Background: an optimization exercise with open tools, aiming at a short achievable clock period. Do not read the settings as production practice. RTL that was checked went through simulation tests only; none was proved equivalent to the original. Some runs may be left out. An edit can pass the tests and still lose a function that they never use. Function not checked in runs 2 to 5: the RTL went through the layout flow alone. Power figures rest on the tool's default switching activity, not on a simulated workload.

<file path="flow/run.sh">
#!/bin/bash
# synth_recipe.tcl (not shown) runs the flow's synth.tcl, then flattens the netlist and writes it again
# the make line also repeats each setting of config.mk as NAME=value (left out here)
make -C /OpenROAD-flow-scripts/flow DESIGN_CONFIG=/design/flow/config.mk WORK_HOME=/design/flow/orfs CLKGATE_MAP_FILE= SYNTH_SCRIPT=/design/flow/synth_recipe.tcl finish
</file>
<file path="flow/config.mk">
export PLATFORM = sky130hd
export DESIGN_NAME = ALU_TOP
export DESIGN_NICKNAME = ALU_TOP
export VERILOG_FILES = /design/flow/design.v
export SDC_FILE = /design/flow/constraint.sdc
export NUM_CORES = 4
export LEC_CHECK = 0
export CAP_MARGIN = 20
export CORE_MARGIN = 2
export CORE_UTILIZATION = 40
export SLEW_MARGIN = 20
</file>
<file path="flow/constraint.sdc">
create_clock -name core_clock -period 34.0 [get_ports {CLK}]
set_input_delay 6.8000 -clock core_clock [delete_from_list [all_inputs] [get_ports {CLK}]]
set_output_delay 6.8000 -clock core_clock [all_outputs]
set_load 0.01 [all_outputs]
</file>
<file path="flow/design.v">
module decoder (
input       wire      [1:0]   alu_fun_d,
output      reg       [3:0]   EN_Signals
);
always @(*) begin
 case (alu_fun_d)
    2'b00:  EN_Signals = 4'b1000;
    2'b01:  EN_Signals = 4'b0100;
    2'b10:  EN_Signals = 4'b0010;
    2'b11:  EN_Signals = 4'b0001;
endcase
end
endmodule
module arithmetic_u # (
    parameter   WIDTH =16)
(
  input    wire                  CLK,
  input    wire                  A_EN,
  input    wire   [1:0]          ALU_fun_AU,
  input    wire   [WIDTH-1 :0]   IN1, 
  input    wire   [WIDTH-1 :0]   IN2, 
  output   reg    [WIDTH-1 :0]   Arith_Out, 
  output   reg                   Carry_Out,                 
  output   reg                   Arith_flag
);
always @(*) 
begin
    if (A_EN)
      begin
        Arith_flag = 1 ;
        Carry_Out  = 0 ;
        case (ALU_fun_AU)
          2'b00: {Carry_Out,Arith_Out}  = IN1 + IN2 ;
          2'b01:  Arith_Out             = IN1 - IN2 ;
          2'b10:  Arith_Out             = IN1 * IN2 ;
          2'b11:  Arith_Out             = (IN2 == 0) ? {WIDTH{1'b1}} : IN1 / IN2 ;
        endcase  
      end
    else
      begin
      Arith_Out  = 0; 
      Carry_Out  = 0;
      Arith_flag = 0;
      end
end
endmodule
module logic_u # (
    parameter WIDTH=16)
(
  input    wire                  CLK,
  input    wire                  L_EN,
  input    wire   [1:0]          ALU_fun_LU,
  input    wire   [WIDTH-1 :0]   IN1, 
  input    wire   [WIDTH-1 :0]   IN2, 
  output   reg    [WIDTH-1 :0]   Logic_Out,                 
  output   reg                   Logic_flag
);
always @(*) 
begin
    if (L_EN)
      begin
        Logic_flag = 1 ;
        case (ALU_fun_LU)
          2'b00:  Logic_Out             =   IN1 & IN2;
          2'b01:  Logic_Out             =   IN1 | IN2;
          2'b10:  Logic_Out             = ~(IN1 & IN2);
          2'b11:  Logic_Out             = ~(IN1 | IN2);
        endcase  
      end
    else
      begin
      Logic_Out  = 0; 
      Logic_flag = 0;
      end
end
endmodule
module cmp_u # (
    parameter   WIDTH =16)
(
  input    wire                  CLK,
  input    wire                  C_EN,
  input    wire   [1:0]          ALU_fun_CU,
  input    wire   [WIDTH-1 :0]   IN1, 
  input    wire   [WIDTH-1 :0]   IN2, 
  output   reg    [WIDTH-1 :0]   CMP_Out,                  
  output   reg                   CMP_flag
);
always @(*) 
begin
    if (C_EN)
      begin
     CMP_flag = 1 ;
        case (ALU_fun_CU)
          2'b00:  CMP_Out       = 0;
          2'b01:  CMP_Out       =(IN1==IN2)? 'd1:0;
          2'b10:  CMP_Out       =(IN1>IN2)?  'd2:0;
          2'b11:  CMP_Out       =(IN1<IN2)?  'd3:0;
        endcase  
      end
    else
      begin
     CMP_Out  = 0; 
     CMP_flag = 0;
      end
end
endmodule
module shift_u# (
    parameter   WIDTH =16)
(
  input    wire                  CLK,
  input    wire                  S_EN,
  input    wire   [1:0]          ALU_fun_SU,
  input    wire   [WIDTH-1 :0]   IN1, 
  input    wire   [WIDTH-1 :0]   IN2, 
  output   reg    [WIDTH-1 :0]   SHIFT_Out,                  
  output   reg                   SHIFT_Flag
);
always @(*) 
begin
    if (S_EN)
      begin
     SHIFT_Flag = 1 ;
        case (ALU_fun_SU)
          2'b00:  SHIFT_Out       = IN1 >>1;
          2'b01:  SHIFT_Out       = IN1 <<1;
          2'b10:  SHIFT_Out       = IN2 >>1;
          2'b11:  SHIFT_Out       = IN2 <<1;
        endcase  
      end
    else
      begin
     SHIFT_Out   = 0; 
     SHIFT_Flag = 0;
      end
end
endmodule
module ALU_TOP #(
parameter WIDTH =16)
(
  input    wire                       CLK,RST,
  input    wire       [3:0]           ALU_FUN,
  input    wire       [WIDTH-1:0]     A,B,      
  output   reg        [WIDTH-1:0]     Arith_Out,
  output   reg        [WIDTH-1:0]     Logic_Out,
  output   reg        [WIDTH-1:0]     CMP_Out,
  output   reg        [WIDTH-1:0]     SHIFT_Out,
  output   reg                        Carry_Out,
  output   reg        [3:0]           flags_reg
);
wire    [3:0] EN_D_out ;   
wire   [WIDTH-1:0]  Arith_Out_c,Logic_Out_c;
wire   [WIDTH-1:0]  CMP_Out_c,SHIFT_Out_c;
wire                Arith_F_c,Logic_F_c,Carry_Out_c;
wire                CMP_F_c,SHIFT_F_c; 
wire   [3:0]        flags_c;
assign  flags_c = {SHIFT_F_c,CMP_F_c,Logic_F_c,Arith_F_c} ;
always @(posedge CLK or negedge RST ) 
begin
    if (!RST) 
     begin
        Arith_Out <= 0;
        Carry_Out <= 0; 
        Logic_Out <= 0;
        CMP_Out   <= 0;
        SHIFT_Out <= 0;
        flags_reg <= 0;
     end
    else
     begin
        Arith_Out <= Arith_Out_c;
        Carry_Out <= Carry_Out_c; 
        Logic_Out <= Logic_Out_c;
        CMP_Out   <= CMP_Out_c;
        SHIFT_Out <= SHIFT_Out_c;
        flags_reg <= flags_c;
     end
end
decoder d_U (
.alu_fun_d(ALU_FUN[3:2]),
.EN_Signals(EN_D_out)
);
arithmetic_u A_U (
.IN1(A),
.IN2(B),
.CLK(CLK),
.A_EN(EN_D_out[3]),
.ALU_fun_AU(ALU_FUN[1:0]),
.Arith_Out(Arith_Out_c),
.Carry_Out(Carry_Out_c),
.Arith_flag(Arith_F_c)
);
logic_u L_U (
.IN1(A),
.IN2(B),
.CLK(CLK),
.L_EN(EN_D_out[2]),
.ALU_fun_LU(ALU_FUN[1:0]),
.Logic_Out(Logic_Out_c),
.Logic_flag(Logic_F_c)
);
cmp_u C_U (
.IN1(A),
.IN2(B),
.CLK(CLK),
.C_EN(EN_D_out[1]),
.ALU_fun_CU(ALU_FUN[1:0]),
.CMP_Out(CMP_Out_c),
.CMP_flag(CMP_F_c)
);
shift_u S_U (
.IN1(A),
.IN2(B),
.CLK(CLK),
.S_EN(EN_D_out[0]),
.ALU_fun_SU(ALU_FUN[1:0]),
.SHIFT_Out(SHIFT_Out_c),
.SHIFT_Flag(SHIFT_F_c)
);
endmodule
</file>
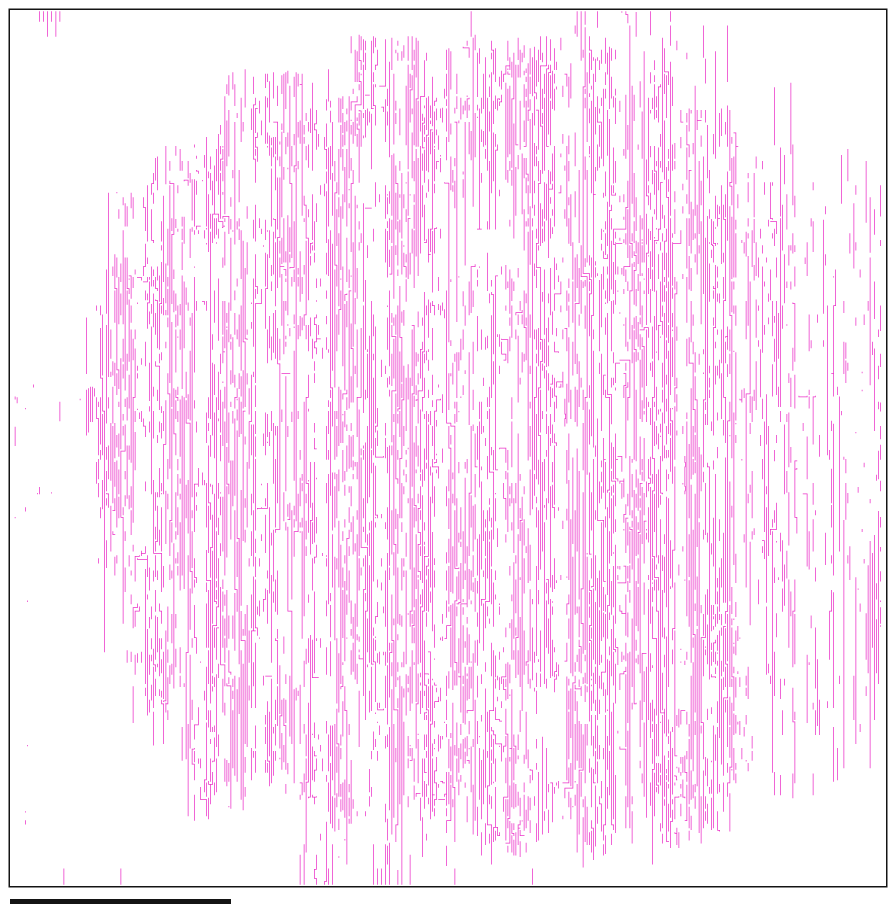
Fig. 1. Met2 routing (run 1).
The bar under the picture is 50 µm long.
The wires run mostly vertical. 1,982 nets have wire on it. The layer holds 45% of the routed length. The layer carries 24.6 mm of wire.

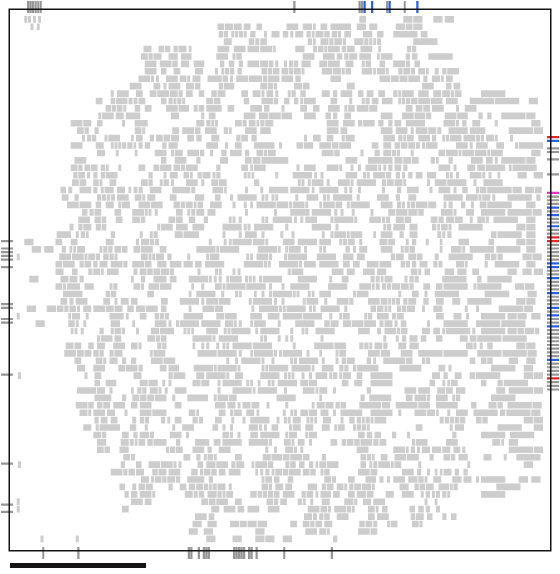
Fig. 2. Pin placement (run 1).
The bar under the picture is 50 µm long. Pins as bars across the die edge, other pins in grey.
Key: blue = Arith_Out [pins 16, direction output, edge 12 east, 4 north]; magenta = CLK [pins 1, direction input, edge east]; red = flags_reg [pins 4, direction output, edge east]

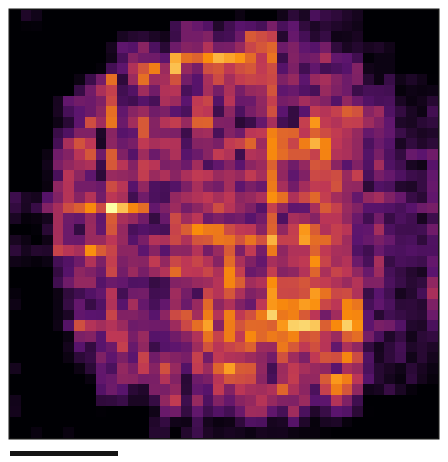
Fig. 3. Wire density map (run 1).
The bar under the picture is 50 µm long. 40 x 40 tiles, from black (low) to pale yellow (high), scaled to the fullest tile. Values are wire area over tile area, all layers added.
The emptiest ninth of the die: south-west. The fullest tile reaches 0.82. The densest ninth of the die: centre. 19% of the tiles are nearly empty. The mean over all tiles is 0.23.
Global Route Usage Sum: 0.281
DR vias: 14,700
Wirelength per Cell: 21.9 µm
Routed WL: 54.9 mm

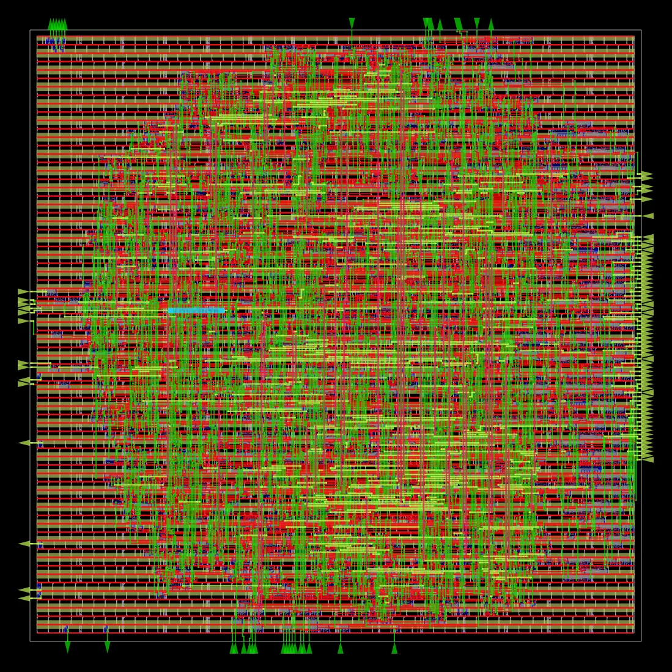
Fig. 4. Routing view (run 1).
wire length on met2: 24.6 mm
met1 layer wirelength in the final routing: 23.4 mm
met3 wire length: 4.26 mm
Highest Signal Layer: met5

==> report_table.html, run 1 <==
<table>
<tr><th>Metric</th><th>Value</th></tr>
<tr><th colspan="2">Yosys</th></tr>
<tr><td>Number of distinct library cells after synthesis</td><td>90</td></tr>
<tr><td>Mapped cell area</td><td>~15,000 µm²</td></tr>
<tr><td>Seq/Total Area, Yosys</td><td>0.0915</td></tr>
<tr><td>Count leader, synth</td><td>ha_1</td></tr>
<tr><td>Portion of netlist area occupied by mux cells</td><td>0.0449</td></tr>
<tr><td>Post-synth EDFFs</td><td>0</td></tr>
<tr><td>Dominant combinational cell family by area after synthesis</td><td>adder cells</td></tr>
<tr><td>Area share of the leading cell type in the synthesized netlist</td><td>0.196</td></tr>
<tr><td>Primary flip-flop cell chosen by synthesis mapping</td><td>dfrtp_1</td></tr>
<tr><td>Basic-gate share of the synthesized area counting and, or, nand and nor cells</td><td>0.181</td></tr>
<tr><td>Share of synthesized cell area in full adder, half adder and majority cells</td><td>0.305</td></tr>
<tr><td>Synthesized area divided by synthesized cell count</td><td>~7.8 µm²</td></tr>
<tr><td>Number of standard cells after synthesis</td><td>slightly below 2,000</td></tr>
<tr><td>Most instantiated cells after synthesis</td><td>ha_1 (236), nor2_1 (188), inv_1 (180), nand2_1 (175), a21oi_1 (135)</td></tr>
<tr><td>Synth area leader</td><td>ha_1</td></tr>
<tr><td>XOR/XNOR Fraction of Synth Area</td><td>0.0804</td></tr>
<tr><td>Flops &amp; latches, synth</td><td>55</td></tr>
<tr><td>Dominant cells by area after synthesis</td><td>ha_1 (20%), fa_1 (11%), dfrtp_1 (9.2%)</td></tr>
<tr><td>Proportion of synthesized flip-flops having asynchronous set or reset</td><td>1.00</td></tr>
<tr><td>Compound-Gate Fraction of Synth Area</td><td>0.222</td></tr>
<tr><th colspan="2">Layout</th></tr>
<tr><td>Layout Cells excl Fill</td><td>around 2,500</td></tr>
<tr><td>Top cell category</td><td>multi-input gates</td></tr>
<tr><td>Count of inverters other than clock inverters in the layout</td><td>between 150 and 200</td></tr>
<tr><td>Design area</td><td>~17,000 µm²</td></tr>
<tr><td>Register area</td><td>1380 µm²</td></tr>
<tr><td>Leading cell type in the layout, fill and taps excluded</td><td>ha_1</td></tr>
<tr><td>Multi-input gate area in the final layout</td><td>12,800 µm²</td></tr>
<tr><td>Register fraction of the total cell area</td><td>0.0797</td></tr>
<tr><td>Area fraction of clock buffers and clock inverters</td><td>0.00920</td></tr>
<tr><td>Number of multi-input combinational cells</td><td>roughly 1,600</td></tr>
<tr><td>Diodes inserted</td><td>0</td></tr>
<tr><td>Fill cell count</td><td>approximately 3,700</td></tr>
<tr><td>Final Util</td><td>0.463</td></tr>
<tr><td>Proportion of cell area occupied by multi-input gates</td><td>0.741</td></tr>
<tr><td>Final layout net count</td><td>~2,400</td></tr>
<tr><td>Area Overhead vs Synth</td><td>14.8%</td></tr>
<tr><td>Highest-count cells in the layout ignoring fill and taps</td><td>ha_1 (235), nor2_1 (187), inv_1 (180), nand2_1 (175), a21oi_1 (127)</td></tr>
<tr><td>Fraction of layout instances using a drive strength above 1</td><td>0.115</td></tr>
<tr><td>Layout sequential cell count</td><td>55</td></tr>
<tr><td>Buffers excl. clock</td><td>approximately 190</td></tr>
<tr><td>Area share of buffers outside the clock network</td><td>0.0947</td></tr>
<tr><td>Largest registers</td><td>Arith_Out (16), Logic_Out (16), SHIFT_Out (16)</td></tr>
<tr><th colspan="2">Die</th></tr>
<tr><td>Core area</td><td>37,300 µm²</td></tr>
<tr><td>Area enclosed by the die boundary</td><td>roughly 40,000 µm²</td></tr>
<tr><td>Die X</td><td>between 150 and 200 µm</td></tr>
<tr><td>Count of standard-cell rows</td><td>about 70</td></tr>
<tr><td>Ports</td><td>roughly 110</td></tr>
<tr><td>Die height</td><td>a little under 200 µm</td></tr>
<tr><td>Initial cell density of the core</td><td>0.403</td></tr>
<tr><th colspan="2">Route</th></tr>
<tr><td>Post-DR vias/cell</td><td>around 5.9</td></tr>
<tr><td>Antenna-violating nets left</td><td>0</td></tr>
<tr><td>Detailed-route DRC error count</td><td>0</td></tr>
<tr><th colspan="2">Worst setup path</th></tr>
<tr><td>Start point of the critical path</td><td>B[13]</td></tr>
<tr><td>Slowest cell on the critical path</td><td>or4b_4</td></tr>
<tr><td>Largest delay contributor family on the critical path</td><td>compound AO/OA/AOI/OAI gates</td></tr>
<tr><td>Capture point of the worst path</td><td>Arith_Out[0]$_DFF_PN0_</td></tr>
<tr><td>Signal arrival time at the worst endpoint</td><td>32,640 ps</td></tr>
<tr><td>CP Data Required Time</td><td>around 34,000 ps</td></tr>
<tr><td>Total stage count of the critical path</td><td>122</td></tr>
<tr><td>Buffers plus inverters on the worst setup path</td><td>14</td></tr>
<tr><td>Max stage delay on crit path</td><td>approximately 530 ps</td></tr>
<tr><td>CP Max Fanout</td><td>11</td></tr>
<tr><td>Startpoint Class</td><td>primary input</td></tr>
<tr><th colspan="2">Power</th></tr>
<tr><td>Net switching component of the power</td><td>around 0.35 mW</td></tr>
<tr><td>Power density cells</td><td>about 40 nW/µm²</td></tr>
<tr><td>VDD IR max</td><td>~0.050 mV</td></tr>
<tr><td>Post-layout power</td><td>~0.7 mW</td></tr>
<tr><td>Comb pwr</td><td>between 0.5 and 0.6 mW</td></tr>
<tr><td>Total clock network power</td><td>about 0.055 mW</td></tr>
<tr><td>Share of total power in the clock network</td><td>0.079</td></tr>
<tr><td>LEAKAGE</td><td>about 8 nW</td></tr>
<tr><td>Proportion of total power due to net switching</td><td>0.509</td></tr>
<tr><td>Sequential group power</td><td>about 0.073 mW</td></tr>
<tr><td>Internal Pwr Total</td><td>around 0.34 mW</td></tr>
<tr><td>Top Consumer</td><td>combinational cells</td></tr>
<tr><td>Part of the power in combinational logic</td><td>0.817</td></tr>
<tr><th colspan="2">Placement</th></tr>
<tr><td>GPL Wtd Cong</td><td>0.956</td></tr>
<tr><td>Pre-CTS setup slack</td><td>-424 ps</td></tr>
<tr><td>Area after detailed placement</td><td>around 17,000 µm²</td></tr>
<tr><td>Number of I/O port buffers</td><td>between 90 and 100</td></tr>
<tr><td>Detail Placement HPWL</td><td>around 43 mm</td></tr>
<tr><th colspan="2">Timing</th></tr>
<tr><td>Slew at the pin closest to its max-slew limit</td><td>about 1000 ps</td></tr>
<tr><td>Count of final max-slew check failures</td><td>0</td></tr>
<tr><td>Final worst slack</td><td>roughly 1500 ps</td></tr>
<tr><td>Number of failing setup endpoints in the final timing report</td><td>0</td></tr>
<tr><td>Clock period minus worst slack</td><td>about 32,000 ps</td></tr>
<tr><td>Sum of negative setup slack</td><td>0 ps</td></tr>
<tr><td>Achievable frequency</td><td>approximately 31 MHz</td></tr>
<tr><td>Final hold violations</td><td>0</td></tr>
<tr><td>Final hold slack</td><td>around 6600 ps</td></tr>
<tr><th colspan="2">Global routing</th></tr>
<tr><td>Global-route track usage on met3</td><td>0.0390</td></tr>
<tr><td>Number of global-route vias before repair</td><td>14,400</td></tr>
<tr><td>Antenna violations before repair</td><td>1</td></tr>
<tr><td>Wire length of the first global-routing pass</td><td>around 84 mm</td></tr>
<tr><td>Met1 routing resource usage after global routing</td><td>0.368</td></tr>
<tr><td>Remaining Overflow, GRT</td><td>0</td></tr>
<tr><td>Layer with the highest usage after global routing</td><td>met2</td></tr>
<tr><td>Met2 capacity usage during global routing</td><td>0.464</td></tr>
<tr><td>Maximum number of pins on one net before global-route repair</td><td>between 70 and 80</td></tr>
<tr><th colspan="2">CTS</th></tr>
<tr><td>Number of buffers on the longest clock path</td><td>2</td></tr>
<tr><td>CTS clk-pin slew, worst paths</td><td>~80 ps</td></tr>
<tr><td>Hold-fix buffers at CTS</td><td>0</td></tr>
<tr><td>H-tree levels</td><td>2</td></tr>
<tr><td>Clk root buf</td><td>clkbuf_16</td></tr>
<tr><td>TritonCTS clock tree</td><td>built</td></tr>
<tr><td>Total clock buffers created by CTS</td><td>5</td></tr>
<tr><td>Number of gates given a new drive strength after cts</td><td>1</td></tr>
<tr><th colspan="2">Outcome</th></tr>
<tr><td>Outcome</td><td>timing/DRC/antenna clean</td></tr>
<tr><th colspan="2">Hold path</th></tr>
<tr><td>Class of the tightest hold or removal check</td><td>primary input to asynchronous set/reset pin</td></tr>
</table>
--- run 2 (changed files replaced; the others as in run 1) ---
removed: flow/run.sh
==> flow/design.v <==
module decoder (
input       wire      [1:0]   alu_fun_d,
output      reg       [3:0]   EN_Signals
);
always @(*) begin
 case (alu_fun_d)
    2'b00:  EN_Signals = 4'b1000;
    2'b01:  EN_Signals = 4'b0100;
    2'b10:  EN_Signals = 4'b0010;
    2'b11:  EN_Signals = 4'b0001;
endcase
end
endmodule
module arithmetic_u #(
    parameter WIDTH = 16)
(
  input  wire               A_EN,
  input  wire [1:0]         ALU_fun_AU,
  input  wire [WIDTH-1:0]   IN1,
  input  wire [WIDTH-1:0]   IN2,
  output reg  [WIDTH-1:0]   Arith_Out,    
  output reg                Carry_Out,
  output wire               Arith_flag,
  output wire               Div_sel,
  output wire               Mul_sel
);
assign Arith_flag = A_EN;
assign Div_sel    = A_EN & (ALU_fun_AU == 2'b11);
assign Mul_sel    = A_EN & (ALU_fun_AU == 2'b10);
always @(*)
begin
    Arith_Out = 0;
    Carry_Out = 0;
    if (A_EN)
      case (ALU_fun_AU)
        2'b00: {Carry_Out, Arith_Out} = IN1 + IN2;
        2'b01: Arith_Out = IN1 - IN2;
        default: Arith_Out = 0;
      endcase
end
endmodule
module mul_u (
  input  wire          CLK,
  input  wire          RST,
  input  wire          EN,
  input  wire [15:0]   A,
  input  wire [15:0]   B,
  output wire [15:0]   P
);
reg [15:0] r_P;
always @(posedge CLK or negedge RST)
begin
    if (!RST)
        r_P <= 16'd0;
    else
        r_P <= EN ? A * B : 16'd0;
end
assign P = r_P;
endmodule
module div_u (
  input  wire          CLK,
  input  wire          RST,
  input  wire          EN,
  input  wire [15:0]   A,
  input  wire [15:0]   B,
  output wire [15:0]   Q
);
wire [20:0] M0 = 21'd0;
wire [20:0] M1 = {{5{1'b0}}, B};
wire [20:0] M2;
wire [20:0] M3;
wire [20:0] M4;
wire [20:0] M5;
wire [20:0] M6;
wire [20:0] M7;
wire [20:0] M8;
wire [20:0] M9;
wire [20:0] M10;
wire [20:0] M11;
wire [20:0] M12;
wire [20:0] M13;
wire [20:0] M14;
wire [20:0] M15;
wire [20:0] M16;
wire [20:0] M17;
wire [20:0] M18;
wire [20:0] M19;
wire [20:0] M20;
wire [20:0] M21;
wire [20:0] M22;
wire [20:0] M23;
wire [20:0] M24;
wire [20:0] M25;
wire [20:0] M26;
wire [20:0] M27;
wire [20:0] M28;
wire [20:0] M29;
wire [20:0] M30;
wire [20:0] M31;
assign M2 = {M1[19:0], 1'b0};
assign M3 = (M1 << 2) - M1;
assign M4 = {M2[19:0], 1'b0};
assign M5 = M1 + (M1 << 2);
assign M6 = {M3[19:0], 1'b0};
assign M7 = (M1 << 3) - M1;
assign M8 = {M4[19:0], 1'b0};
assign M9 = M1 + (M1 << 3);
assign M10 = {M5[19:0], 1'b0};
assign M11 = (M3 << 2) - M1;
assign M12 = {M6[19:0], 1'b0};
assign M13 = M1 + (M3 << 2);
assign M14 = {M7[19:0], 1'b0};
assign M15 = (M1 << 4) - M1;
assign M16 = {M8[19:0], 1'b0};
assign M17 = M1 + (M1 << 4);
assign M18 = {M9[19:0], 1'b0};
assign M19 = (M5 << 2) - M1;
assign M20 = {M10[19:0], 1'b0};
assign M21 = M1 + (M5 << 2);
assign M22 = {M11[19:0], 1'b0};
assign M23 = (M3 << 3) - M1;
assign M24 = {M12[19:0], 1'b0};
assign M25 = M1 + (M3 << 3);
assign M26 = {M13[19:0], 1'b0};
assign M27 = (M7 << 2) - M1;
assign M28 = {M14[19:0], 1'b0};
assign M29 = M1 + (M7 << 2);
assign M30 = {M15[19:0], 1'b0};
assign M31 = (M1 << 5) - M1;
wire [4:0] A_s0;
wire [3:0] A_s1;
wire [3:0] A_s2;
wire [2:0] A_s3;
wire H0_1_c = (B <= 16'd31);
wire H0_2_c = (B <= 16'd15);
wire H0_3_c = (B <= 16'd10);
wire H0_4_c = (B <= 16'd7);
wire H0_5_c = (B <= 16'd6);
wire H0_6_c = (B <= 16'd5);
wire H0_7_c = (B <= 16'd4);
wire H0_8_c = (B <= 16'd3);
wire H0_9_c = (B <= 16'd3);
wire H0_10_c = (B <= 16'd3);
wire H0_11_c = (B <= 16'd2);
wire H0_12_c = (B <= 16'd2);
wire H0_13_c = (B <= 16'd2);
wire H0_14_c = (B <= 16'd2);
wire H0_15_c = (B <= 16'd2);
wire H0_16_c = (B <= 16'd1);
wire H0_17_c = (B <= 16'd1);
wire H0_18_c = (B <= 16'd1);
wire H0_19_c = (B <= 16'd1);
wire H0_20_c = (B <= 16'd1);
wire H0_21_c = (B <= 16'd1);
wire H0_22_c = (B <= 16'd1);
wire H0_23_c = (B <= 16'd1);
wire H0_24_c = (B <= 16'd1);
wire H0_25_c = (B <= 16'd1);
wire H0_26_c = (B <= 16'd1);
wire H0_27_c = (B <= 16'd1);
wire H0_28_c = (B <= 16'd1);
wire H0_29_c = (B <= 16'd1);
wire H0_30_c = (B <= 16'd1);
wire H0_31_c = (B <= 16'd1);
wire H1_1_c = (B <= 16'd511);
wire H1_2_c = (B <= 16'd255);
wire H1_3_c = (B <= 16'd170);
wire H1_4_c = (B <= 16'd127);
wire H1_5_c = (B <= 16'd102);
wire H1_6_c = (B <= 16'd85);
wire H1_7_c = (B <= 16'd73);
wire H1_8_c = (B <= 16'd63);
wire H1_9_c = (B <= 16'd56);
wire H1_10_c = (B <= 16'd51);
wire H1_11_c = (B <= 16'd46);
wire H1_12_c = (B <= 16'd42);
wire H1_13_c = (B <= 16'd39);
wire H1_14_c = (B <= 16'd36);
wire H1_15_c = (B <= 16'd34);
wire H2_1_c = (B <= 16'd8191);
wire H2_2_c = (B <= 16'd4095);
wire H2_3_c = (B <= 16'd2730);
wire H2_4_c = (B <= 16'd2047);
wire H2_5_c = (B <= 16'd1638);
wire H2_6_c = (B <= 16'd1365);
wire H2_7_c = (B <= 16'd1170);
wire H2_8_c = (B <= 16'd1023);
wire H2_9_c = (B <= 16'd910);
wire H2_10_c = (B <= 16'd819);
wire H2_11_c = (B <= 16'd744);
wire H2_12_c = (B <= 16'd682);
wire H2_13_c = (B <= 16'd630);
wire H2_14_c = (B <= 16'd585);
wire H2_15_c = (B <= 16'd546);
wire H3_2_c = (B <= 16'd32767);
wire H3_3_c = (B <= 16'd21845);
wire H3_4_c = (B <= 16'd16383);
wire H3_5_c = (B <= 16'd13107);
wire H3_6_c = (B <= 16'd10922);
wire H3_7_c = (B <= 16'd9362);
assign A_s0 = A[15:11];
assign A_s1 = A[10:7];
wire [4:0] X0 = A_s0;
wire [5:0] D0_1 = {1'b0, X0} - {1'b0, M1[4:0]};
wire T0_1 = H0_1_c & ~D0_1[5];
wire [5:0] D0_2 = {1'b0, X0} - {1'b0, M2[4:0]};
wire T0_2 = H0_2_c & ~D0_2[5];
wire [5:0] D0_3 = {1'b0, X0} - {1'b0, M3[4:0]};
wire T0_3 = H0_3_c & ~D0_3[5];
wire [5:0] D0_4 = {1'b0, X0} - {1'b0, M4[4:0]};
wire T0_4 = H0_4_c & ~D0_4[5];
wire [5:0] D0_5 = {1'b0, X0} - {1'b0, M5[4:0]};
wire T0_5 = H0_5_c & ~D0_5[5];
wire [5:0] D0_6 = {1'b0, X0} - {1'b0, M6[4:0]};
wire T0_6 = H0_6_c & ~D0_6[5];
wire [5:0] D0_7 = {1'b0, X0} - {1'b0, M7[4:0]};
wire T0_7 = H0_7_c & ~D0_7[5];
wire [5:0] D0_8 = {1'b0, X0} - {1'b0, M8[4:0]};
wire T0_8 = H0_8_c & ~D0_8[5];
wire [5:0] D0_9 = {1'b0, X0} - {1'b0, M9[4:0]};
wire T0_9 = H0_9_c & ~D0_9[5];
wire [5:0] D0_10 = {1'b0, X0} - {1'b0, M10[4:0]};
wire T0_10 = H0_10_c & ~D0_10[5];
wire [5:0] D0_11 = {1'b0, X0} - {1'b0, M11[4:0]};
wire T0_11 = H0_11_c & ~D0_11[5];
wire [5:0] D0_12 = {1'b0, X0} - {1'b0, M12[4:0]};
wire T0_12 = H0_12_c & ~D0_12[5];
wire [5:0] D0_13 = {1'b0, X0} - {1'b0, M13[4:0]};
wire T0_13 = H0_13_c & ~D0_13[5];
wire [5:0] D0_14 = {1'b0, X0} - {1'b0, M14[4:0]};
wire T0_14 = H0_14_c & ~D0_14[5];
wire [5:0] D0_15 = {1'b0, X0} - {1'b0, M15[4:0]};
wire T0_15 = H0_15_c & ~D0_15[5];
wire [5:0] D0_16 = {1'b0, X0} - {1'b0, M16[4:0]};
wire T0_16 = H0_16_c & ~D0_16[5];
wire [5:0] D0_17 = {1'b0, X0} - {1'b0, M17[4:0]};
wire T0_17 = H0_17_c & ~D0_17[5];
wire [5:0] D0_18 = {1'b0, X0} - {1'b0, M18[4:0]};
wire T0_18 = H0_18_c & ~D0_18[5];
wire [5:0] D0_19 = {1'b0, X0} - {1'b0, M19[4:0]};
wire T0_19 = H0_19_c & ~D0_19[5];
wire [5:0] D0_20 = {1'b0, X0} - {1'b0, M20[4:0]};
wire T0_20 = H0_20_c & ~D0_20[5];
wire [5:0] D0_21 = {1'b0, X0} - {1'b0, M21[4:0]};
wire T0_21 = H0_21_c & ~D0_21[5];
wire [5:0] D0_22 = {1'b0, X0} - {1'b0, M22[4:0]};
wire T0_22 = H0_22_c & ~D0_22[5];
wire [5:0] D0_23 = {1'b0, X0} - {1'b0, M23[4:0]};
wire T0_23 = H0_23_c & ~D0_23[5];
wire [5:0] D0_24 = {1'b0, X0} - {1'b0, M24[4:0]};
wire T0_24 = H0_24_c & ~D0_24[5];
wire [5:0] D0_25 = {1'b0, X0} - {1'b0, M25[4:0]};
wire T0_25 = H0_25_c & ~D0_25[5];
wire [5:0] D0_26 = {1'b0, X0} - {1'b0, M26[4:0]};
wire T0_26 = H0_26_c & ~D0_26[5];
wire [5:0] D0_27 = {1'b0, X0} - {1'b0, M27[4:0]};
wire T0_27 = H0_27_c & ~D0_27[5];
wire [5:0] D0_28 = {1'b0, X0} - {1'b0, M28[4:0]};
wire T0_28 = H0_28_c & ~D0_28[5];
wire [5:0] D0_29 = {1'b0, X0} - {1'b0, M29[4:0]};
wire T0_29 = H0_29_c & ~D0_29[5];
wire [5:0] D0_30 = {1'b0, X0} - {1'b0, M30[4:0]};
wire T0_30 = H0_30_c & ~D0_30[5];
wire [5:0] D0_31 = {1'b0, X0} - {1'b0, M31[4:0]};
wire T0_31 = H0_31_c & ~D0_31[5];
wire S0_t0 = 1'b1;
wire S0_t32 = 1'b0;
wire S0_0 = S0_t0 & ~T0_1;
wire S0_1 = T0_1 & ~T0_2;
wire S0_2 = T0_2 & ~T0_3;
wire S0_3 = T0_3 & ~T0_4;
wire S0_4 = T0_4 & ~T0_5;
wire S0_5 = T0_5 & ~T0_6;
wire S0_6 = T0_6 & ~T0_7;
wire S0_7 = T0_7 & ~T0_8;
wire S0_8 = T0_8 & ~T0_9;
wire S0_9 = T0_9 & ~T0_10;
wire S0_10 = T0_10 & ~T0_11;
wire S0_11 = T0_11 & ~T0_12;
wire S0_12 = T0_12 & ~T0_13;
wire S0_13 = T0_13 & ~T0_14;
wire S0_14 = T0_14 & ~T0_15;
wire S0_15 = T0_15 & ~T0_16;
wire S0_16 = T0_16 & ~T0_17;
wire S0_17 = T0_17 & ~T0_18;
wire S0_18 = T0_18 & ~T0_19;
wire S0_19 = T0_19 & ~T0_20;
wire S0_20 = T0_20 & ~T0_21;
wire S0_21 = T0_21 & ~T0_22;
wire S0_22 = T0_22 & ~T0_23;
wire S0_23 = T0_23 & ~T0_24;
wire S0_24 = T0_24 & ~T0_25;
wire S0_25 = T0_25 & ~T0_26;
wire S0_26 = T0_26 & ~T0_27;
wire S0_27 = T0_27 & ~T0_28;
wire S0_28 = T0_28 & ~T0_29;
wire S0_29 = T0_29 & ~T0_30;
wire S0_30 = T0_30 & ~T0_31;
wire S0_31 = T0_31 & ~S0_t32;
wire Qd0_0 = S0_1 | S0_3 | S0_5 | S0_7 | S0_9 | S0_11 | S0_13 | S0_15 | S0_17 | S0_19 | S0_21 | S0_23 | S0_25 | S0_27 | S0_29 | S0_31;
wire Qd0_1 = S0_2 | S0_3 | S0_6 | S0_7 | S0_10 | S0_11 | S0_14 | S0_15 | S0_18 | S0_19 | S0_22 | S0_23 | S0_26 | S0_27 | S0_30 | S0_31;
wire Qd0_2 = S0_4 | S0_5 | S0_6 | S0_7 | S0_12 | S0_13 | S0_14 | S0_15 | S0_20 | S0_21 | S0_22 | S0_23 | S0_28 | S0_29 | S0_30 | S0_31;
wire Qd0_3 = S0_8 | S0_9 | S0_10 | S0_11 | S0_12 | S0_13 | S0_14 | S0_15 | S0_24 | S0_25 | S0_26 | S0_27 | S0_28 | S0_29 | S0_30 | S0_31;
wire Qd0_4 = S0_16 | S0_17 | S0_18 | S0_19 | S0_20 | S0_21 | S0_22 | S0_23 | S0_24 | S0_25 | S0_26 | S0_27 | S0_28 | S0_29 | S0_30 | S0_31;
wire [4:0] Qd0 = {Qd0_4, Qd0_3, Qd0_2, Qd0_1, Qd0_0};
wire [4:0] R1 = ({5{S0_0}} & X0[4:0])
    | ({5{S0_1}} & D0_1[4:0])
    | ({5{S0_2}} & D0_2[4:0])
    | ({5{S0_3}} & D0_3[4:0])
    | ({5{S0_4}} & D0_4[4:0])
    | ({5{S0_5}} & D0_5[4:0])
    | ({5{S0_6}} & D0_6[4:0])
    | ({5{S0_7}} & D0_7[4:0])
    | ({5{S0_8}} & D0_8[4:0])
    | ({5{S0_9}} & D0_9[4:0])
    | ({5{S0_10}} & D0_10[4:0])
    | ({5{S0_11}} & D0_11[4:0])
    | ({5{S0_12}} & D0_12[4:0])
    | ({5{S0_13}} & D0_13[4:0])
    | ({5{S0_14}} & D0_14[4:0])
    | ({5{S0_15}} & D0_15[4:0])
    | ({5{S0_16}} & D0_16[4:0])
    | ({5{S0_17}} & D0_17[4:0])
    | ({5{S0_18}} & D0_18[4:0])
    | ({5{S0_19}} & D0_19[4:0])
    | ({5{S0_20}} & D0_20[4:0])
    | ({5{S0_21}} & D0_21[4:0])
    | ({5{S0_22}} & D0_22[4:0])
    | ({5{S0_23}} & D0_23[4:0])
    | ({5{S0_24}} & D0_24[4:0])
    | ({5{S0_25}} & D0_25[4:0])
    | ({5{S0_26}} & D0_26[4:0])
    | ({5{S0_27}} & D0_27[4:0])
    | ({5{S0_28}} & D0_28[4:0])
    | ({5{S0_29}} & D0_29[4:0])
    | ({5{S0_30}} & D0_30[4:0])
    | ({5{S0_31}} & D0_31[4:0]);
wire [8:0] X1 = {R1, A_s1};
wire [9:0] D1_1 = {1'b0, X1} - {1'b0, M1[8:0]};
wire T1_1 = H1_1_c & ~D1_1[9];
wire [9:0] D1_2 = {1'b0, X1} - {1'b0, M2[8:0]};
wire T1_2 = H1_2_c & ~D1_2[9];
wire [9:0] D1_3 = {1'b0, X1} - {1'b0, M3[8:0]};
wire T1_3 = H1_3_c & ~D1_3[9];
wire [9:0] D1_4 = {1'b0, X1} - {1'b0, M4[8:0]};
wire T1_4 = H1_4_c & ~D1_4[9];
wire [9:0] D1_5 = {1'b0, X1} - {1'b0, M5[8:0]};
wire T1_5 = H1_5_c & ~D1_5[9];
wire [9:0] D1_6 = {1'b0, X1} - {1'b0, M6[8:0]};
wire T1_6 = H1_6_c & ~D1_6[9];
wire [9:0] D1_7 = {1'b0, X1} - {1'b0, M7[8:0]};
wire T1_7 = H1_7_c & ~D1_7[9];
wire [9:0] D1_8 = {1'b0, X1} - {1'b0, M8[8:0]};
wire T1_8 = H1_8_c & ~D1_8[9];
wire [9:0] D1_9 = {1'b0, X1} - {1'b0, M9[8:0]};
wire T1_9 = H1_9_c & ~D1_9[9];
wire [9:0] D1_10 = {1'b0, X1} - {1'b0, M10[8:0]};
wire T1_10 = H1_10_c & ~D1_10[9];
wire [9:0] D1_11 = {1'b0, X1} - {1'b0, M11[8:0]};
wire T1_11 = H1_11_c & ~D1_11[9];
wire [9:0] D1_12 = {1'b0, X1} - {1'b0, M12[8:0]};
wire T1_12 = H1_12_c & ~D1_12[9];
wire [9:0] D1_13 = {1'b0, X1} - {1'b0, M13[8:0]};
wire T1_13 = H1_13_c & ~D1_13[9];
wire [9:0] D1_14 = {1'b0, X1} - {1'b0, M14[8:0]};
wire T1_14 = H1_14_c & ~D1_14[9];
wire [9:0] D1_15 = {1'b0, X1} - {1'b0, M15[8:0]};
wire T1_15 = H1_15_c & ~D1_15[9];
wire S1_t0 = 1'b1;
wire S1_t16 = 1'b0;
wire S1_0 = S1_t0 & ~T1_1;
wire S1_1 = T1_1 & ~T1_2;
wire S1_2 = T1_2 & ~T1_3;
wire S1_3 = T1_3 & ~T1_4;
wire S1_4 = T1_4 & ~T1_5;
wire S1_5 = T1_5 & ~T1_6;
wire S1_6 = T1_6 & ~T1_7;
wire S1_7 = T1_7 & ~T1_8;
wire S1_8 = T1_8 & ~T1_9;
wire S1_9 = T1_9 & ~T1_10;
wire S1_10 = T1_10 & ~T1_11;
wire S1_11 = T1_11 & ~T1_12;
wire S1_12 = T1_12 & ~T1_13;
wire S1_13 = T1_13 & ~T1_14;
wire S1_14 = T1_14 & ~T1_15;
wire S1_15 = T1_15 & ~S1_t16;
wire Qd1_0 = S1_1 | S1_3 | S1_5 | S1_7 | S1_9 | S1_11 | S1_13 | S1_15;
wire Qd1_1 = S1_2 | S1_3 | S1_6 | S1_7 | S1_10 | S1_11 | S1_14 | S1_15;
wire Qd1_2 = S1_4 | S1_5 | S1_6 | S1_7 | S1_12 | S1_13 | S1_14 | S1_15;
wire Qd1_3 = S1_8 | S1_9 | S1_10 | S1_11 | S1_12 | S1_13 | S1_14 | S1_15;
wire [3:0] Qd1 = {Qd1_3, Qd1_2, Qd1_1, Qd1_0};
wire [8:0] R2 = ({9{S1_0}} & X1[8:0])
    | ({9{S1_1}} & D1_1[8:0])
    | ({9{S1_2}} & D1_2[8:0])
    | ({9{S1_3}} & D1_3[8:0])
    | ({9{S1_4}} & D1_4[8:0])
    | ({9{S1_5}} & D1_5[8:0])
    | ({9{S1_6}} & D1_6[8:0])
    | ({9{S1_7}} & D1_7[8:0])
    | ({9{S1_8}} & D1_8[8:0])
    | ({9{S1_9}} & D1_9[8:0])
    | ({9{S1_10}} & D1_10[8:0])
    | ({9{S1_11}} & D1_11[8:0])
    | ({9{S1_12}} & D1_12[8:0])
    | ({9{S1_13}} & D1_13[8:0])
    | ({9{S1_14}} & D1_14[8:0])
    | ({9{S1_15}} & D1_15[8:0]);
reg [8:0] r_R;
reg [8:0] r_Q;
reg [6:0] r_A;
reg [15:0] r_M1;
reg [15:0] r_M3;
reg [15:0] r_M5;
reg [15:0] r_M7;
reg [15:0] r_M9;
reg [15:0] r_M11;
reg [15:0] r_M13;
reg [15:0] r_M15;
reg [0:0] r_H2_1;
reg [0:0] r_H2_2;
reg [0:0] r_H2_3;
reg [0:0] r_H2_4;
reg [0:0] r_H2_5;
reg [0:0] r_H2_6;
reg [0:0] r_H2_7;
reg [0:0] r_H2_8;
reg [0:0] r_H2_9;
reg [0:0] r_H2_10;
reg [0:0] r_H2_11;
reg [0:0] r_H2_12;
reg [0:0] r_H2_13;
reg [0:0] r_H2_14;
reg [0:0] r_H2_15;
reg [0:0] r_H3_2;
reg [0:0] r_H3_3;
reg [0:0] r_H3_4;
reg [0:0] r_H3_5;
reg [0:0] r_H3_6;
reg [0:0] r_H3_7;
reg [0:0] r_EN;
always @(posedge CLK or negedge RST)
begin
    if (!RST)
      begin
        r_R <= 9'd0;
        r_Q <= 9'd0;
        r_A <= 7'd0;
        r_M1 <= 16'd0;
        r_M3 <= 16'd0;
        r_M5 <= 16'd0;
        r_M7 <= 16'd0;
        r_M9 <= 16'd0;
        r_M11 <= 16'd0;
        r_M13 <= 16'd0;
        r_M15 <= 16'd0;
        r_H2_1 <= 1'd0;
        r_H2_2 <= 1'd0;
        r_H2_3 <= 1'd0;
        r_H2_4 <= 1'd0;
        r_H2_5 <= 1'd0;
        r_H2_6 <= 1'd0;
        r_H2_7 <= 1'd0;
        r_H2_8 <= 1'd0;
        r_H2_9 <= 1'd0;
        r_H2_10 <= 1'd0;
        r_H2_11 <= 1'd0;
        r_H2_12 <= 1'd0;
        r_H2_13 <= 1'd0;
        r_H2_14 <= 1'd0;
        r_H2_15 <= 1'd0;
        r_H3_2 <= 1'd0;
        r_H3_3 <= 1'd0;
        r_H3_4 <= 1'd0;
        r_H3_5 <= 1'd0;
        r_H3_6 <= 1'd0;
        r_H3_7 <= 1'd0;
        r_EN <= 1'd0;
      end
    else
      begin
        r_R <= R2;
        r_Q <= {Qd0, Qd1};
        r_A <= A[6:0];
        r_M1 <= M1[15:0];
        r_M3 <= M3[15:0];
        r_M5 <= M5[15:0];
        r_M7 <= M7[15:0];
        r_M9 <= M9[15:0];
        r_M11 <= M11[15:0];
        r_M13 <= M13[15:0];
        r_M15 <= M15[15:0];
        r_H2_1 <= H2_1_c;
        r_H2_2 <= H2_2_c;
        r_H2_3 <= H2_3_c;
        r_H2_4 <= H2_4_c;
        r_H2_5 <= H2_5_c;
        r_H2_6 <= H2_6_c;
        r_H2_7 <= H2_7_c;
        r_H2_8 <= H2_8_c;
        r_H2_9 <= H2_9_c;
        r_H2_10 <= H2_10_c;
        r_H2_11 <= H2_11_c;
        r_H2_12 <= H2_12_c;
        r_H2_13 <= H2_13_c;
        r_H2_14 <= H2_14_c;
        r_H2_15 <= H2_15_c;
        r_H3_2 <= H3_2_c;
        r_H3_3 <= H3_3_c;
        r_H3_4 <= H3_4_c;
        r_H3_5 <= H3_5_c;
        r_H3_6 <= H3_6_c;
        r_H3_7 <= H3_7_c;
        r_EN <= EN;
      end
end
wire [15:0] r_M2 = {r_M1, 1'd0};
wire [15:0] r_M4 = {r_M1, 2'd0};
wire [15:0] r_M6 = {r_M3, 1'd0};
wire [15:0] r_M8 = {r_M1, 3'd0};
wire [15:0] r_M10 = {r_M5, 1'd0};
wire [15:0] r_M12 = {r_M3, 2'd0};
wire [15:0] r_M14 = {r_M7, 1'd0};
assign A_s2 = r_A[6:3];
assign A_s3 = r_A[2:0];
wire [12:0] X2 = {r_R, A_s2};
wire [13:0] D2_1 = {1'b0, X2} - {1'b0, r_M1[12:0]};
wire T2_1 = r_H2_1 & ~D2_1[13];
wire [13:0] D2_2 = {1'b0, X2} - {1'b0, r_M2[12:0]};
wire T2_2 = r_H2_2 & ~D2_2[13];
wire [13:0] D2_3 = {1'b0, X2} - {1'b0, r_M3[12:0]};
wire T2_3 = r_H2_3 & ~D2_3[13];
wire [13:0] D2_4 = {1'b0, X2} - {1'b0, r_M4[12:0]};
wire T2_4 = r_H2_4 & ~D2_4[13];
wire [13:0] D2_5 = {1'b0, X2} - {1'b0, r_M5[12:0]};
wire T2_5 = r_H2_5 & ~D2_5[13];
wire [13:0] D2_6 = {1'b0, X2} - {1'b0, r_M6[12:0]};
wire T2_6 = r_H2_6 & ~D2_6[13];
wire [13:0] D2_7 = {1'b0, X2} - {1'b0, r_M7[12:0]};
wire T2_7 = r_H2_7 & ~D2_7[13];
wire [13:0] D2_8 = {1'b0, X2} - {1'b0, r_M8[12:0]};
wire T2_8 = r_H2_8 & ~D2_8[13];
wire [13:0] D2_9 = {1'b0, X2} - {1'b0, r_M9[12:0]};
wire T2_9 = r_H2_9 & ~D2_9[13];
wire [13:0] D2_10 = {1'b0, X2} - {1'b0, r_M10[12:0]};
wire T2_10 = r_H2_10 & ~D2_10[13];
wire [13:0] D2_11 = {1'b0, X2} - {1'b0, r_M11[12:0]};
wire T2_11 = r_H2_11 & ~D2_11[13];
wire [13:0] D2_12 = {1'b0, X2} - {1'b0, r_M12[12:0]};
wire T2_12 = r_H2_12 & ~D2_12[13];
wire [13:0] D2_13 = {1'b0, X2} - {1'b0, r_M13[12:0]};
wire T2_13 = r_H2_13 & ~D2_13[13];
wire [13:0] D2_14 = {1'b0, X2} - {1'b0, r_M14[12:0]};
wire T2_14 = r_H2_14 & ~D2_14[13];
wire [13:0] D2_15 = {1'b0, X2} - {1'b0, r_M15[12:0]};
wire T2_15 = r_H2_15 & ~D2_15[13];
wire S2_t0 = 1'b1;
wire S2_t16 = 1'b0;
wire S2_0 = S2_t0 & ~T2_1;
wire S2_1 = T2_1 & ~T2_2;
wire S2_2 = T2_2 & ~T2_3;
wire S2_3 = T2_3 & ~T2_4;
wire S2_4 = T2_4 & ~T2_5;
wire S2_5 = T2_5 & ~T2_6;
wire S2_6 = T2_6 & ~T2_7;
wire S2_7 = T2_7 & ~T2_8;
wire S2_8 = T2_8 & ~T2_9;
wire S2_9 = T2_9 & ~T2_10;
wire S2_10 = T2_10 & ~T2_11;
wire S2_11 = T2_11 & ~T2_12;
wire S2_12 = T2_12 & ~T2_13;
wire S2_13 = T2_13 & ~T2_14;
wire S2_14 = T2_14 & ~T2_15;
wire S2_15 = T2_15 & ~S2_t16;
wire Qd2_0 = S2_1 | S2_3 | S2_5 | S2_7 | S2_9 | S2_11 | S2_13 | S2_15;
wire Qd2_1 = S2_2 | S2_3 | S2_6 | S2_7 | S2_10 | S2_11 | S2_14 | S2_15;
wire Qd2_2 = S2_4 | S2_5 | S2_6 | S2_7 | S2_12 | S2_13 | S2_14 | S2_15;
wire Qd2_3 = S2_8 | S2_9 | S2_10 | S2_11 | S2_12 | S2_13 | S2_14 | S2_15;
wire [3:0] Qd2 = {Qd2_3, Qd2_2, Qd2_1, Qd2_0};
wire [12:0] R3 = ({13{S2_0}} & X2[12:0])
    | ({13{S2_1}} & D2_1[12:0])
    | ({13{S2_2}} & D2_2[12:0])
    | ({13{S2_3}} & D2_3[12:0])
    | ({13{S2_4}} & D2_4[12:0])
    | ({13{S2_5}} & D2_5[12:0])
    | ({13{S2_6}} & D2_6[12:0])
    | ({13{S2_7}} & D2_7[12:0])
    | ({13{S2_8}} & D2_8[12:0])
    | ({13{S2_9}} & D2_9[12:0])
    | ({13{S2_10}} & D2_10[12:0])
    | ({13{S2_11}} & D2_11[12:0])
    | ({13{S2_12}} & D2_12[12:0])
    | ({13{S2_13}} & D2_13[12:0])
    | ({13{S2_14}} & D2_14[12:0])
    | ({13{S2_15}} & D2_15[12:0]);
wire [15:0] X3 = {R3, A_s3};
wire [16:0] D3_1 = {1'b0, X3} - {1'b0, r_M1[15:0]};
wire T3_1 = ~D3_1[16];
wire [16:0] D3_2 = {1'b0, X3} - {1'b0, r_M2[15:0]};
wire T3_2 = r_H3_2 & ~D3_2[16];
wire [16:0] D3_3 = {1'b0, X3} - {1'b0, r_M3[15:0]};
wire T3_3 = r_H3_3 & ~D3_3[16];
wire [16:0] D3_4 = {1'b0, X3} - {1'b0, r_M4[15:0]};
wire T3_4 = r_H3_4 & ~D3_4[16];
wire [16:0] D3_5 = {1'b0, X3} - {1'b0, r_M5[15:0]};
wire T3_5 = r_H3_5 & ~D3_5[16];
wire [16:0] D3_6 = {1'b0, X3} - {1'b0, r_M6[15:0]};
wire T3_6 = r_H3_6 & ~D3_6[16];
wire [16:0] D3_7 = {1'b0, X3} - {1'b0, r_M7[15:0]};
wire T3_7 = r_H3_7 & ~D3_7[16];
wire S3_t0 = 1'b1;
wire S3_t8 = 1'b0;
wire S3_0 = S3_t0 & ~T3_1;
wire S3_1 = T3_1 & ~T3_2;
wire S3_2 = T3_2 & ~T3_3;
wire S3_3 = T3_3 & ~T3_4;
wire S3_4 = T3_4 & ~T3_5;
wire S3_5 = T3_5 & ~T3_6;
wire S3_6 = T3_6 & ~T3_7;
wire S3_7 = T3_7 & ~S3_t8;
wire Qd3_0 = S3_1 | S3_3 | S3_5 | S3_7;
wire Qd3_1 = S3_2 | S3_3 | S3_6 | S3_7;
wire Qd3_2 = S3_4 | S3_5 | S3_6 | S3_7;
wire [2:0] Qd3 = {Qd3_2, Qd3_1, Qd3_0};
assign Q = {16{r_EN}} & {r_Q, Qd2, Qd3};
endmodule
module logic_u # (
    parameter WIDTH=16)
(
  input    wire                  CLK,
  input    wire                  L_EN,
  input    wire   [1:0]          ALU_fun_LU,
  input    wire   [WIDTH-1 :0]   IN1, 
  input    wire   [WIDTH-1 :0]   IN2, 
  output   reg    [WIDTH-1 :0]   Logic_Out,                 
  output   reg                   Logic_flag
);
always @(*) 
begin
    if (L_EN)
      begin
        Logic_flag = 1 ;
        case (ALU_fun_LU)
          2'b00:  Logic_Out             =   IN1 & IN2;
          2'b01:  Logic_Out             =   IN1 | IN2;
          2'b10:  Logic_Out             = ~(IN1 & IN2);
          2'b11:  Logic_Out             = ~(IN1 | IN2);
        endcase  
      end
    else
      begin
      Logic_Out  = 0; 
      Logic_flag = 0;
      end
end
endmodule
module cmp_u # (
    parameter   WIDTH =16)
(
  input    wire                  CLK,
  input    wire                  C_EN,
  input    wire   [1:0]          ALU_fun_CU,
  input    wire   [WIDTH-1 :0]   IN1, 
  input    wire   [WIDTH-1 :0]   IN2, 
  output   reg    [WIDTH-1 :0]   CMP_Out,                  
  output   reg                   CMP_flag
);
always @(*) 
begin
    if (C_EN)
      begin
     CMP_flag = 1 ;
        case (ALU_fun_CU)
          2'b00:  CMP_Out       = 0;
          2'b01:  CMP_Out       =(IN1==IN2)? 'd1:0;
          2'b10:  CMP_Out       =(IN1>IN2)?  'd2:0;
          2'b11:  CMP_Out       =(IN1<IN2)?  'd3:0;
        endcase  
      end
    else
      begin
     CMP_Out  = 0; 
     CMP_flag = 0;
      end
end
endmodule
module shift_u# (
    parameter   WIDTH =16)
(
  input    wire                  CLK,
  input    wire                  S_EN,
  input    wire   [1:0]          ALU_fun_SU,
  input    wire   [WIDTH-1 :0]   IN1, 
  input    wire   [WIDTH-1 :0]   IN2, 
  output   reg    [WIDTH-1 :0]   SHIFT_Out,                  
  output   reg                   SHIFT_Flag
);
always @(*) 
begin
    if (S_EN)
      begin
     SHIFT_Flag = 1 ;
        case (ALU_fun_SU)
          2'b00:  SHIFT_Out       = IN1 >>1;
          2'b01:  SHIFT_Out       = IN1 <<1;
          2'b10:  SHIFT_Out       = IN2 >>1;
          2'b11:  SHIFT_Out       = IN2 <<1;
        endcase  
      end
    else
      begin
     SHIFT_Out   = 0; 
     SHIFT_Flag = 0;
      end
end
endmodule
module ALU_TOP #(
parameter WIDTH =16)
(
  input    wire                       CLK,RST,
  input    wire       [3:0]           ALU_FUN,
  input    wire       [WIDTH-1:0]     A,B,
  output   wire       [WIDTH-1:0]     Arith_Out,
  output   reg        [WIDTH-1:0]     Logic_Out,
  output   reg        [WIDTH-1:0]     CMP_Out,
  output   reg        [WIDTH-1:0]     SHIFT_Out,
  output   reg                        Carry_Out,
  output   reg        [3:0]           flags_reg
);
wire    [3:0] EN_D_out ;   
wire   [WIDTH-1:0]  Arith_Out_c,Logic_Out_c;
wire   [WIDTH-1:0]  CMP_Out_c,SHIFT_Out_c;
wire                Arith_F_c,Logic_F_c,Carry_Out_c;
wire                CMP_F_c,SHIFT_F_c;
wire   [3:0]        flags_c;
wire                Div_sel_c,Mul_sel_c;
wire   [WIDTH-1:0]  Div_Q,Mul_P;
reg    [WIDTH-1:0]  Arith_r;    
assign  flags_c = {SHIFT_F_c,CMP_F_c,Logic_F_c,Arith_F_c} ;
assign  Arith_Out = Arith_r | Div_Q | Mul_P ;
always @(posedge CLK or negedge RST )
begin
    if (!RST)
     begin
        Arith_r   <= 0;
        Carry_Out <= 0;
        Logic_Out <= 0;
        CMP_Out   <= 0;
        SHIFT_Out <= 0;
        flags_reg <= 0;
     end
    else
     begin
        Arith_r   <= Arith_Out_c;
        Carry_Out <= Carry_Out_c;
        Logic_Out <= Logic_Out_c;
        CMP_Out   <= CMP_Out_c;
        SHIFT_Out <= SHIFT_Out_c;
        flags_reg <= flags_c;
     end
end
decoder d_U (
.alu_fun_d(ALU_FUN[3:2]),
.EN_Signals(EN_D_out)
);
arithmetic_u A_U (
.IN1(A),
.IN2(B),
.A_EN(EN_D_out[3]),
.ALU_fun_AU(ALU_FUN[1:0]),
.Arith_Out(Arith_Out_c),
.Carry_Out(Carry_Out_c),
.Arith_flag(Arith_F_c),
.Div_sel(Div_sel_c),
.Mul_sel(Mul_sel_c)
);
mul_u M_U (
.CLK(CLK),
.RST(RST),
.EN(Mul_sel_c),
.A(A),
.B(B),
.P(Mul_P)
);
div_u D_U (
.CLK(CLK),
.RST(RST),
.EN(Div_sel_c),
.A(A),
.B(B),
.Q(Div_Q)
);
logic_u L_U (
.IN1(A),
.IN2(B),
.CLK(CLK),
.L_EN(EN_D_out[2]),
.ALU_fun_LU(ALU_FUN[1:0]),
.Logic_Out(Logic_Out_c),
.Logic_flag(Logic_F_c)
);
cmp_u C_U (
.IN1(A),
.IN2(B),
.CLK(CLK),
.C_EN(EN_D_out[1]),
.ALU_fun_CU(ALU_FUN[1:0]),
.CMP_Out(CMP_Out_c),
.CMP_flag(CMP_F_c)
);
shift_u S_U (
.IN1(A),
.IN2(B),
.CLK(CLK),
.S_EN(EN_D_out[0]),
.ALU_fun_SU(ALU_FUN[1:0]),
.SHIFT_Out(SHIFT_Out_c),
.SHIFT_Flag(SHIFT_F_c)
);
endmodule
==> flow/flow/run.sh <==
#!/bin/bash
# The standard layout (standard.sh: ORFS with the design's SDC and
# settings), except that repair_timing gets a large setup margin, so the
# resizer keeps shortening the critical paths well past the 34 ns that the
# SDC asks for.
set -euo pipefail
bash standard.sh SETUP_SLACK_MARGIN=25 finish > standard_flow.log 2>&1
==> flow/standard.sh <==
#!/bin/bash
# synth_recipe.tcl (not shown) runs the flow's synth.tcl, then flattens the netlist and writes it again
# the make line also repeats each setting of config.mk as NAME=value (left out here)
make -C /OpenROAD-flow-scripts/flow DESIGN_CONFIG=/design/flow/config.mk WORK_HOME=/design/flow/orfs CLKGATE_MAP_FILE= SYNTH_SCRIPT=/design/flow/synth_recipe.tcl "${@:-finish}"
==> run 2 against run 1 <==
Net effect: first-iteration DRC count increased to 3.4 times the previous value; via count increased to 2.6 times the previous value; utilization increased by 9.5 points; fmax increased by 140%; final area increased to 2.9 times the previous value; non-clock buffer count increased by 441; critical endpoint is now Arith_Out[1]; highest routed layer unchanged; clock-buffer cell count increased by 33; still clean; critical path depth decreased by 85.
==> report_table.html, run 2 <==
<table>
<tr><th>Metric</th><th>Value</th></tr>
<tr><th colspan="2">Outcome</th></tr>
<tr><td>Outcome</td><td>timing/DRC/antenna clean</td></tr>
<tr><th colspan="2">Timing</th></tr>
<tr><td>Final hold slack</td><td>6210 ps (-407 ps)</td></tr>
<tr><td>Final hold violations</td><td>0 (unchanged)</td></tr>
<tr><td>Achievable frequency</td><td>75.2 MHz (+140%)</td></tr>
<tr><td>Number of failing setup endpoints in the final timing report</td><td>0 (unchanged)</td></tr>
<tr><td>Final worst slack</td><td>20,710 ps (+19,200 ps)</td></tr>
<tr><td>Slew at the pin closest to its max-slew limit</td><td>1150 ps (+147 ps)</td></tr>
<tr><td>Sum of negative setup slack</td><td>0 ps (unchanged)</td></tr>
<tr><th colspan="2">Layout</th></tr>
<tr><td>Area Overhead vs Synth</td><td>37.9%</td></tr>
<tr><td>Proportion of cell area occupied by multi-input gates</td><td>0.675 (-0.0667)</td></tr>
<tr><td>Final layout net count</td><td>5,695 (+140%)</td></tr>
<tr><td>Leading cell type in the layout, fill and taps excluded</td><td>ha_1</td></tr>
<tr><td>Area fraction of clock buffers and clock inverters</td><td>0.0207 (+0.0115)</td></tr>
<tr><td>Register area</td><td>5460 µm² (+300%)</td></tr>
<tr><td>Top cell category</td><td>multi-input gates</td></tr>
<tr><td>Number of multi-input combinational cells</td><td>3,648 (+130%)</td></tr>
<tr><td>Layout Cells excl Fill</td><td>6,133 (+140%)</td></tr>
<tr><td>Layout sequential cell count</td><td>217 (+290%)</td></tr>
<tr><td>Diodes inserted</td><td>2 (+2)</td></tr>
<tr><td>Final Util</td><td>0.558 (+0.0954)</td></tr>
<tr><td>Area share of buffers outside the clock network</td><td>0.128 (+0.0328)</td></tr>
<tr><td>Fill cell count</td><td>7,953 (+110%)</td></tr>
<tr><td>Multi-input gate area in the final layout</td><td>33,400 µm² (+160%)</td></tr>
<tr><td>Count of inverters other than clock inverters in the layout</td><td>420 (+120%)</td></tr>
<tr><td>Highest-count cells in the layout ignoring fill and taps</td><td>ha_1 (466), buf_4 (391), nor2_1 (353), inv_1 (343)</td></tr>
<tr><td>Buffers excl. clock</td><td>630 (+230%)</td></tr>
<tr><th colspan="2">Yosys</th></tr>
<tr><td>Flops &amp; latches, synth</td><td>217 (+290%)</td></tr>
<tr><td>Seq/Total Area, Yosys</td><td>0.151 (+0.0598)</td></tr>
<tr><td>Number of standard cells after synthesis</td><td>4,391 (+130%)</td></tr>
<tr><td>Synthesis warning total</td><td>8</td></tr>
<tr><td>Most instantiated cells after synthesis</td><td>ha_1 (605), inv_1 (409), nor2_1 (399), a21oi_1 (294), xnor2_1 (269)</td></tr>
<tr><td>Area share of the leading cell type in the synthesized netlist</td><td>0.211 (+0.0146)</td></tr>
<tr><td>Synth area leader</td><td>ha_1</td></tr>
<tr><td>Primary flip-flop cell chosen by synthesis mapping</td><td>dfrtp_1</td></tr>
<tr><td>Count leader, synth</td><td>ha_1</td></tr>
<tr><td>Dominant cells by area after synthesis</td><td>ha_1 (21%), dfrtp_1 (15%), xnor2_1 (6.6%)</td></tr>
<tr><td>Compound-Gate Fraction of Synth Area</td><td>0.239 (+0.0168)</td></tr>
<tr><td>Proportion of synthesized flip-flops having asynchronous set or reset</td><td>1.00 (unchanged)</td></tr>
<tr><td>Basic-gate share of the synthesized area counting and, or, nand and nor cells</td><td>0.173 (-0.00769)</td></tr>
<tr><td>Portion of netlist area occupied by mux cells</td><td>0.0128 (-0.0322)</td></tr>
<tr><td>Mapped cell area</td><td>35,900 µm² (+140%)</td></tr>
<tr><td>Post-synth EDFFs</td><td>0 (unchanged)</td></tr>
<tr><th colspan="2">Worst setup path</th></tr>
<tr><td>Total stage count of the critical path</td><td>37 (-70%)</td></tr>
<tr><td>Startpoint Class</td><td>flip-flop</td></tr>
<tr><td>Start point of the critical path</td><td>D_U.r_M1[0]$_DFF_PN0_</td></tr>
<tr><td>Slowest cell on the critical path</td><td>dfrtp_4</td></tr>
<tr><td>CP Data Required Time</td><td>27,200 ps (-6940 ps)</td></tr>
<tr><td>CP Max Fanout</td><td>4 (-7)</td></tr>
<tr><td>Largest delay contributor family on the critical path</td><td>buffers and inverters</td></tr>
<tr><td>Max stage delay on crit path</td><td>570 ps (+40 ps)</td></tr>
<tr><td>Capture point of the worst path</td><td>Arith_Out[1]</td></tr>
<tr><td>Signal arrival time at the worst endpoint</td><td>6490 ps (-26,150 ps)</td></tr>
<tr><th colspan="2">Die</th></tr>
<tr><td>Area enclosed by the die boundary</td><td>92,100 µm² (+140%)</td></tr>
<tr><td>Count of standard-cell rows</td><td>109 (+54%)</td></tr>
<tr><td>Die X</td><td>304 µm (+53%)</td></tr>
<tr><td>Die height</td><td>304 µm (+53%)</td></tr>
<tr><td>Core area</td><td>88,600 µm² (+140%)</td></tr>
<tr><td>Initial cell density of the core</td><td>0.405 (+0.00179)</td></tr>
<tr><th colspan="2">CTS</th></tr>
<tr><td>TritonCTS clock tree</td><td>built</td></tr>
<tr><td>Hold-fix buffers at CTS</td><td>0 (unchanged)</td></tr>
<tr><td>Clk root buf</td><td>clkbuf_16</td></tr>
<tr><td>Number of buffers on the longest clock path</td><td>3 (+1)</td></tr>
<tr><td>CTS clk-pin slew, worst paths</td><td>60 ps (-20 ps)</td></tr>
<tr><td>Number of gates given a new drive strength after cts</td><td>758 (+757)</td></tr>
<tr><th colspan="2">Power</th></tr>
<tr><td>Comb pwr</td><td>1.79 mW (+210%)</td></tr>
<tr><td>VDD IR max</td><td>0.116 mV (+130%)</td></tr>
<tr><td>Post-layout power</td><td>2.44 mW (+250%)</td></tr>
<tr><td>Share of total power in the clock network</td><td>0.139 (+0.060)</td></tr>
<tr><td>Internal Pwr Total</td><td>1.28 mW (+270%)</td></tr>
<tr><td>Power density cells</td><td>49.3 nW/µm² (+22%)</td></tr>
<tr><td>Proportion of total power due to net switching</td><td>0.475 (-0.0335)</td></tr>
<tr><td>Sequential group power</td><td>0.310 mW (+330%)</td></tr>
<tr><td>LEAKAGE</td><td>21.9 nW (+170%)</td></tr>
<tr><td>Top Consumer</td><td>combinational cells</td></tr>
<tr><th colspan="2">Global routing</th></tr>
<tr><td>Met1 routing resource usage after global routing</td><td>0.477 (+0.109)</td></tr>
<tr><td>Remaining Overflow, GRT</td><td>0 (unchanged)</td></tr>
<tr><td>Global Route Usage Sum</td><td>0.382 (+0.101)</td></tr>
<tr><td>Antenna violations before repair</td><td>11 (+10)</td></tr>
<tr><td>Maximum number of pins on one net before global-route repair</td><td>104 (+32%)</td></tr>
<tr><td>Layer with the highest usage after global routing</td><td>met2</td></tr>
<tr><th colspan="2">Route</th></tr>
<tr><td>Wire length on met2</td><td>77.3 mm (+210%)</td></tr>
<tr><td>Highest Signal Layer</td><td>met5</td></tr>
<tr><td>Post-DR vias/cell</td><td>6.32 (+7.7%)</td></tr>
<tr><td>Met1 layer wirelength in the final routing</td><td>69.5 mm (+200%)</td></tr>
<tr><td>Detailed-route DRC error count</td><td>0 (unchanged)</td></tr>
<tr><td>Met3 wire length</td><td>17.5 mm (+310%)</td></tr>
<tr><td>Wirelength per Cell</td><td>29.7 µm (+35%)</td></tr>
<tr><th colspan="2">Job</th></tr>
<tr><td>Max-cap viol count</td><td>0</td></tr>
<tr><th colspan="2">Hold path</th></tr>
<tr><td>Class of the tightest hold or removal check</td><td>primary input to asynchronous set/reset pin</td></tr>
<tr><th colspan="2">Placement</th></tr>
<tr><td>Area after detailed placement</td><td>39,500 µm² (+130%)</td></tr>
<tr><td>Detail Placement HPWL</td><td>128 mm (+200%)</td></tr>
<tr><td>Number of I/O port buffers</td><td>92 (unchanged)</td></tr>
</table>
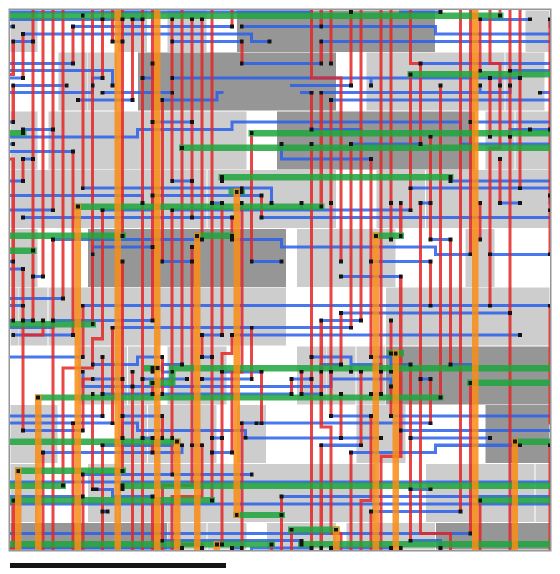
Fig. 5. Zoomed window (run 2).
The bar under the picture is 10 µm long. Region (139, 200) to (164, 225) µm. Cells in grey, sequential cells in the stronger grey; small squares are vias.
Key: red = metal 2; green = metal 3; blue = metal 1; orange = metal 4
38 logic cells have their middle in the window. Sequential cells in the window: 5. Netlist names of flops here include M_U.r_P (2). Most frequent: nor2_1 (8), dfrtp_1 (5), nand2_1 (4).

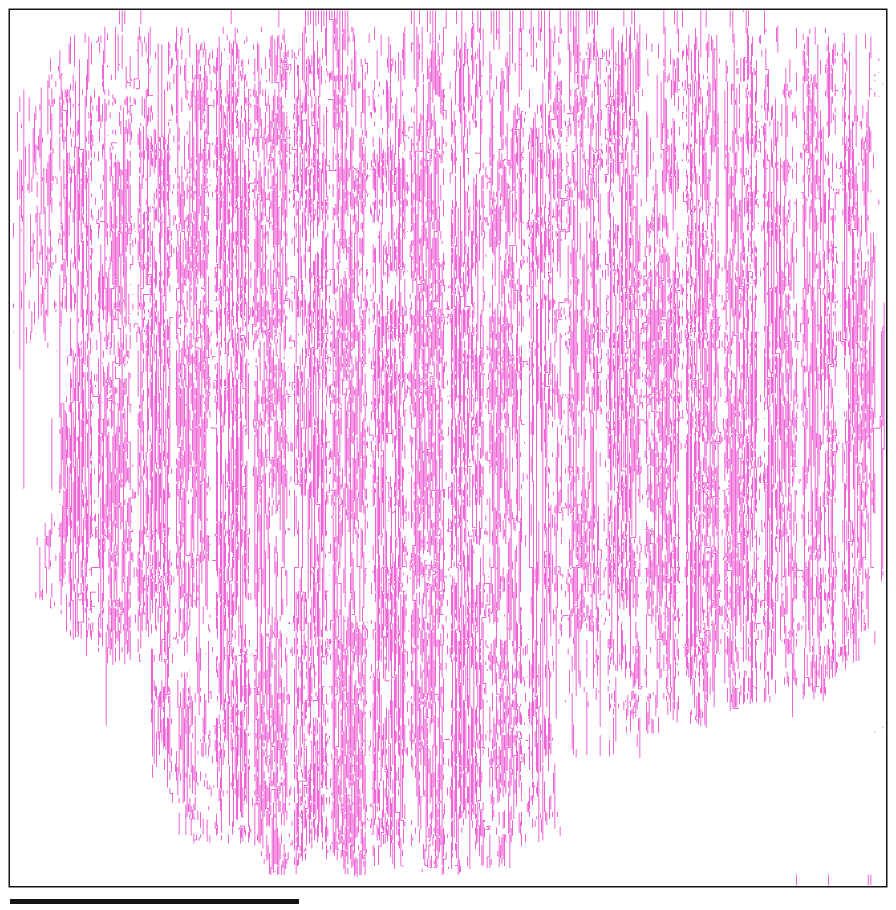
Fig. 6. Met2 routing (run 2).
The bar under the picture is 100 µm long.
The layer carries 77.3 mm of wire. The wires run mostly vertical. 4,873 nets have wire on it. The layer holds 43% of the routed length.
met2 capacity usage during global routing: 0.584
Routed WL: 182 mm
DR vias: 38,800

==> inputs of run 3 (changes only) <==
==> flow/flow/run.sh (replaced) <==
#!/bin/bash
# The standard layout (standard.sh: ORFS with the design's SDC and
# settings), with two changes:
#  - repair_timing gets a large setup margin, so the resizer keeps shortening
#    the critical paths well past the 34 ns that the SDC asks for;
#  - the port buffers that buffer_ports inserts are buf_4 cells rather than
#    the slow delay cells it picks by default.
set -euo pipefail
bash standard.sh SETUP_SLACK_MARGIN=25 'BUFFER_PORTS_ARGS=-buffer_cell sky130_fd_sc_hd__buf_4' finish > standard_flow.log 2>&1
==> run 3 against run 2 <==
Net effect: clock power shrank 2%; critical endpoint unchanged; still clean on timing, DRC and antenna; synthesized cell count is the same; clock-buffer cell count shrank 7.
==> report_table.html, run 3 <==
<table>
<tr><th>Metric</th><th>Value</th></tr>
<tr><th colspan="2">Timing</th></tr>
<tr><td>Achievable frequency</td><td>75.7 MHz (+0.61%)</td></tr>
<tr><td>Slew at the pin closest to its max-slew limit</td><td>1310 ps (+159 ps)</td></tr>
<tr><td>Sum of negative setup slack</td><td>0 ps (unchanged)</td></tr>
<tr><td>Final hold slack</td><td>6260 ps (+40.9 ps)</td></tr>
<tr><td>Final worst slack</td><td>20,790 ps (+81.2 ps)</td></tr>
<tr><td>Number of failing setup endpoints in the final timing report</td><td>0 (unchanged)</td></tr>
<tr><td>Final hold violations</td><td>0 (unchanged)</td></tr>
<tr><th colspan="2">Layout</th></tr>
<tr><td>Register area</td><td>5470 µm² (about the same)</td></tr>
<tr><td>Proportion of cell area occupied by multi-input gates</td><td>0.690 (+0.0151)</td></tr>
<tr><td>Layout Cells excl Fill</td><td>6,032 (-1.6%)</td></tr>
<tr><td>Highest-count cells in the layout ignoring fill and taps</td><td>ha_1 (485), buf_4 (396), nor2_1 (368), inv_1 (345), xnor2_1 (245)</td></tr>
<tr><td>Diodes inserted</td><td>1 (-1)</td></tr>
<tr><td>Final layout net count</td><td>5,594 (-1.8%)</td></tr>
<tr><td>Final Util</td><td>0.537 (-0.0217)</td></tr>
<tr><td>Count of inverters other than clock inverters in the layout</td><td>419 (-0.24%)</td></tr>
<tr><td>Area Overhead vs Synth</td><td>32.5%</td></tr>
<tr><td>Number of multi-input combinational cells</td><td>3,646 (-0.055%)</td></tr>
<tr><td>Fill cell count</td><td>8,083 (+1.6%)</td></tr>
<tr><td>Leading cell type in the layout, fill and taps excluded</td><td>ha_1</td></tr>
<tr><th colspan="2">Route</th></tr>
<tr><td>Met1 layer wirelength in the final routing</td><td>67.7 mm (-2.6%)</td></tr>
<tr><td>Met3 wire length</td><td>16.2 mm (-7.5%)</td></tr>
<tr><td>Highest Signal Layer</td><td>met5</td></tr>
<tr><td>Post-DR vias/cell</td><td>6.30 (-0.30%)</td></tr>
<tr><th colspan="2">CTS</th></tr>
<tr><td>CTS clk-pin slew, worst paths</td><td>60 ps (about the same)</td></tr>
<tr><td>Clk root buf</td><td>clkbuf_16</td></tr>
<tr><td>TritonCTS clock tree</td><td>built</td></tr>
<tr><td>Total clock buffers created by CTS</td><td>28</td></tr>
<tr><td>Number of gates given a new drive strength after cts</td><td>589 (-22%)</td></tr>
<tr><td>Number of buffers on the longest clock path</td><td>3 (unchanged)</td></tr>
<tr><td>Hold-fix buffers at CTS</td><td>0 (unchanged)</td></tr>
<tr><th colspan="2">Power</th></tr>
<tr><td>Sequential group power</td><td>0.310 mW (about the same)</td></tr>
<tr><td>Top Consumer</td><td>combinational cells</td></tr>
<tr><td>Internal Pwr Total</td><td>1.25 mW (-2.3%)</td></tr>
<tr><td>LEAKAGE</td><td>21.2 nW (-3.0%)</td></tr>
<tr><td>VDD IR max</td><td>0.169 mV (+46%)</td></tr>
<tr><td>Share of total power in the clock network</td><td>0.138 (about the same)</td></tr>
<tr><td>Post-layout power</td><td>2.40 mW (-1.5%)</td></tr>
<tr><td>Proportion of total power due to net switching</td><td>0.479 (+0.00406)</td></tr>
<tr><td>Power density cells</td><td>50.5 nW/µm² (+2.5%)</td></tr>
<tr><th colspan="2">Die</th></tr>
<tr><td>Count of standard-cell rows</td><td>109 (unchanged)</td></tr>
<tr><td>Core area</td><td>88,600 µm² (unchanged)</td></tr>
<tr><td>Area enclosed by the die boundary</td><td>92,100 µm² (unchanged)</td></tr>
<tr><th colspan="2">Global routing</th></tr>
<tr><td>Antenna violations before repair</td><td>6 (-5)</td></tr>
<tr><td>Maximum number of pins on one net before global-route repair</td><td>102 (-1.9%)</td></tr>
<tr><td>Met1 routing resource usage after global routing</td><td>0.468 (-0.00903)</td></tr>
<tr><td>Remaining Overflow, GRT</td><td>0 (unchanged)</td></tr>
<tr><td>Met2 capacity usage during global routing</td><td>0.550 (-0.0339)</td></tr>
<tr><td>Layer with the highest usage after global routing</td><td>met2</td></tr>
<tr><th colspan="2">Yosys</th></tr>
<tr><td>Compound-Gate Fraction of Synth Area</td><td>0.239 (unchanged)</td></tr>
<tr><td>Area share of the leading cell type in the synthesized netlist</td><td>0.211 (unchanged)</td></tr>
<tr><td>Portion of netlist area occupied by mux cells</td><td>0.0128 (unchanged)</td></tr>
<tr><td>Synthesized area divided by synthesized cell count</td><td>approximately 8.2 µm²</td></tr>
<tr><td>Basic-gate share of the synthesized area counting and, or, nand and nor cells</td><td>0.173 (unchanged)</td></tr>
<tr><td>Synth area leader</td><td>ha_1</td></tr>
<tr><td>Mapped cell area</td><td>35,900 µm² (unchanged)</td></tr>
<tr><td>Count leader, synth</td><td>ha_1</td></tr>
<tr><td>Number of standard cells after synthesis</td><td>4,391 (unchanged)</td></tr>
<tr><td>Proportion of synthesized flip-flops having asynchronous set or reset</td><td>1.00 (unchanged)</td></tr>
<tr><td>Seq/Total Area, Yosys</td><td>0.151 (unchanged)</td></tr>
<tr><td>Dominant cells by area after synthesis</td><td>ha_1 (21%), dfrtp_1 (15%), xnor2_1 (6.6%)</td></tr>
<tr><td>Post-synth EDFFs</td><td>0 (unchanged)</td></tr>
<tr><th colspan="2">Worst setup path</th></tr>
<tr><td>Slowest cell on the critical path</td><td>or4b_4</td></tr>
<tr><td>Startpoint Class</td><td>flip-flop</td></tr>
<tr><td>Signal arrival time at the worst endpoint</td><td>6410 ps (-80 ps)</td></tr>
<tr><td>Largest delay contributor family on the critical path</td><td>compound AO/OA/AOI/OAI gates</td></tr>
<tr><td>Max stage delay on crit path</td><td>650 ps (+80 ps)</td></tr>
<tr><td>Total stage count of the critical path</td><td>25 (-32%)</td></tr>
<tr><td>Capture point of the worst path</td><td>Arith_Out[1]</td></tr>
<tr><td>CP Max Fanout</td><td>12 (+8)</td></tr>
<tr><td>CP Data Required Time</td><td>27,200 ps (about the same)</td></tr>
<tr><th colspan="2">Job</th></tr>
<tr><td>Max-cap viol count</td><td>0 (unchanged)</td></tr>
<tr><th colspan="2">Placement</th></tr>
<tr><td>Number of I/O port buffers</td><td>92 (unchanged)</td></tr>
<tr><th colspan="2">Hold path</th></tr>
<tr><td>Class of the tightest hold or removal check</td><td>primary input to asynchronous set/reset pin</td></tr>
<tr><th colspan="2">Outcome</th></tr>
<tr><td>Outcome</td><td>timing/DRC/antenna clean</td></tr>
</table>
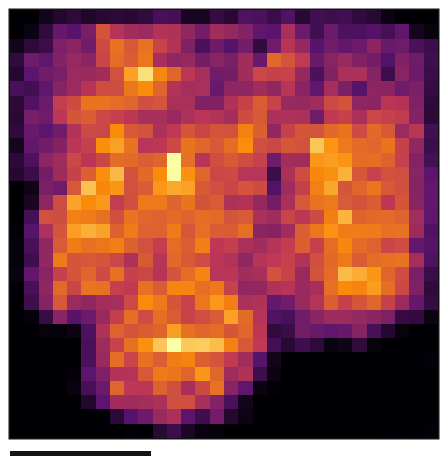
Fig. 7. Wire density map (run 3).
The bar under the picture is 100 µm long. 30 x 30 tiles, from black (low) to pale yellow (high), scaled to the fullest tile. Values are wire area over tile area, all layers added.
The emptiest ninth of the die: south-east. 40% of the tiles are over half the peak. 16% of the tiles are nearly empty. The fullest tile reaches 0.84.
Global Route Usage Sum: 0.366
Routed WL: 173 mm
Wirelength per Cell: 28.8 µm
DR vias: 38,000

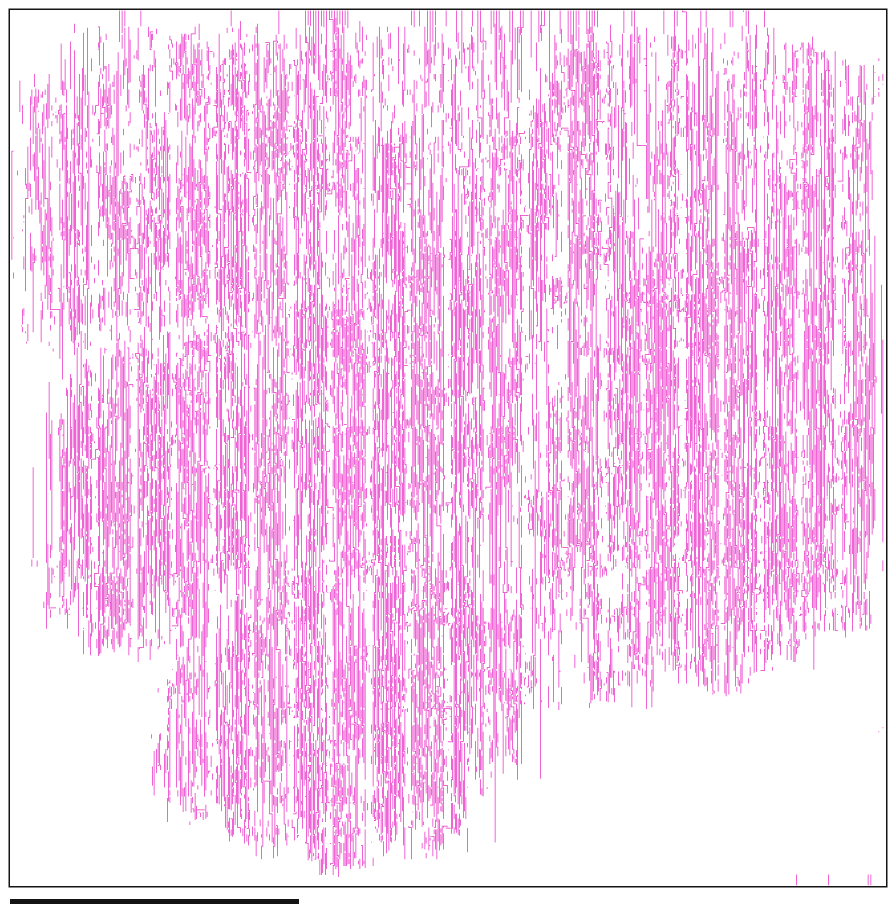
Fig. 8. Met2 routing (run 3).
The bar under the picture is 100 µm long.
4,736 nets have wire on it. The layer carries 72.9 mm of wire. The longest straight run is 192 µm.

--- run 4: outline of the changes from run 3 ---
flow/design.v: 819 -> 819 lines; modules unchanged: 7
  div_u: edited, 566 -> 566 lines
==> flow/flow/run.sh (replaced) <==
#!/bin/bash
# The standard layout (standard.sh: ORFS with the design's SDC and
# settings), except that repair_timing gets a large setup margin, so the
# resizer keeps shortening the critical paths well past the 34 ns that the
# SDC asks for.
set -euo pipefail
bash standard.sh SETUP_SLACK_MARGIN=25 finish > standard_flow.log 2>&1
==> run 4 against run 3 <==
Net effect: area after synthesis grew 2.7%; utilization shrank 0.19 points; sequential share of layout area shrank 2.8 points; fmax grew 2.0%; clock-buffer cell count shrank 14; total power shrank 2.5%; final area grew 2.9%; via count grew 6.9%; cell count grew 4.5%; highest routed layer unchanged.
==> report_table.html, run 4 <==
<table>
<tr><th>Metric</th><th>Value</th></tr>
<tr><th colspan="2">Outcome</th></tr>
<tr><td>Outcome</td><td>timing/DRC/antenna clean</td></tr>
<tr><th colspan="2">Yosys</th></tr>
<tr><td>Dominant cells by area after synthesis</td><td>ha_1 (23%), dfrtp_1 (12%), xnor2_1 (7.1%)</td></tr>
<tr><td>Mapped cell area</td><td>36,900 µm² (+2.7%)</td></tr>
<tr><td>Portion of netlist area occupied by mux cells</td><td>0.0126 (-0.000133)</td></tr>
<tr><td>Area share of the leading cell type in the synthesized netlist</td><td>0.227 (+0.0162)</td></tr>
<tr><td>Count leader, synth</td><td>ha_1</td></tr>
<tr><td>Compound-Gate Fraction of Synth Area</td><td>0.241 (+0.00212)</td></tr>
<tr><td>Synthesized area divided by synthesized cell count</td><td>8.00 µm² (-2.1%)</td></tr>
<tr><td>XOR/XNOR Fraction of Synth Area</td><td>0.106</td></tr>
<tr><td>Synth area leader</td><td>ha_1</td></tr>
<tr><td>Seq/Total Area, Yosys</td><td>0.115 (-0.0359)</td></tr>
<tr><td>Share of synthesized cell area in full adder, half adder and majority cells</td><td>0.287</td></tr>
<tr><td>Proportion of synthesized flip-flops having asynchronous set or reset</td><td>1.00 (unchanged)</td></tr>
<tr><td>Number of standard cells after synthesis</td><td>4,608 (+4.9%)</td></tr>
<tr><td>Basic-gate share of the synthesized area counting and, or, nand and nor cells</td><td>0.182 (+0.00867)</td></tr>
<tr><td>Post-synth EDFFs</td><td>0 (unchanged)</td></tr>
<tr><th colspan="2">Job</th></tr>
<tr><td>Max-cap viol count</td><td>0 (unchanged)</td></tr>
<tr><th colspan="2">Layout</th></tr>
<tr><td>Highest-count cells in the layout ignoring fill and taps</td><td>ha_1 (556), nor2_1 (412), buf_4 (383), inv_1 (340), xnor2_1 (282)</td></tr>
<tr><td>Number of multi-input combinational cells</td><td>3,931 (+7.8%)</td></tr>
<tr><td>Leading cell type in the layout, fill and taps excluded</td><td>ha_1</td></tr>
<tr><td>Register area</td><td>4270 µm² (-22%)</td></tr>
<tr><td>Register fraction of the total cell area</td><td>0.0873</td></tr>
<tr><td>Area fraction of clock buffers and clock inverters</td><td>0.0123</td></tr>
<tr><td>Final layout net count</td><td>5,918 (+5.8%)</td></tr>
<tr><td>Area Overhead vs Synth</td><td>32.8%</td></tr>
<tr><td>Count of inverters other than clock inverters in the layout</td><td>396 (-5.5%)</td></tr>
<tr><td>Proportion of cell area occupied by multi-input gates</td><td>0.717 (+0.0273)</td></tr>
<tr><td>Layout Cells excl Fill</td><td>6,302 (+4.5%)</td></tr>
<tr><td>Diodes inserted</td><td>2 (+1)</td></tr>
<tr><td>Final Util</td><td>0.535 (-0.00194)</td></tr>
<tr><td>Fill cell count</td><td>8,496 (+5.1%)</td></tr>
<tr><th colspan="2">Timing</th></tr>
<tr><td>Sum of negative setup slack</td><td>0 ps (unchanged)</td></tr>
<tr><td>Final critical-path share of the clock period</td><td>0.381</td></tr>
<tr><td>Number of failing setup endpoints in the final timing report</td><td>0 (unchanged)</td></tr>
<tr><td>Final worst slack</td><td>21,040 ps (+254 ps)</td></tr>
<tr><td>Slew at the pin closest to its max-slew limit</td><td>1410 ps (+102 ps)</td></tr>
<tr><td>Final hold violations</td><td>0 (unchanged)</td></tr>
<tr><td>Achievable frequency</td><td>77.2 MHz (+2.0%)</td></tr>
<tr><td>Final hold slack</td><td>6270 ps (+10.2 ps)</td></tr>
<tr><th colspan="2">Power</th></tr>
<tr><td>Sequential group power</td><td>0.236 mW (-24%)</td></tr>
<tr><td>Internal Pwr Total</td><td>1.10 mW (-12%)</td></tr>
<tr><td>Post-layout power</td><td>2.34 mW (-2.5%)</td></tr>
<tr><td>Total clock network power</td><td>roughly 0.22 mW</td></tr>
<tr><td>Share of total power in the clock network</td><td>0.092 (-0.046)</td></tr>
<tr><td>VDD IR max</td><td>0.0593 mV (-65%)</td></tr>
<tr><td>Power density cells</td><td>47.8 nW/µm² (-5.3%)</td></tr>
<tr><td>LEAKAGE</td><td>21.8 nW (+2.7%)</td></tr>
<tr><td>Top Consumer</td><td>combinational cells</td></tr>
<tr><td>Proportion of total power due to net switching</td><td>0.528 (+0.0487)</td></tr>
<tr><th colspan="2">Route</th></tr>
<tr><td>Met3 wire length</td><td>23.3 mm (+44%)</td></tr>
<tr><td>Post-DR vias/cell</td><td>6.45 (+2.3%)</td></tr>
<tr><td>Met1 layer wirelength in the final routing</td><td>76.4 mm (+13%)</td></tr>
<tr><td>Highest Signal Layer</td><td>met5</td></tr>
<tr><th colspan="2">Die</th></tr>
<tr><td>Core area</td><td>91,500 µm² (+3.2%)</td></tr>
<tr><td>Area enclosed by the die boundary</td><td>94,600 µm² (+2.7%)</td></tr>
<tr><td>Initial cell density of the core</td><td>0.403</td></tr>
<tr><td>Die height</td><td>around 300 µm</td></tr>
<tr><td>Number of well taps</td><td>1,186</td></tr>
<tr><td>Count of standard-cell rows</td><td>111 (+1.8%)</td></tr>
<tr><th colspan="2">Worst setup path</th></tr>
<tr><td>Largest delay contributor family on the critical path</td><td>simple AND/OR/NAND/NOR gates</td></tr>
<tr><td>Max stage delay on crit path</td><td>570 ps (-80 ps)</td></tr>
<tr><td>Startpoint Class</td><td>primary input</td></tr>
<tr><td>Signal arrival time at the worst endpoint</td><td>13,300 ps (+6890 ps)</td></tr>
<tr><td>CP Max Fanout</td><td>16 (+4)</td></tr>
<tr><td>Total stage count of the critical path</td><td>26 (+4.0%)</td></tr>
<tr><td>Critical Setup Path Class</td><td>primary input to flip-flop</td></tr>
<tr><td>CP Data Required Time</td><td>34,350 ps (+7150 ps)</td></tr>
<tr><td>Slowest cell on the critical path</td><td>or4_4</td></tr>
<tr><td>Capture point of the worst path</td><td>D_U.r_R[6]$_DFF_PN0_</td></tr>
<tr><th colspan="2">Global routing</th></tr>
<tr><td>Antenna violations before repair</td><td>9 (+3)</td></tr>
<tr><td>Met1 routing resource usage after global routing</td><td>0.504 (+0.0362)</td></tr>
<tr><td>Layer with the highest usage after global routing</td><td>met2</td></tr>
<tr><td>Number of global-route vias before repair</td><td>39,000</td></tr>
<tr><td>Remaining Overflow, GRT</td><td>0 (unchanged)</td></tr>
<tr><td>Maximum number of pins on one net before global-route repair</td><td>64 (-37%)</td></tr>
<tr><th colspan="2">Placement</th></tr>
<tr><td>Number of I/O port buffers</td><td>92 (unchanged)</td></tr>
<tr><td>Detail Placement HPWL</td><td>147 mm</td></tr>
<tr><td>Inst Count DP</td><td>~5,800</td></tr>
<tr><th colspan="2">CTS</th></tr>
<tr><td>CTS clk-pin slew, worst paths</td><td>100 ps (+40 ps)</td></tr>
<tr><td>TritonCTS clock tree</td><td>built</td></tr>
<tr><td>Number of buffers on the longest clock path</td><td>2 (-1)</td></tr>
<tr><td>Hold-fix buffers at CTS</td><td>0 (unchanged)</td></tr>
<tr><td>Clk root buf</td><td>clkbuf_16</td></tr>
<tr><td>Total clock buffers created by CTS</td><td>17 (-39%)</td></tr>
<tr><td>Number of gates given a new drive strength after cts</td><td>813 (+38%)</td></tr>
<tr><th colspan="2">Hold path</th></tr>
<tr><td>Class of the tightest hold or removal check</td><td>primary input to asynchronous set/reset pin</td></tr>
</table>
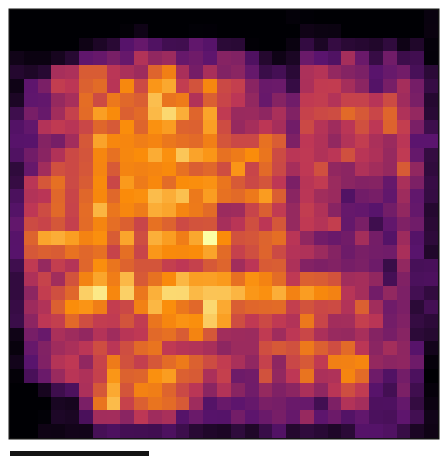
Fig. 9. Wire density map (run 4).
The bar under the picture is 100 µm long. 31 x 31 tiles, from black (low) to pale yellow (high), scaled to the fullest tile. Values are wire area over tile area, all layers added.
The mean over all tiles is 0.39. The densest ninth of the die: centre. 42% of the tiles are over half the peak.
DR vias: 40,700
Routed WL: 204 mm
Wirelength per Cell: 32.4 µm
Global Route Usage Sum: 0.417

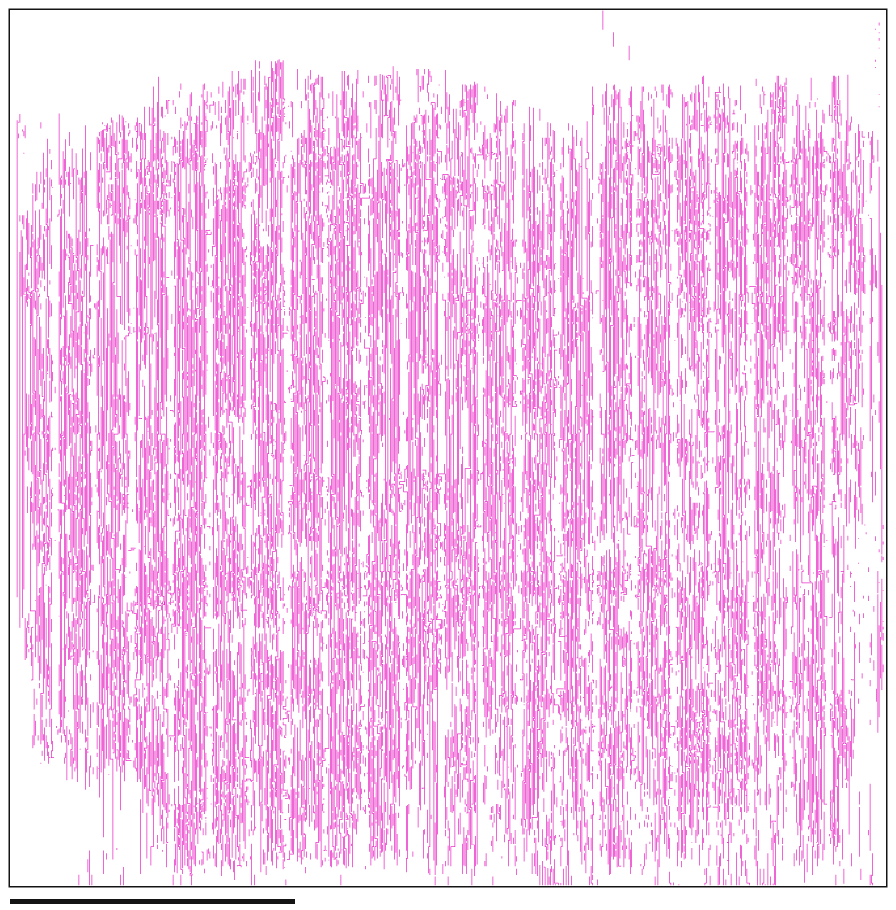
Fig. 10. Met2 routing (run 4).
The bar under the picture is 100 µm long.
The wires run mostly vertical. The layer holds 41% of the routed length. The longest straight run is 167 µm. The layer carries 84.1 mm of wire. 5,078 nets have wire on it.
met2 capacity usage during global routing: 0.616

==> inputs of run 5 (changes only) <==
==> flow/flow/run.sh (replaced) <==
#!/bin/bash
# The standard layout (standard.sh: ORFS with the design's SDC and
# settings), with two changes:
#  - repair_timing gets a large setup margin, so the resizer keeps shortening
#    the critical paths well past the 34 ns that the SDC asks for;
#  - the port buffers that buffer_ports inserts are buf_4 cells rather than
#    the slow delay cells it picks by default.
set -euo pipefail
bash standard.sh SETUP_SLACK_MARGIN=25 'BUFFER_PORTS_ARGS=-buffer_cell sky130_fd_sc_hd__buf_4' finish > standard_flow.log 2>&1
==> run 5 against run 4 <==
Net effect: still clean on timing, DRC and antenna; final area shrank 1.2%; clock-buffer cell count grew 2; clock power barely moved; fmax shrank 0.11%; setup slack got worse by 14 ps; utilization decreased by 0.62 points; first-iteration DRC count increased by 6.1%; non-clock buffer count is 56 lower; critical path depth down 1; sequential share of layout area rose by 0.10 points; via count down 0.41%; synthesized cell count did not move; critical path type unchanged; critical endpoint is now D_U.r_R[4]$_DFF_PN0_; largest power group unchanged; highest routed layer unchanged.
==> report_table.html, run 5 <==
<table>
<tr><th>Metric</th><th>Value</th></tr>
<tr><th colspan="2">Yosys</th></tr>
<tr><td>Proportion of synthesized flip-flops having asynchronous set or reset</td><td>1.00 (unchanged)</td></tr>
<tr><td>Synth area leader</td><td>ha_1</td></tr>
<tr><td>Area share of the leading cell type in the synthesized netlist</td><td>0.227 (unchanged)</td></tr>
<tr><td>Dominant cells by area after synthesis</td><td>ha_1 (23%), dfrtp_1 (12%), xnor2_1 (7.1%)</td></tr>
<tr><td>Synthesized area divided by synthesized cell count</td><td>8.00 µm² (unchanged)</td></tr>
<tr><td>Basic-gate share of the synthesized area counting and, or, nand and nor cells</td><td>0.182 (unchanged)</td></tr>
<tr><td>Share of synthesized cell area in full adder, half adder and majority cells</td><td>0.287 (unchanged)</td></tr>
<tr><td>Portion of netlist area occupied by mux cells</td><td>0.0126 (unchanged)</td></tr>
<tr><td>Mapped cell area</td><td>36,900 µm² (unchanged)</td></tr>
<tr><td>Number of standard cells after synthesis</td><td>4,608 (unchanged)</td></tr>
<tr><td>Post-synth EDFFs</td><td>0 (unchanged)</td></tr>
<tr><th colspan="2">Worst setup path</th></tr>
<tr><td>Signal arrival time at the worst endpoint</td><td>13,360 ps (+60 ps)</td></tr>
<tr><td>Max stage delay on crit path</td><td>530 ps (-40 ps)</td></tr>
<tr><td>CP Max Fanout</td><td>8 (-8)</td></tr>
<tr><td>Total stage count of the critical path</td><td>25 (-3.8%)</td></tr>
<tr><td>Slowest cell on the critical path</td><td>a222oi_1</td></tr>
<tr><td>CP Data Required Time</td><td>34,390 ps (+40 ps)</td></tr>
<tr><td>Critical Setup Path Class</td><td>primary input to flip-flop</td></tr>
<tr><td>Capture point of the worst path</td><td>D_U.r_R[4]$_DFF_PN0_</td></tr>
<tr><td>Largest delay contributor family on the critical path</td><td>simple AND/OR/NAND/NOR gates</td></tr>
<tr><th colspan="2">Timing</th></tr>
<tr><td>Number of failing setup endpoints in the final timing report</td><td>0 (unchanged)</td></tr>
<tr><td>Final critical-path share of the clock period</td><td>0.382 (+0.000424)</td></tr>
<tr><td>Slew at the pin closest to its max-slew limit</td><td>1360 ps (-47.9 ps)</td></tr>
<tr><td>Final hold violations</td><td>0 (unchanged)</td></tr>
<tr><td>Final worst slack</td><td>21,030 ps (-14.4 ps)</td></tr>
<tr><th colspan="2">Placement</th></tr>
<tr><td>Detail Placement HPWL</td><td>146 mm (-0.84%)</td></tr>
<tr><td>Inst Count DP</td><td>5,824 (-0.33%)</td></tr>
<tr><th colspan="2">Global routing</th></tr>
<tr><td>Number of global-route vias before repair</td><td>38,000 (-2.4%)</td></tr>
<tr><td>Layer with the highest usage after global routing</td><td>met2</td></tr>
<tr><td>Remaining Overflow, GRT</td><td>0 (unchanged)</td></tr>
<tr><td>Met1 routing resource usage after global routing</td><td>0.485 (-0.0185)</td></tr>
<tr><td>Global Route Usage Sum</td><td>0.402 (-0.0153)</td></tr>
<tr><td>Antenna violations before repair</td><td>23 (+14)</td></tr>
<tr><th colspan="2">Die</th></tr>
<tr><td>Initial cell density of the core</td><td>0.403 (unchanged)</td></tr>
<tr><td>Die height</td><td>308 µm (unchanged)</td></tr>
<tr><th colspan="2">Layout</th></tr>
<tr><td>Final Util</td><td>0.529 (-0.00615)</td></tr>
<tr><td>Area fraction of clock buffers and clock inverters</td><td>0.0123 (+0.0000394)</td></tr>
<tr><td>Highest-count cells in the layout ignoring fill and taps</td><td>ha_1 (548), buf_4 (414), nor2_1 (412), inv_1 (342), xnor2_1 (284)</td></tr>
<tr><td>Diodes inserted</td><td>12 (+10)</td></tr>
<tr><td>Fill cell count</td><td>8,494 (-0.024%)</td></tr>
<tr><td>Proportion of cell area occupied by multi-input gates</td><td>0.728 (+0.0106)</td></tr>
<tr><td>Final layout net count</td><td>5,862 (-0.95%)</td></tr>
<tr><td>Area Overhead vs Synth</td><td>31.2%</td></tr>
<tr><td>Number of multi-input combinational cells</td><td>3,931 (unchanged)</td></tr>
<tr><th colspan="2">CTS</th></tr>
<tr><td>Hold-fix buffers at CTS</td><td>0 (unchanged)</td></tr>
<tr><td>Number of gates given a new drive strength after cts</td><td>703 (-14%)</td></tr>
<tr><td>Number of buffers on the longest clock path</td><td>2 (unchanged)</td></tr>
<tr><td>Clk root buf</td><td>clkbuf_16</td></tr>
<tr><td>CTS clk-pin slew, worst paths</td><td>100 ps (about the same)</td></tr>
<tr><td>TritonCTS clock tree</td><td>built</td></tr>
<tr><th colspan="2">Outcome</th></tr>
<tr><td>Outcome</td><td>timing/DRC/antenna clean</td></tr>
<tr><th colspan="2">Power</th></tr>
<tr><td>Internal Pwr Total</td><td>1.09 mW (-1.2%)</td></tr>
<tr><td>Proportion of total power due to net switching</td><td>0.529 (+0.00113)</td></tr>
<tr><td>VDD IR max</td><td>0.0605 mV (+2.0%)</td></tr>
<tr><td>Post-layout power</td><td>2.32 mW (-0.96%)</td></tr>
<tr><td>Total clock network power</td><td>0.216 mW (about the same)</td></tr>
<tr><td>Power density cells</td><td>47.9 nW/µm² (+0.19%)</td></tr>
<tr><td>LEAKAGE</td><td>21.5 nW (-1.2%)</td></tr>
<tr><td>Top Consumer</td><td>combinational cells</td></tr>
<tr><td>Sequential group power</td><td>0.237 mW (about the same)</td></tr>
<tr><th colspan="2">Route</th></tr>
<tr><td>Wirelength per Cell</td><td>31.5 µm (-2.7%)</td></tr>
<tr><td>DR vias</td><td>40,500 (-0.41%)</td></tr>
<tr><td>Post-DR vias/cell</td><td>6.47 (+0.31%)</td></tr>
<tr><th colspan="2">Job</th></tr>
<tr><td>Max-cap viol count</td><td>0 (unchanged)</td></tr>
<tr><th colspan="2">Hold path</th></tr>
<tr><td>Class of the tightest hold or removal check</td><td>primary input to asynchronous set/reset pin</td></tr>
</table>
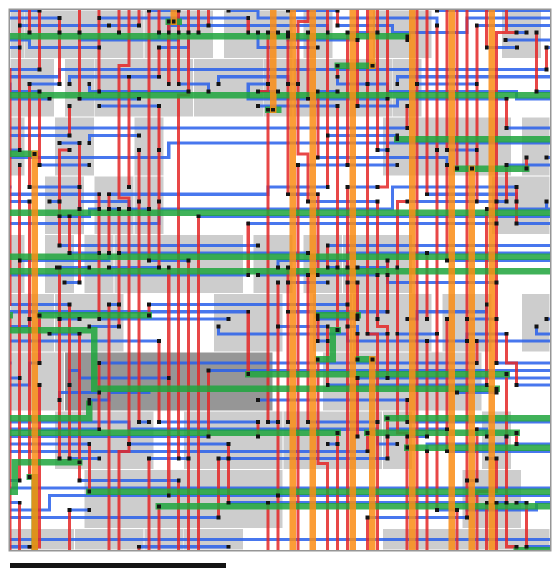
Fig. 11. Zoomed window (run 5).
The bar under the picture is 10 µm long. Region (141, 203) to (166, 228) µm. Cells in grey, sequential cells in the stronger grey; small squares are vias.
Key: orange = metal 4; blue = metal 1; red = metal 2; green = metal 3
43 logic cells have their middle in the window. Netlist names of flops here include D_U.r_R (1). Most frequent: nor2_1 (6), ha_1 (5). Sequential cells in the window: 1.

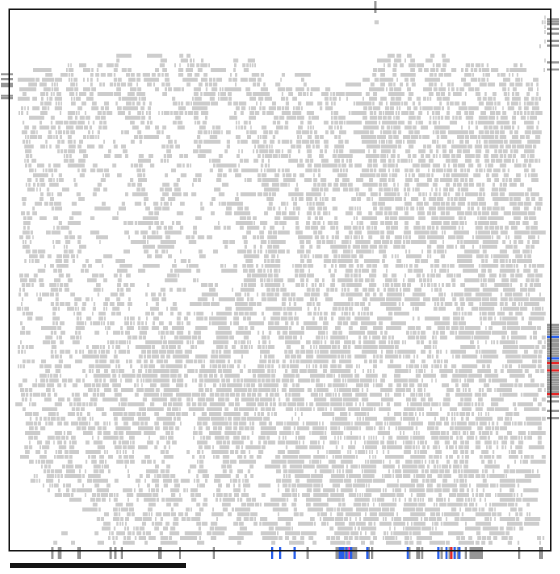
Fig. 12. Pin placement (run 5).
The bar under the picture is 100 µm long. Pins as bars across the die edge, other pins in grey.
Key: magenta = CLK [pins 1, direction input, edge south]; red = flags_reg [pins 4, direction output, edge 3 east, 1 south]; blue = Arith_Out [pins 16, direction output, edge 14 south, 2 east]
All pins by edge: 57 south, 43 east, 6 west, 1 north.

==> run 6: too many edits to list; what changed since run 5 <==
flow/design.v: 819 -> 735 lines; modules unchanged: 4
  arithmetic_u: edited, 28 -> 27 lines
  div_u: edited, 566 -> 510 lines
  ALU_TOP: edited, 104 -> 95 lines
  removed: mul_u
==> module ALU_TOP as of run 6 <==
module ALU_TOP #(
parameter WIDTH =16)
(
  input    wire                       CLK,RST,
  input    wire       [3:0]           ALU_FUN,
  input    wire       [WIDTH-1:0]     A,B,
  output   wire       [WIDTH-1:0]     Arith_Out,
  output   reg        [WIDTH-1:0]     Logic_Out,
  output   reg        [WIDTH-1:0]     CMP_Out,
  output   reg        [WIDTH-1:0]     SHIFT_Out,
  output   reg                        Carry_Out,
  output   reg        [3:0]           flags_reg
);
wire    [3:0] EN_D_out ;   
wire   [WIDTH-1:0]  Arith_Out_c,Logic_Out_c;
wire   [WIDTH-1:0]  CMP_Out_c,SHIFT_Out_c;
wire                Arith_F_c,Logic_F_c,Carry_Out_c;
wire                CMP_F_c,SHIFT_F_c;
wire   [3:0]        flags_c;
wire                Div_sel_c;
wire   [WIDTH-1:0]  Div_Q;
reg    [WIDTH-1:0]  Arith_r;    
assign  flags_c = {SHIFT_F_c,CMP_F_c,Logic_F_c,Arith_F_c} ;
assign  Arith_Out = Arith_r | Div_Q ;
always @(posedge CLK or negedge RST )
begin
    if (!RST)
     begin
        Arith_r   <= 0;
        Carry_Out <= 0;
        Logic_Out <= 0;
        CMP_Out   <= 0;
        SHIFT_Out <= 0;
        flags_reg <= 0;
     end
    else
     begin
        Arith_r   <= Arith_Out_c;
        Carry_Out <= Carry_Out_c;
        Logic_Out <= Logic_Out_c;
        CMP_Out   <= CMP_Out_c;
        SHIFT_Out <= SHIFT_Out_c;
        flags_reg <= flags_c;
     end
end
decoder d_U (
.alu_fun_d(ALU_FUN[3:2]),
.EN_Signals(EN_D_out)
);
arithmetic_u A_U (
.IN1(A),
.IN2(B),
.A_EN(EN_D_out[3]),
.ALU_fun_AU(ALU_FUN[1:0]),
.Arith_Out(Arith_Out_c),
.Carry_Out(Carry_Out_c),
.Arith_flag(Arith_F_c),
.Div_sel(Div_sel_c)
);
div_u D_U (
.CLK(CLK),
.RST(RST),
.EN(Div_sel_c),
.A(A),
.B(B),
.Q(Div_Q)
);
logic_u L_U (
.IN1(A),
.IN2(B),
.CLK(CLK),
.L_EN(EN_D_out[2]),
.ALU_fun_LU(ALU_FUN[1:0]),
.Logic_Out(Logic_Out_c),
.Logic_flag(Logic_F_c)
);
cmp_u C_U (
.IN1(A),
.IN2(B),
.CLK(CLK),
.C_EN(EN_D_out[1]),
.ALU_fun_CU(ALU_FUN[1:0]),
.CMP_Out(CMP_Out_c),
.CMP_flag(CMP_F_c)
);
shift_u S_U (
.IN1(A),
.IN2(B),
.CLK(CLK),
.S_EN(EN_D_out[0]),
.ALU_fun_SU(ALU_FUN[1:0]),
.SHIFT_Out(SHIFT_Out_c),
.SHIFT_Flag(SHIFT_F_c)
);
endmodule
==> module arithmetic_u as of run 6 <==
module arithmetic_u #(
    parameter WIDTH = 16)
(
  input  wire               A_EN,
  input  wire [1:0]         ALU_fun_AU,
  input  wire [WIDTH-1:0]   IN1,
  input  wire [WIDTH-1:0]   IN2,
  output reg  [WIDTH-1:0]   Arith_Out,    
  output reg                Carry_Out,
  output wire               Arith_flag,
  output wire               Div_sel
);
assign Arith_flag = A_EN;
assign Div_sel    = A_EN & (ALU_fun_AU == 2'b11);
always @(*)
begin
    Arith_Out = 0;
    Carry_Out = 0;
    if (A_EN)
      case (ALU_fun_AU)
        2'b00: {Carry_Out, Arith_Out} = IN1 + IN2;
        2'b01: Arith_Out = IN1 - IN2;
        2'b10: Arith_Out = IN1 * IN2;
        default: Arith_Out = 0;
      endcase
end
endmodule
==> flow/run.sh (new file) <==
#!/bin/bash
# synth_recipe.tcl (not shown) runs the flow's synth.tcl, then flattens the netlist and writes it again
# the make line also repeats each setting of config.mk as NAME=value (left out here)
make -C /OpenROAD-flow-scripts/flow DESIGN_CONFIG=/design/flow/config.mk WORK_HOME=/design/flow/orfs CLKGATE_MAP_FILE= SYNTH_SCRIPT=/design/flow/synth_recipe.tcl finish
removed: flow/flow/run.sh
removed: flow/standard.sh
==> run 6 against run 5 <==
Net effect: clock power rose by 47%; global-route usage down 9.6 points; via count down 18%; flip-flop and latch count up 50; non-clock buffer count fell by 364; cell count fell by 13%; routed wire length down 29%; sequential share of layout area up 5.6 points; final area decreased by 21%; sequential power increased by 33%; first-iteration DRC count is 34% lower; critical endpoint is now Arith_Out[1]; largest power group unchanged.
==> report_table.html, run 6 <==
<table>
<tr><th>Metric</th><th>Value</th></tr>
<tr><th colspan="2">CTS</th></tr>
<tr><td>Clk root buf</td><td>clkbuf_16</td></tr>
<tr><td>TritonCTS clock tree</td><td>built</td></tr>
<tr><td>Hold-fix buffers at CTS</td><td>0 (unchanged)</td></tr>
<tr><td>H-tree levels</td><td>1</td></tr>
<tr><td># Post-CTS Setup Buffers</td><td>0</td></tr>
<tr><td>CTS clk-pin slew, worst paths</td><td>70 ps (-30 ps)</td></tr>
<tr><td>Number of buffers on the longest clock path</td><td>3 (+1)</td></tr>
<tr><td>Number of gates given a new drive strength after cts</td><td>0 (-100%)</td></tr>
<tr><th colspan="2">Placement</th></tr>
<tr><td>Detail Placement HPWL</td><td>110 mm (-25%)</td></tr>
<tr><td>Inst Count DP</td><td>5,396 (-7.3%)</td></tr>
<tr><td>GPL Wtd Cong</td><td>approximately 1.0</td></tr>
<tr><th colspan="2">Layout</th></tr>
<tr><td>Final layout net count</td><td>5,076 (-13%)</td></tr>
<tr><td>Highest-count cells in the layout ignoring fill and taps</td><td>ha_1 (660), inv_1 (406), nor2_1 (332), a21oi_1 (293), nand2_1 (239)</td></tr>
<tr><td>Area fraction of clock buffers and clock inverters</td><td>0.0254 (+0.0130)</td></tr>
<tr><td>Final Util</td><td>0.442 (-0.0870)</td></tr>
<tr><td>Number of multi-input combinational cells</td><td>3,439 (-13%)</td></tr>
<tr><td>Multi-input gate area in the final layout</td><td>27,300 µm²</td></tr>
<tr><td>Area Overhead vs Synth</td><td>9.87%</td></tr>
<tr><td>Proportion of cell area occupied by multi-input gates</td><td>0.714 (-0.0139)</td></tr>
<tr><td>Diodes inserted</td><td>1 (-11)</td></tr>
<tr><td>Count of inverters other than clock inverters in the layout</td><td>approximately 420</td></tr>
<tr><td>Fill cell count</td><td>8,696 (+2.4%)</td></tr>
<tr><td>Buffers excl. clock</td><td>about 170</td></tr>
<tr><th colspan="2">Timing</th></tr>
<tr><td>Unrepaired setup endpoints after global routing</td><td>false</td></tr>
<tr><td>Final hold violations</td><td>0 (unchanged)</td></tr>
<tr><td>Slew at the pin closest to its max-slew limit</td><td>1190 ps (-168 ps)</td></tr>
<tr><td>Final critical-path share of the clock period</td><td>0.450 (+0.0686)</td></tr>
<tr><td>Final worst slack</td><td>18,700 ps (-2330 ps)</td></tr>
<tr><td>Number of failing setup endpoints in the final timing report</td><td>0 (unchanged)</td></tr>
<tr><th colspan="2">Yosys</th></tr>
<tr><td>Dominant cells by area after synthesis</td><td>ha_1 (24%), dfrtp_1 (16%), fa_1 (6.1%)</td></tr>
<tr><td>Proportion of synthesized flip-flops having asynchronous set or reset</td><td>1.00 (unchanged)</td></tr>
<tr><td>Portion of netlist area occupied by mux cells</td><td>0.0131 (+0.000476)</td></tr>
<tr><td>Share of synthesized cell area in full adder, half adder and majority cells</td><td>0.299 (+0.0113)</td></tr>
<tr><td>Basic-gate share of the synthesized area counting and, or, nand and nor cells</td><td>0.158 (-0.0239)</td></tr>
<tr><td>Primary flip-flop cell chosen by synthesis mapping</td><td>dfrtp_1</td></tr>
<tr><td>Synth area leader</td><td>ha_1</td></tr>
<tr><td>Area share of the leading cell type in the synthesized netlist</td><td>0.238 (+0.0105)</td></tr>
<tr><td>Post-synth EDFFs</td><td>0 (unchanged)</td></tr>
<tr><td>Mapped cell area</td><td>34,800 µm² (-5.7%)</td></tr>
<tr><td>Synthesized area divided by synthesized cell count</td><td>8.32 µm² (+4.0%)</td></tr>
<tr><td>Number of standard cells after synthesis</td><td>4,176 (-9.4%)</td></tr>
<tr><th colspan="2">Route</th></tr>
<tr><td>Post-DR vias/cell</td><td>6.08 (-6.0%)</td></tr>
<tr><td>Antenna-violating nets left</td><td>0</td></tr>
<tr><td>Wire length on met2</td><td>about 63 mm</td></tr>
<tr><td>Wirelength per Cell</td><td>25.7 µm (-18%)</td></tr>
<tr><td>Starting DRT DRC Count</td><td>about 3,200</td></tr>
<tr><th colspan="2">Job</th></tr>
<tr><td>Max-cap viol count</td><td>0 (unchanged)</td></tr>
<tr><th colspan="2">Power</th></tr>
<tr><td>Post-layout power</td><td>1.97 mW (-15%)</td></tr>
<tr><td>VDD IR max</td><td>0.0434 mV (-28%)</td></tr>
<tr><td>Sequential group power</td><td>0.316 mW (+33%)</td></tr>
<tr><td>LEAKAGE</td><td>18.1 nW (-16%)</td></tr>
<tr><td>Power density cells</td><td>51.6 nW/µm² (+7.7%)</td></tr>
<tr><td>Top Consumer</td><td>combinational cells</td></tr>
<tr><td>Part of the power in combinational logic</td><td>0.679</td></tr>
<tr><td>Total clock network power</td><td>0.317 mW (+47%)</td></tr>
<tr><td>Internal Pwr Total</td><td>1.02 mW (-6.6%)</td></tr>
<tr><td>Proportion of total power due to net switching</td><td>0.483 (-0.0464)</td></tr>
<tr><th colspan="2">Worst setup path</th></tr>
<tr><td>CP Max Fanout</td><td>15 (+7)</td></tr>
<tr><td>Max stage delay on crit path</td><td>890 ps (+360 ps)</td></tr>
<tr><td>Slowest cell on the critical path</td><td>nand4b_1</td></tr>
<tr><td>Signal arrival time at the worst endpoint</td><td>8500 ps (-4860 ps)</td></tr>
<tr><td>CP Data Required Time</td><td>27,200 ps (-7190 ps)</td></tr>
<tr><td>Total stage count of the critical path</td><td>23 (-8.0%)</td></tr>
<tr><td>Capture point of the worst path</td><td>Arith_Out[1]</td></tr>
<tr><td>Critical Setup Path Class</td><td>flip-flop to output pin</td></tr>
<tr><td>Largest delay contributor family on the critical path</td><td>compound AO/OA/AOI/OAI gates</td></tr>
<tr><th colspan="2">Global routing</th></tr>
<tr><td>Met1 routing resource usage after global routing</td><td>0.394 (-0.0912)</td></tr>
<tr><td>Antenna violations before repair</td><td>3 (-87%)</td></tr>
<tr><td>Layer with the highest usage after global routing</td><td>met2</td></tr>
<tr><td>Remaining Overflow, GRT</td><td>0 (unchanged)</td></tr>
<tr><td>Number of global-route vias before repair</td><td>32,400 (-15%)</td></tr>
<tr><th colspan="2">Die</th></tr>
<tr><td>Count of standard-cell rows</td><td>108</td></tr>
<tr><td>Die height</td><td>299 µm (-2.9%)</td></tr>
<tr><td>Initial cell density of the core</td><td>0.402 (-0.000855)</td></tr>
<tr><td>Number of well taps</td><td>between 1,000 and 1,500</td></tr>
<tr><th colspan="2">Hold path</th></tr>
<tr><td>Class of the tightest hold or removal check</td><td>primary input to asynchronous set/reset pin</td></tr>
<tr><th colspan="2">Outcome</th></tr>
<tr><td>Outcome</td><td>timing/DRC/antenna clean</td></tr>
</table>
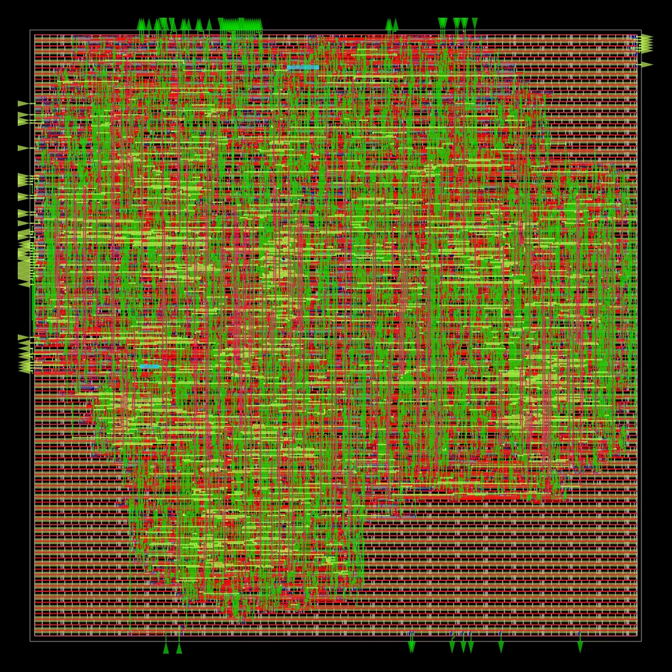
Fig. 13. Routing view (run 6).
met1 layer wirelength in the final routing: 57.2 mm
Global Route Usage Sum: 0.306
DR vias: 33,100

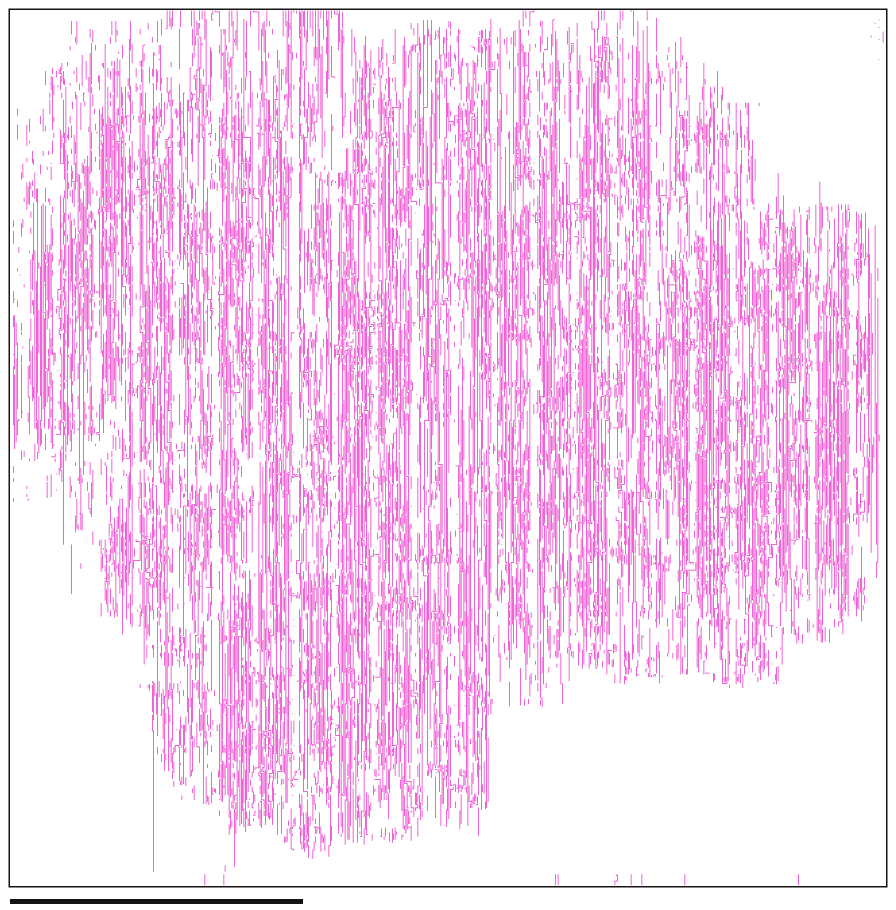
Fig. 14. Met2 routing (run 6).
The bar under the picture is 100 µm long.
4,131 nets have wire on it. The wires run mostly vertical.
met2 capacity usage during global routing: 0.498
Routed WL: 140 mm

==> inputs of run 7 (changes only) <==
==> flow/flow/run.sh (new file) <==
#!/bin/bash
# The standard layout (standard.sh, i.e. ORFS with the design's SDC),
# with a larger setup margin for repair_timing so that the resizer keeps
# shortening the critical paths well past the 34 ns the SDC asks for.
set -euo pipefail
bash standard.sh SETUP_SLACK_MARGIN=25 finish > standard_flow.log 2>&1
==> flow/standard.sh (new file) <==
#!/bin/bash
# synth_recipe.tcl (not shown) runs the flow's synth.tcl, then flattens the netlist and writes it again
# the make line also repeats each setting of config.mk as NAME=value (left out here)
make -C /OpenROAD-flow-scripts/flow DESIGN_CONFIG=/design/flow/config.mk WORK_HOME=/design/flow/orfs CLKGATE_MAP_FILE= SYNTH_SCRIPT=/design/flow/synth_recipe.tcl "${@:-finish}"
removed: flow/run.sh
==> run 7 against run 6 <==
Net effect: still clean; final area rose by 27%; non-clock buffer count rose by 493; cell count rose by 9.2%; critical path type unchanged; largest power group unchanged; clock-buffer cell count fell by 2; area after synthesis did not move; combinational power rose by 35%; first-iteration DRC count rose by 29%; routed wire length rose by 18%; highest routed layer unchanged; total power rose by 24%; clock power fell by 2%; flip-flop and latch count did not move.
==> report_table.html, run 7 <==
<table>
<tr><th>Metric</th><th>Value</th></tr>
<tr><th colspan="2">Outcome</th></tr>
<tr><td>Outcome</td><td>timing/DRC/antenna clean</td></tr>
<tr><th colspan="2">Layout</th></tr>
<tr><td>Buffers excl. clock</td><td>659 (+300%)</td></tr>
<tr><td>Area fraction of clock buffers and clock inverters</td><td>0.0193 (-0.00605)</td></tr>
<tr><td>Multi-input gate area in the final layout</td><td>32,000 µm² (+17%)</td></tr>
<tr><td>Area Overhead vs Synth</td><td>39.3%</td></tr>
<tr><td>Number of multi-input combinational cells</td><td>3,442 (+0.087%)</td></tr>
<tr><td>Highest-count cells in the layout ignoring fill and taps</td><td>ha_1 (538), buf_4 (405), inv_1 (329), nor2_1 (280), nand2_1 (221)</td></tr>
<tr><td>Design area</td><td>48,400 µm²</td></tr>
<tr><td>Final Util</td><td>0.560 (+0.118)</td></tr>
<tr><td>Diodes inserted</td><td>7 (+6)</td></tr>
<tr><td>Count of inverters other than clock inverters in the layout</td><td>417 (unchanged)</td></tr>
<tr><td>Fill cell count</td><td>7,644 (-12%)</td></tr>
<tr><td>Final layout net count</td><td>5,571 (+9.8%)</td></tr>
<tr><td>Proportion of cell area occupied by multi-input gates</td><td>0.661 (-0.0527)</td></tr>
<tr><th colspan="2">CTS</th></tr>
<tr><td>Number of gates given a new drive strength after cts</td><td>834 (+834)</td></tr>
<tr><td>H-tree levels</td><td>1 (unchanged)</td></tr>
<tr><td>Clk root buf</td><td>clkbuf_16</td></tr>
<tr><td># Post-CTS Setup Buffers</td><td>396 (+396)</td></tr>
<tr><td>TritonCTS clock tree</td><td>built</td></tr>
<tr><td>Hold-fix buffers at CTS</td><td>0 (unchanged)</td></tr>
<tr><td>CTS clk-pin slew, worst paths</td><td>70 ps (about the same)</td></tr>
<tr><td>Number of buffers on the longest clock path</td><td>3 (unchanged)</td></tr>
<tr><th colspan="2">Route</th></tr>
<tr><td>Met1 layer wirelength in the final routing</td><td>63.5 mm (+11%)</td></tr>
<tr><td>Wire length on met2</td><td>71.5 mm (+14%)</td></tr>
<tr><td>DR vias</td><td>37,100 (+12%)</td></tr>
<tr><td>Antenna-violating nets left</td><td>0 (unchanged)</td></tr>
<tr><td>Wirelength per Cell</td><td>27.7 µm (+7.8%)</td></tr>
<tr><td>Starting DRT DRC Count</td><td>4,126 (+29%)</td></tr>
<tr><td>Routed WL</td><td>165 mm (+18%)</td></tr>
<tr><th colspan="2">Timing</th></tr>
<tr><td>Clock period minus worst slack</td><td>approximately 13,000 ps</td></tr>
<tr><td>Sum of negative setup slack</td><td>0 ps</td></tr>
<tr><td>Slew at the pin closest to its max-slew limit</td><td>1120 ps (-69.2 ps)</td></tr>
<tr><td>Number of failing setup endpoints in the final timing report</td><td>0 (unchanged)</td></tr>
<tr><td>Final worst slack</td><td>21,030 ps (+2330 ps)</td></tr>
<tr><td>Final hold violations</td><td>0 (unchanged)</td></tr>
<tr><td>Unrepaired setup endpoints after global routing</td><td>true</td></tr>
<tr><td>Final critical-path share of the clock period</td><td>0.381 (-0.0686)</td></tr>
<tr><th colspan="2">Worst setup path</th></tr>
<tr><td>Signal arrival time at the worst endpoint</td><td>6170 ps (-2330 ps)</td></tr>
<tr><td>Slowest cell on the critical path</td><td>or4_4</td></tr>
<tr><td>Largest delay contributor family on the critical path</td><td>compound AO/OA/AOI/OAI gates</td></tr>
<tr><td>Max stage delay on crit path</td><td>640 ps (-250 ps)</td></tr>
<tr><td>CP Data Required Time</td><td>27,200 ps (about the same)</td></tr>
<tr><td>Startpoint Class</td><td>flip-flop</td></tr>
<tr><td>Total stage count of the critical path</td><td>25 (+8.7%)</td></tr>
<tr><td>Critical Setup Path Class</td><td>flip-flop to output pin</td></tr>
<tr><td>CP Max Fanout</td><td>5 (-10)</td></tr>
<tr><th colspan="2">Yosys</th></tr>
<tr><td>Synthesized area divided by synthesized cell count</td><td>8.32 µm² (unchanged)</td></tr>
<tr><td>Post-synth EDFFs</td><td>0 (unchanged)</td></tr>
<tr><td>Basic-gate share of the synthesized area counting and, or, nand and nor cells</td><td>0.158 (unchanged)</td></tr>
<tr><td>Synth area leader</td><td>ha_1</td></tr>
<tr><td>Area share of the leading cell type in the synthesized netlist</td><td>0.238 (unchanged)</td></tr>
<tr><td>Primary flip-flop cell chosen by synthesis mapping</td><td>dfrtp_1</td></tr>
<tr><td>Dominant cells by area after synthesis</td><td>ha_1 (24%), dfrtp_1 (16%), fa_1 (6.1%)</td></tr>
<tr><td>Number of standard cells after synthesis</td><td>4,176 (unchanged)</td></tr>
<tr><td>Portion of netlist area occupied by mux cells</td><td>0.0131 (unchanged)</td></tr>
<tr><td>Mapped cell area</td><td>34,800 µm² (unchanged)</td></tr>
<tr><td>Proportion of synthesized flip-flops having asynchronous set or reset</td><td>1.00 (unchanged)</td></tr>
<tr><td>Share of synthesized cell area in full adder, half adder and majority cells</td><td>0.299 (unchanged)</td></tr>
<tr><th colspan="2">Die</th></tr>
<tr><td>Count of standard-cell rows</td><td>108 (unchanged)</td></tr>
<tr><td>Initial cell density of the core</td><td>0.402 (unchanged)</td></tr>
<tr><td>Die X</td><td>roughly 300 µm</td></tr>
<tr><td>Die height</td><td>299 µm (unchanged)</td></tr>
<tr><td>Ports</td><td>around 110</td></tr>
<tr><td>Number of well taps</td><td>1,155 (unchanged)</td></tr>
<tr><th colspan="2">Power</th></tr>
<tr><td>Top Consumer</td><td>combinational cells</td></tr>
<tr><td>Proportion of total power due to net switching</td><td>0.473 (-0.00917)</td></tr>
<tr><td>LEAKAGE</td><td>21.7 nW (+20%)</td></tr>
<tr><td>Part of the power in combinational logic</td><td>0.742 (+0.063)</td></tr>
<tr><td>Power density cells</td><td>50.3 nW/µm² (-2.4%)</td></tr>
<tr><td>VDD IR max</td><td>0.0861 mV (+98%)</td></tr>
<tr><td>Sequential group power</td><td>0.319 mW (about the same)</td></tr>
<tr><td>Total clock network power</td><td>0.310 mW (-2%)</td></tr>
<tr><td>Post-layout power</td><td>2.44 mW (+24%)</td></tr>
<tr><td>Internal Pwr Total</td><td>1.28 mW (+26%)</td></tr>
<tr><th colspan="2">Global routing</th></tr>
<tr><td>Met1 routing resource usage after global routing</td><td>0.438 (+0.0440)</td></tr>
<tr><td>Antenna violations before repair</td><td>11 (+8)</td></tr>
<tr><td>Global-route track usage on met3</td><td>0.0694</td></tr>
<tr><td>Met2 capacity usage during global routing</td><td>0.550 (+0.0523)</td></tr>
<tr><td>Number of global-route vias before repair</td><td>35,800 (+10%)</td></tr>
<tr><td>Global Route Usage Sum</td><td>0.353 (+0.0469)</td></tr>
<tr><td>Layer with the highest usage after global routing</td><td>met2</td></tr>
<tr><td>Remaining Overflow, GRT</td><td>0 (unchanged)</td></tr>
<tr><th colspan="2">Hold path</th></tr>
<tr><td>Class of the tightest hold or removal check</td><td>primary input to asynchronous set/reset pin</td></tr>
<tr><th colspan="2">Placement</th></tr>
<tr><td>Inst Count DP</td><td>5,382 (-0.26%)</td></tr>
<tr><td>Detail Placement HPWL</td><td>112 mm (+2.0%)</td></tr>
<tr><td>GPL Wtd Cong</td><td>1.05 (+1.2%)</td></tr>
<tr><th colspan="2">Job</th></tr>
<tr><td>Max-cap viol count</td><td>0 (unchanged)</td></tr>
</table>
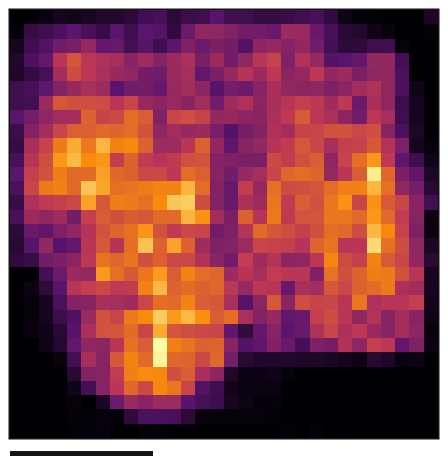
Fig. 15. Wire density map (run 7).
The bar under the picture is 100 µm long. 30 x 30 tiles, from black (low) to pale yellow (high), scaled to the fullest tile. Values are wire area over tile area, all layers added.
The mean over all tiles is 0.32. The fullest tile reaches 0.89. 16% of the tiles are nearly empty. 33% of the tiles are over half the peak. The emptiest ninth of the die: south-east.

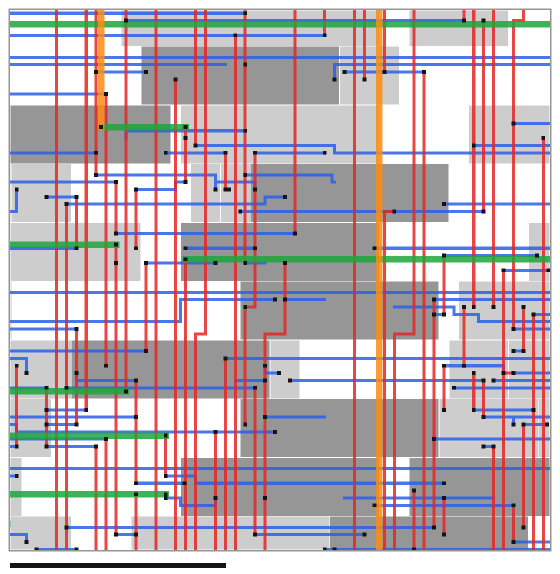
Fig. 16. Zoomed window (run 7).
The bar under the picture is 10 µm long. Region (137, 197) to (162, 222) µm. Cells in grey, sequential cells in the stronger grey; small squares are vias.
Key: red = metal 2; green = metal 3; blue = metal 1; orange = metal 4
Sequential cells in the window: 10. Most frequent: dfrtp_1 (10). Netlist names of flops here include D_U.r_M9 (3), D_U.r_M5 (2). 27 logic cells have their middle in the window.

## what the ideal ports hide
No port has a modelled driver above. Below, the same layouts with a new extraction and two added sets of constraints.
Step 1 assumes that a clkbuf_16 drives the clock port and a buf_2 every other input.
Step 2 moves the port delays by t, midway between the first and last clock arrival at a register: inputs arrive t later, outputs are due t later. That takes back most of the time a late clock gives input paths.
Three values: no drivers, after step 1, after step 2; two values: the first two.
| run | shift t [ns] | setup WS [ns] | latest minus earliest clock arrival (ns) | slew at the worst register clock pin (ns) |
|---|---|---|---|---|
| run 1 | 0.337 | 1.509 / 1.519 / 1.183 | 0.011 / 0.011 | 0.08 / 0.08 |
| run 2 | 0.662 | 20.706 / 20.642 / 21.074 | 0.020 / 0.020 | 0.07 / 0.07 |
| run 3 | 0.647 | 20.788 / 20.731 / 21.013 | 0.021 / 0.021 | 0.07 / 0.07 |
| run 4 | 0.548 | 21.042 / 21.028 / 20.480 | 0.033 / 0.033 | 0.10 / 0.10 |
| run 5 | 0.551 | 21.028 / 20.877 / 20.326 | 0.028 / 0.027 | 0.10 / 0.10 |
| run 6 | 0.641 | 18.696 / 18.632 / 18.932 | 0.035 / 0.035 | 0.07 / 0.07 |
| run 7 | 0.641 | 21.029 / 20.965 / 21.606 | 0.019 / 0.018 | 0.07 / 0.07 |
After both steps every run listed still meets setup and hold. The setup slack of run 5, which loses most, moves by -0.151 ns with the drivers and by -0.702 ns with both steps.
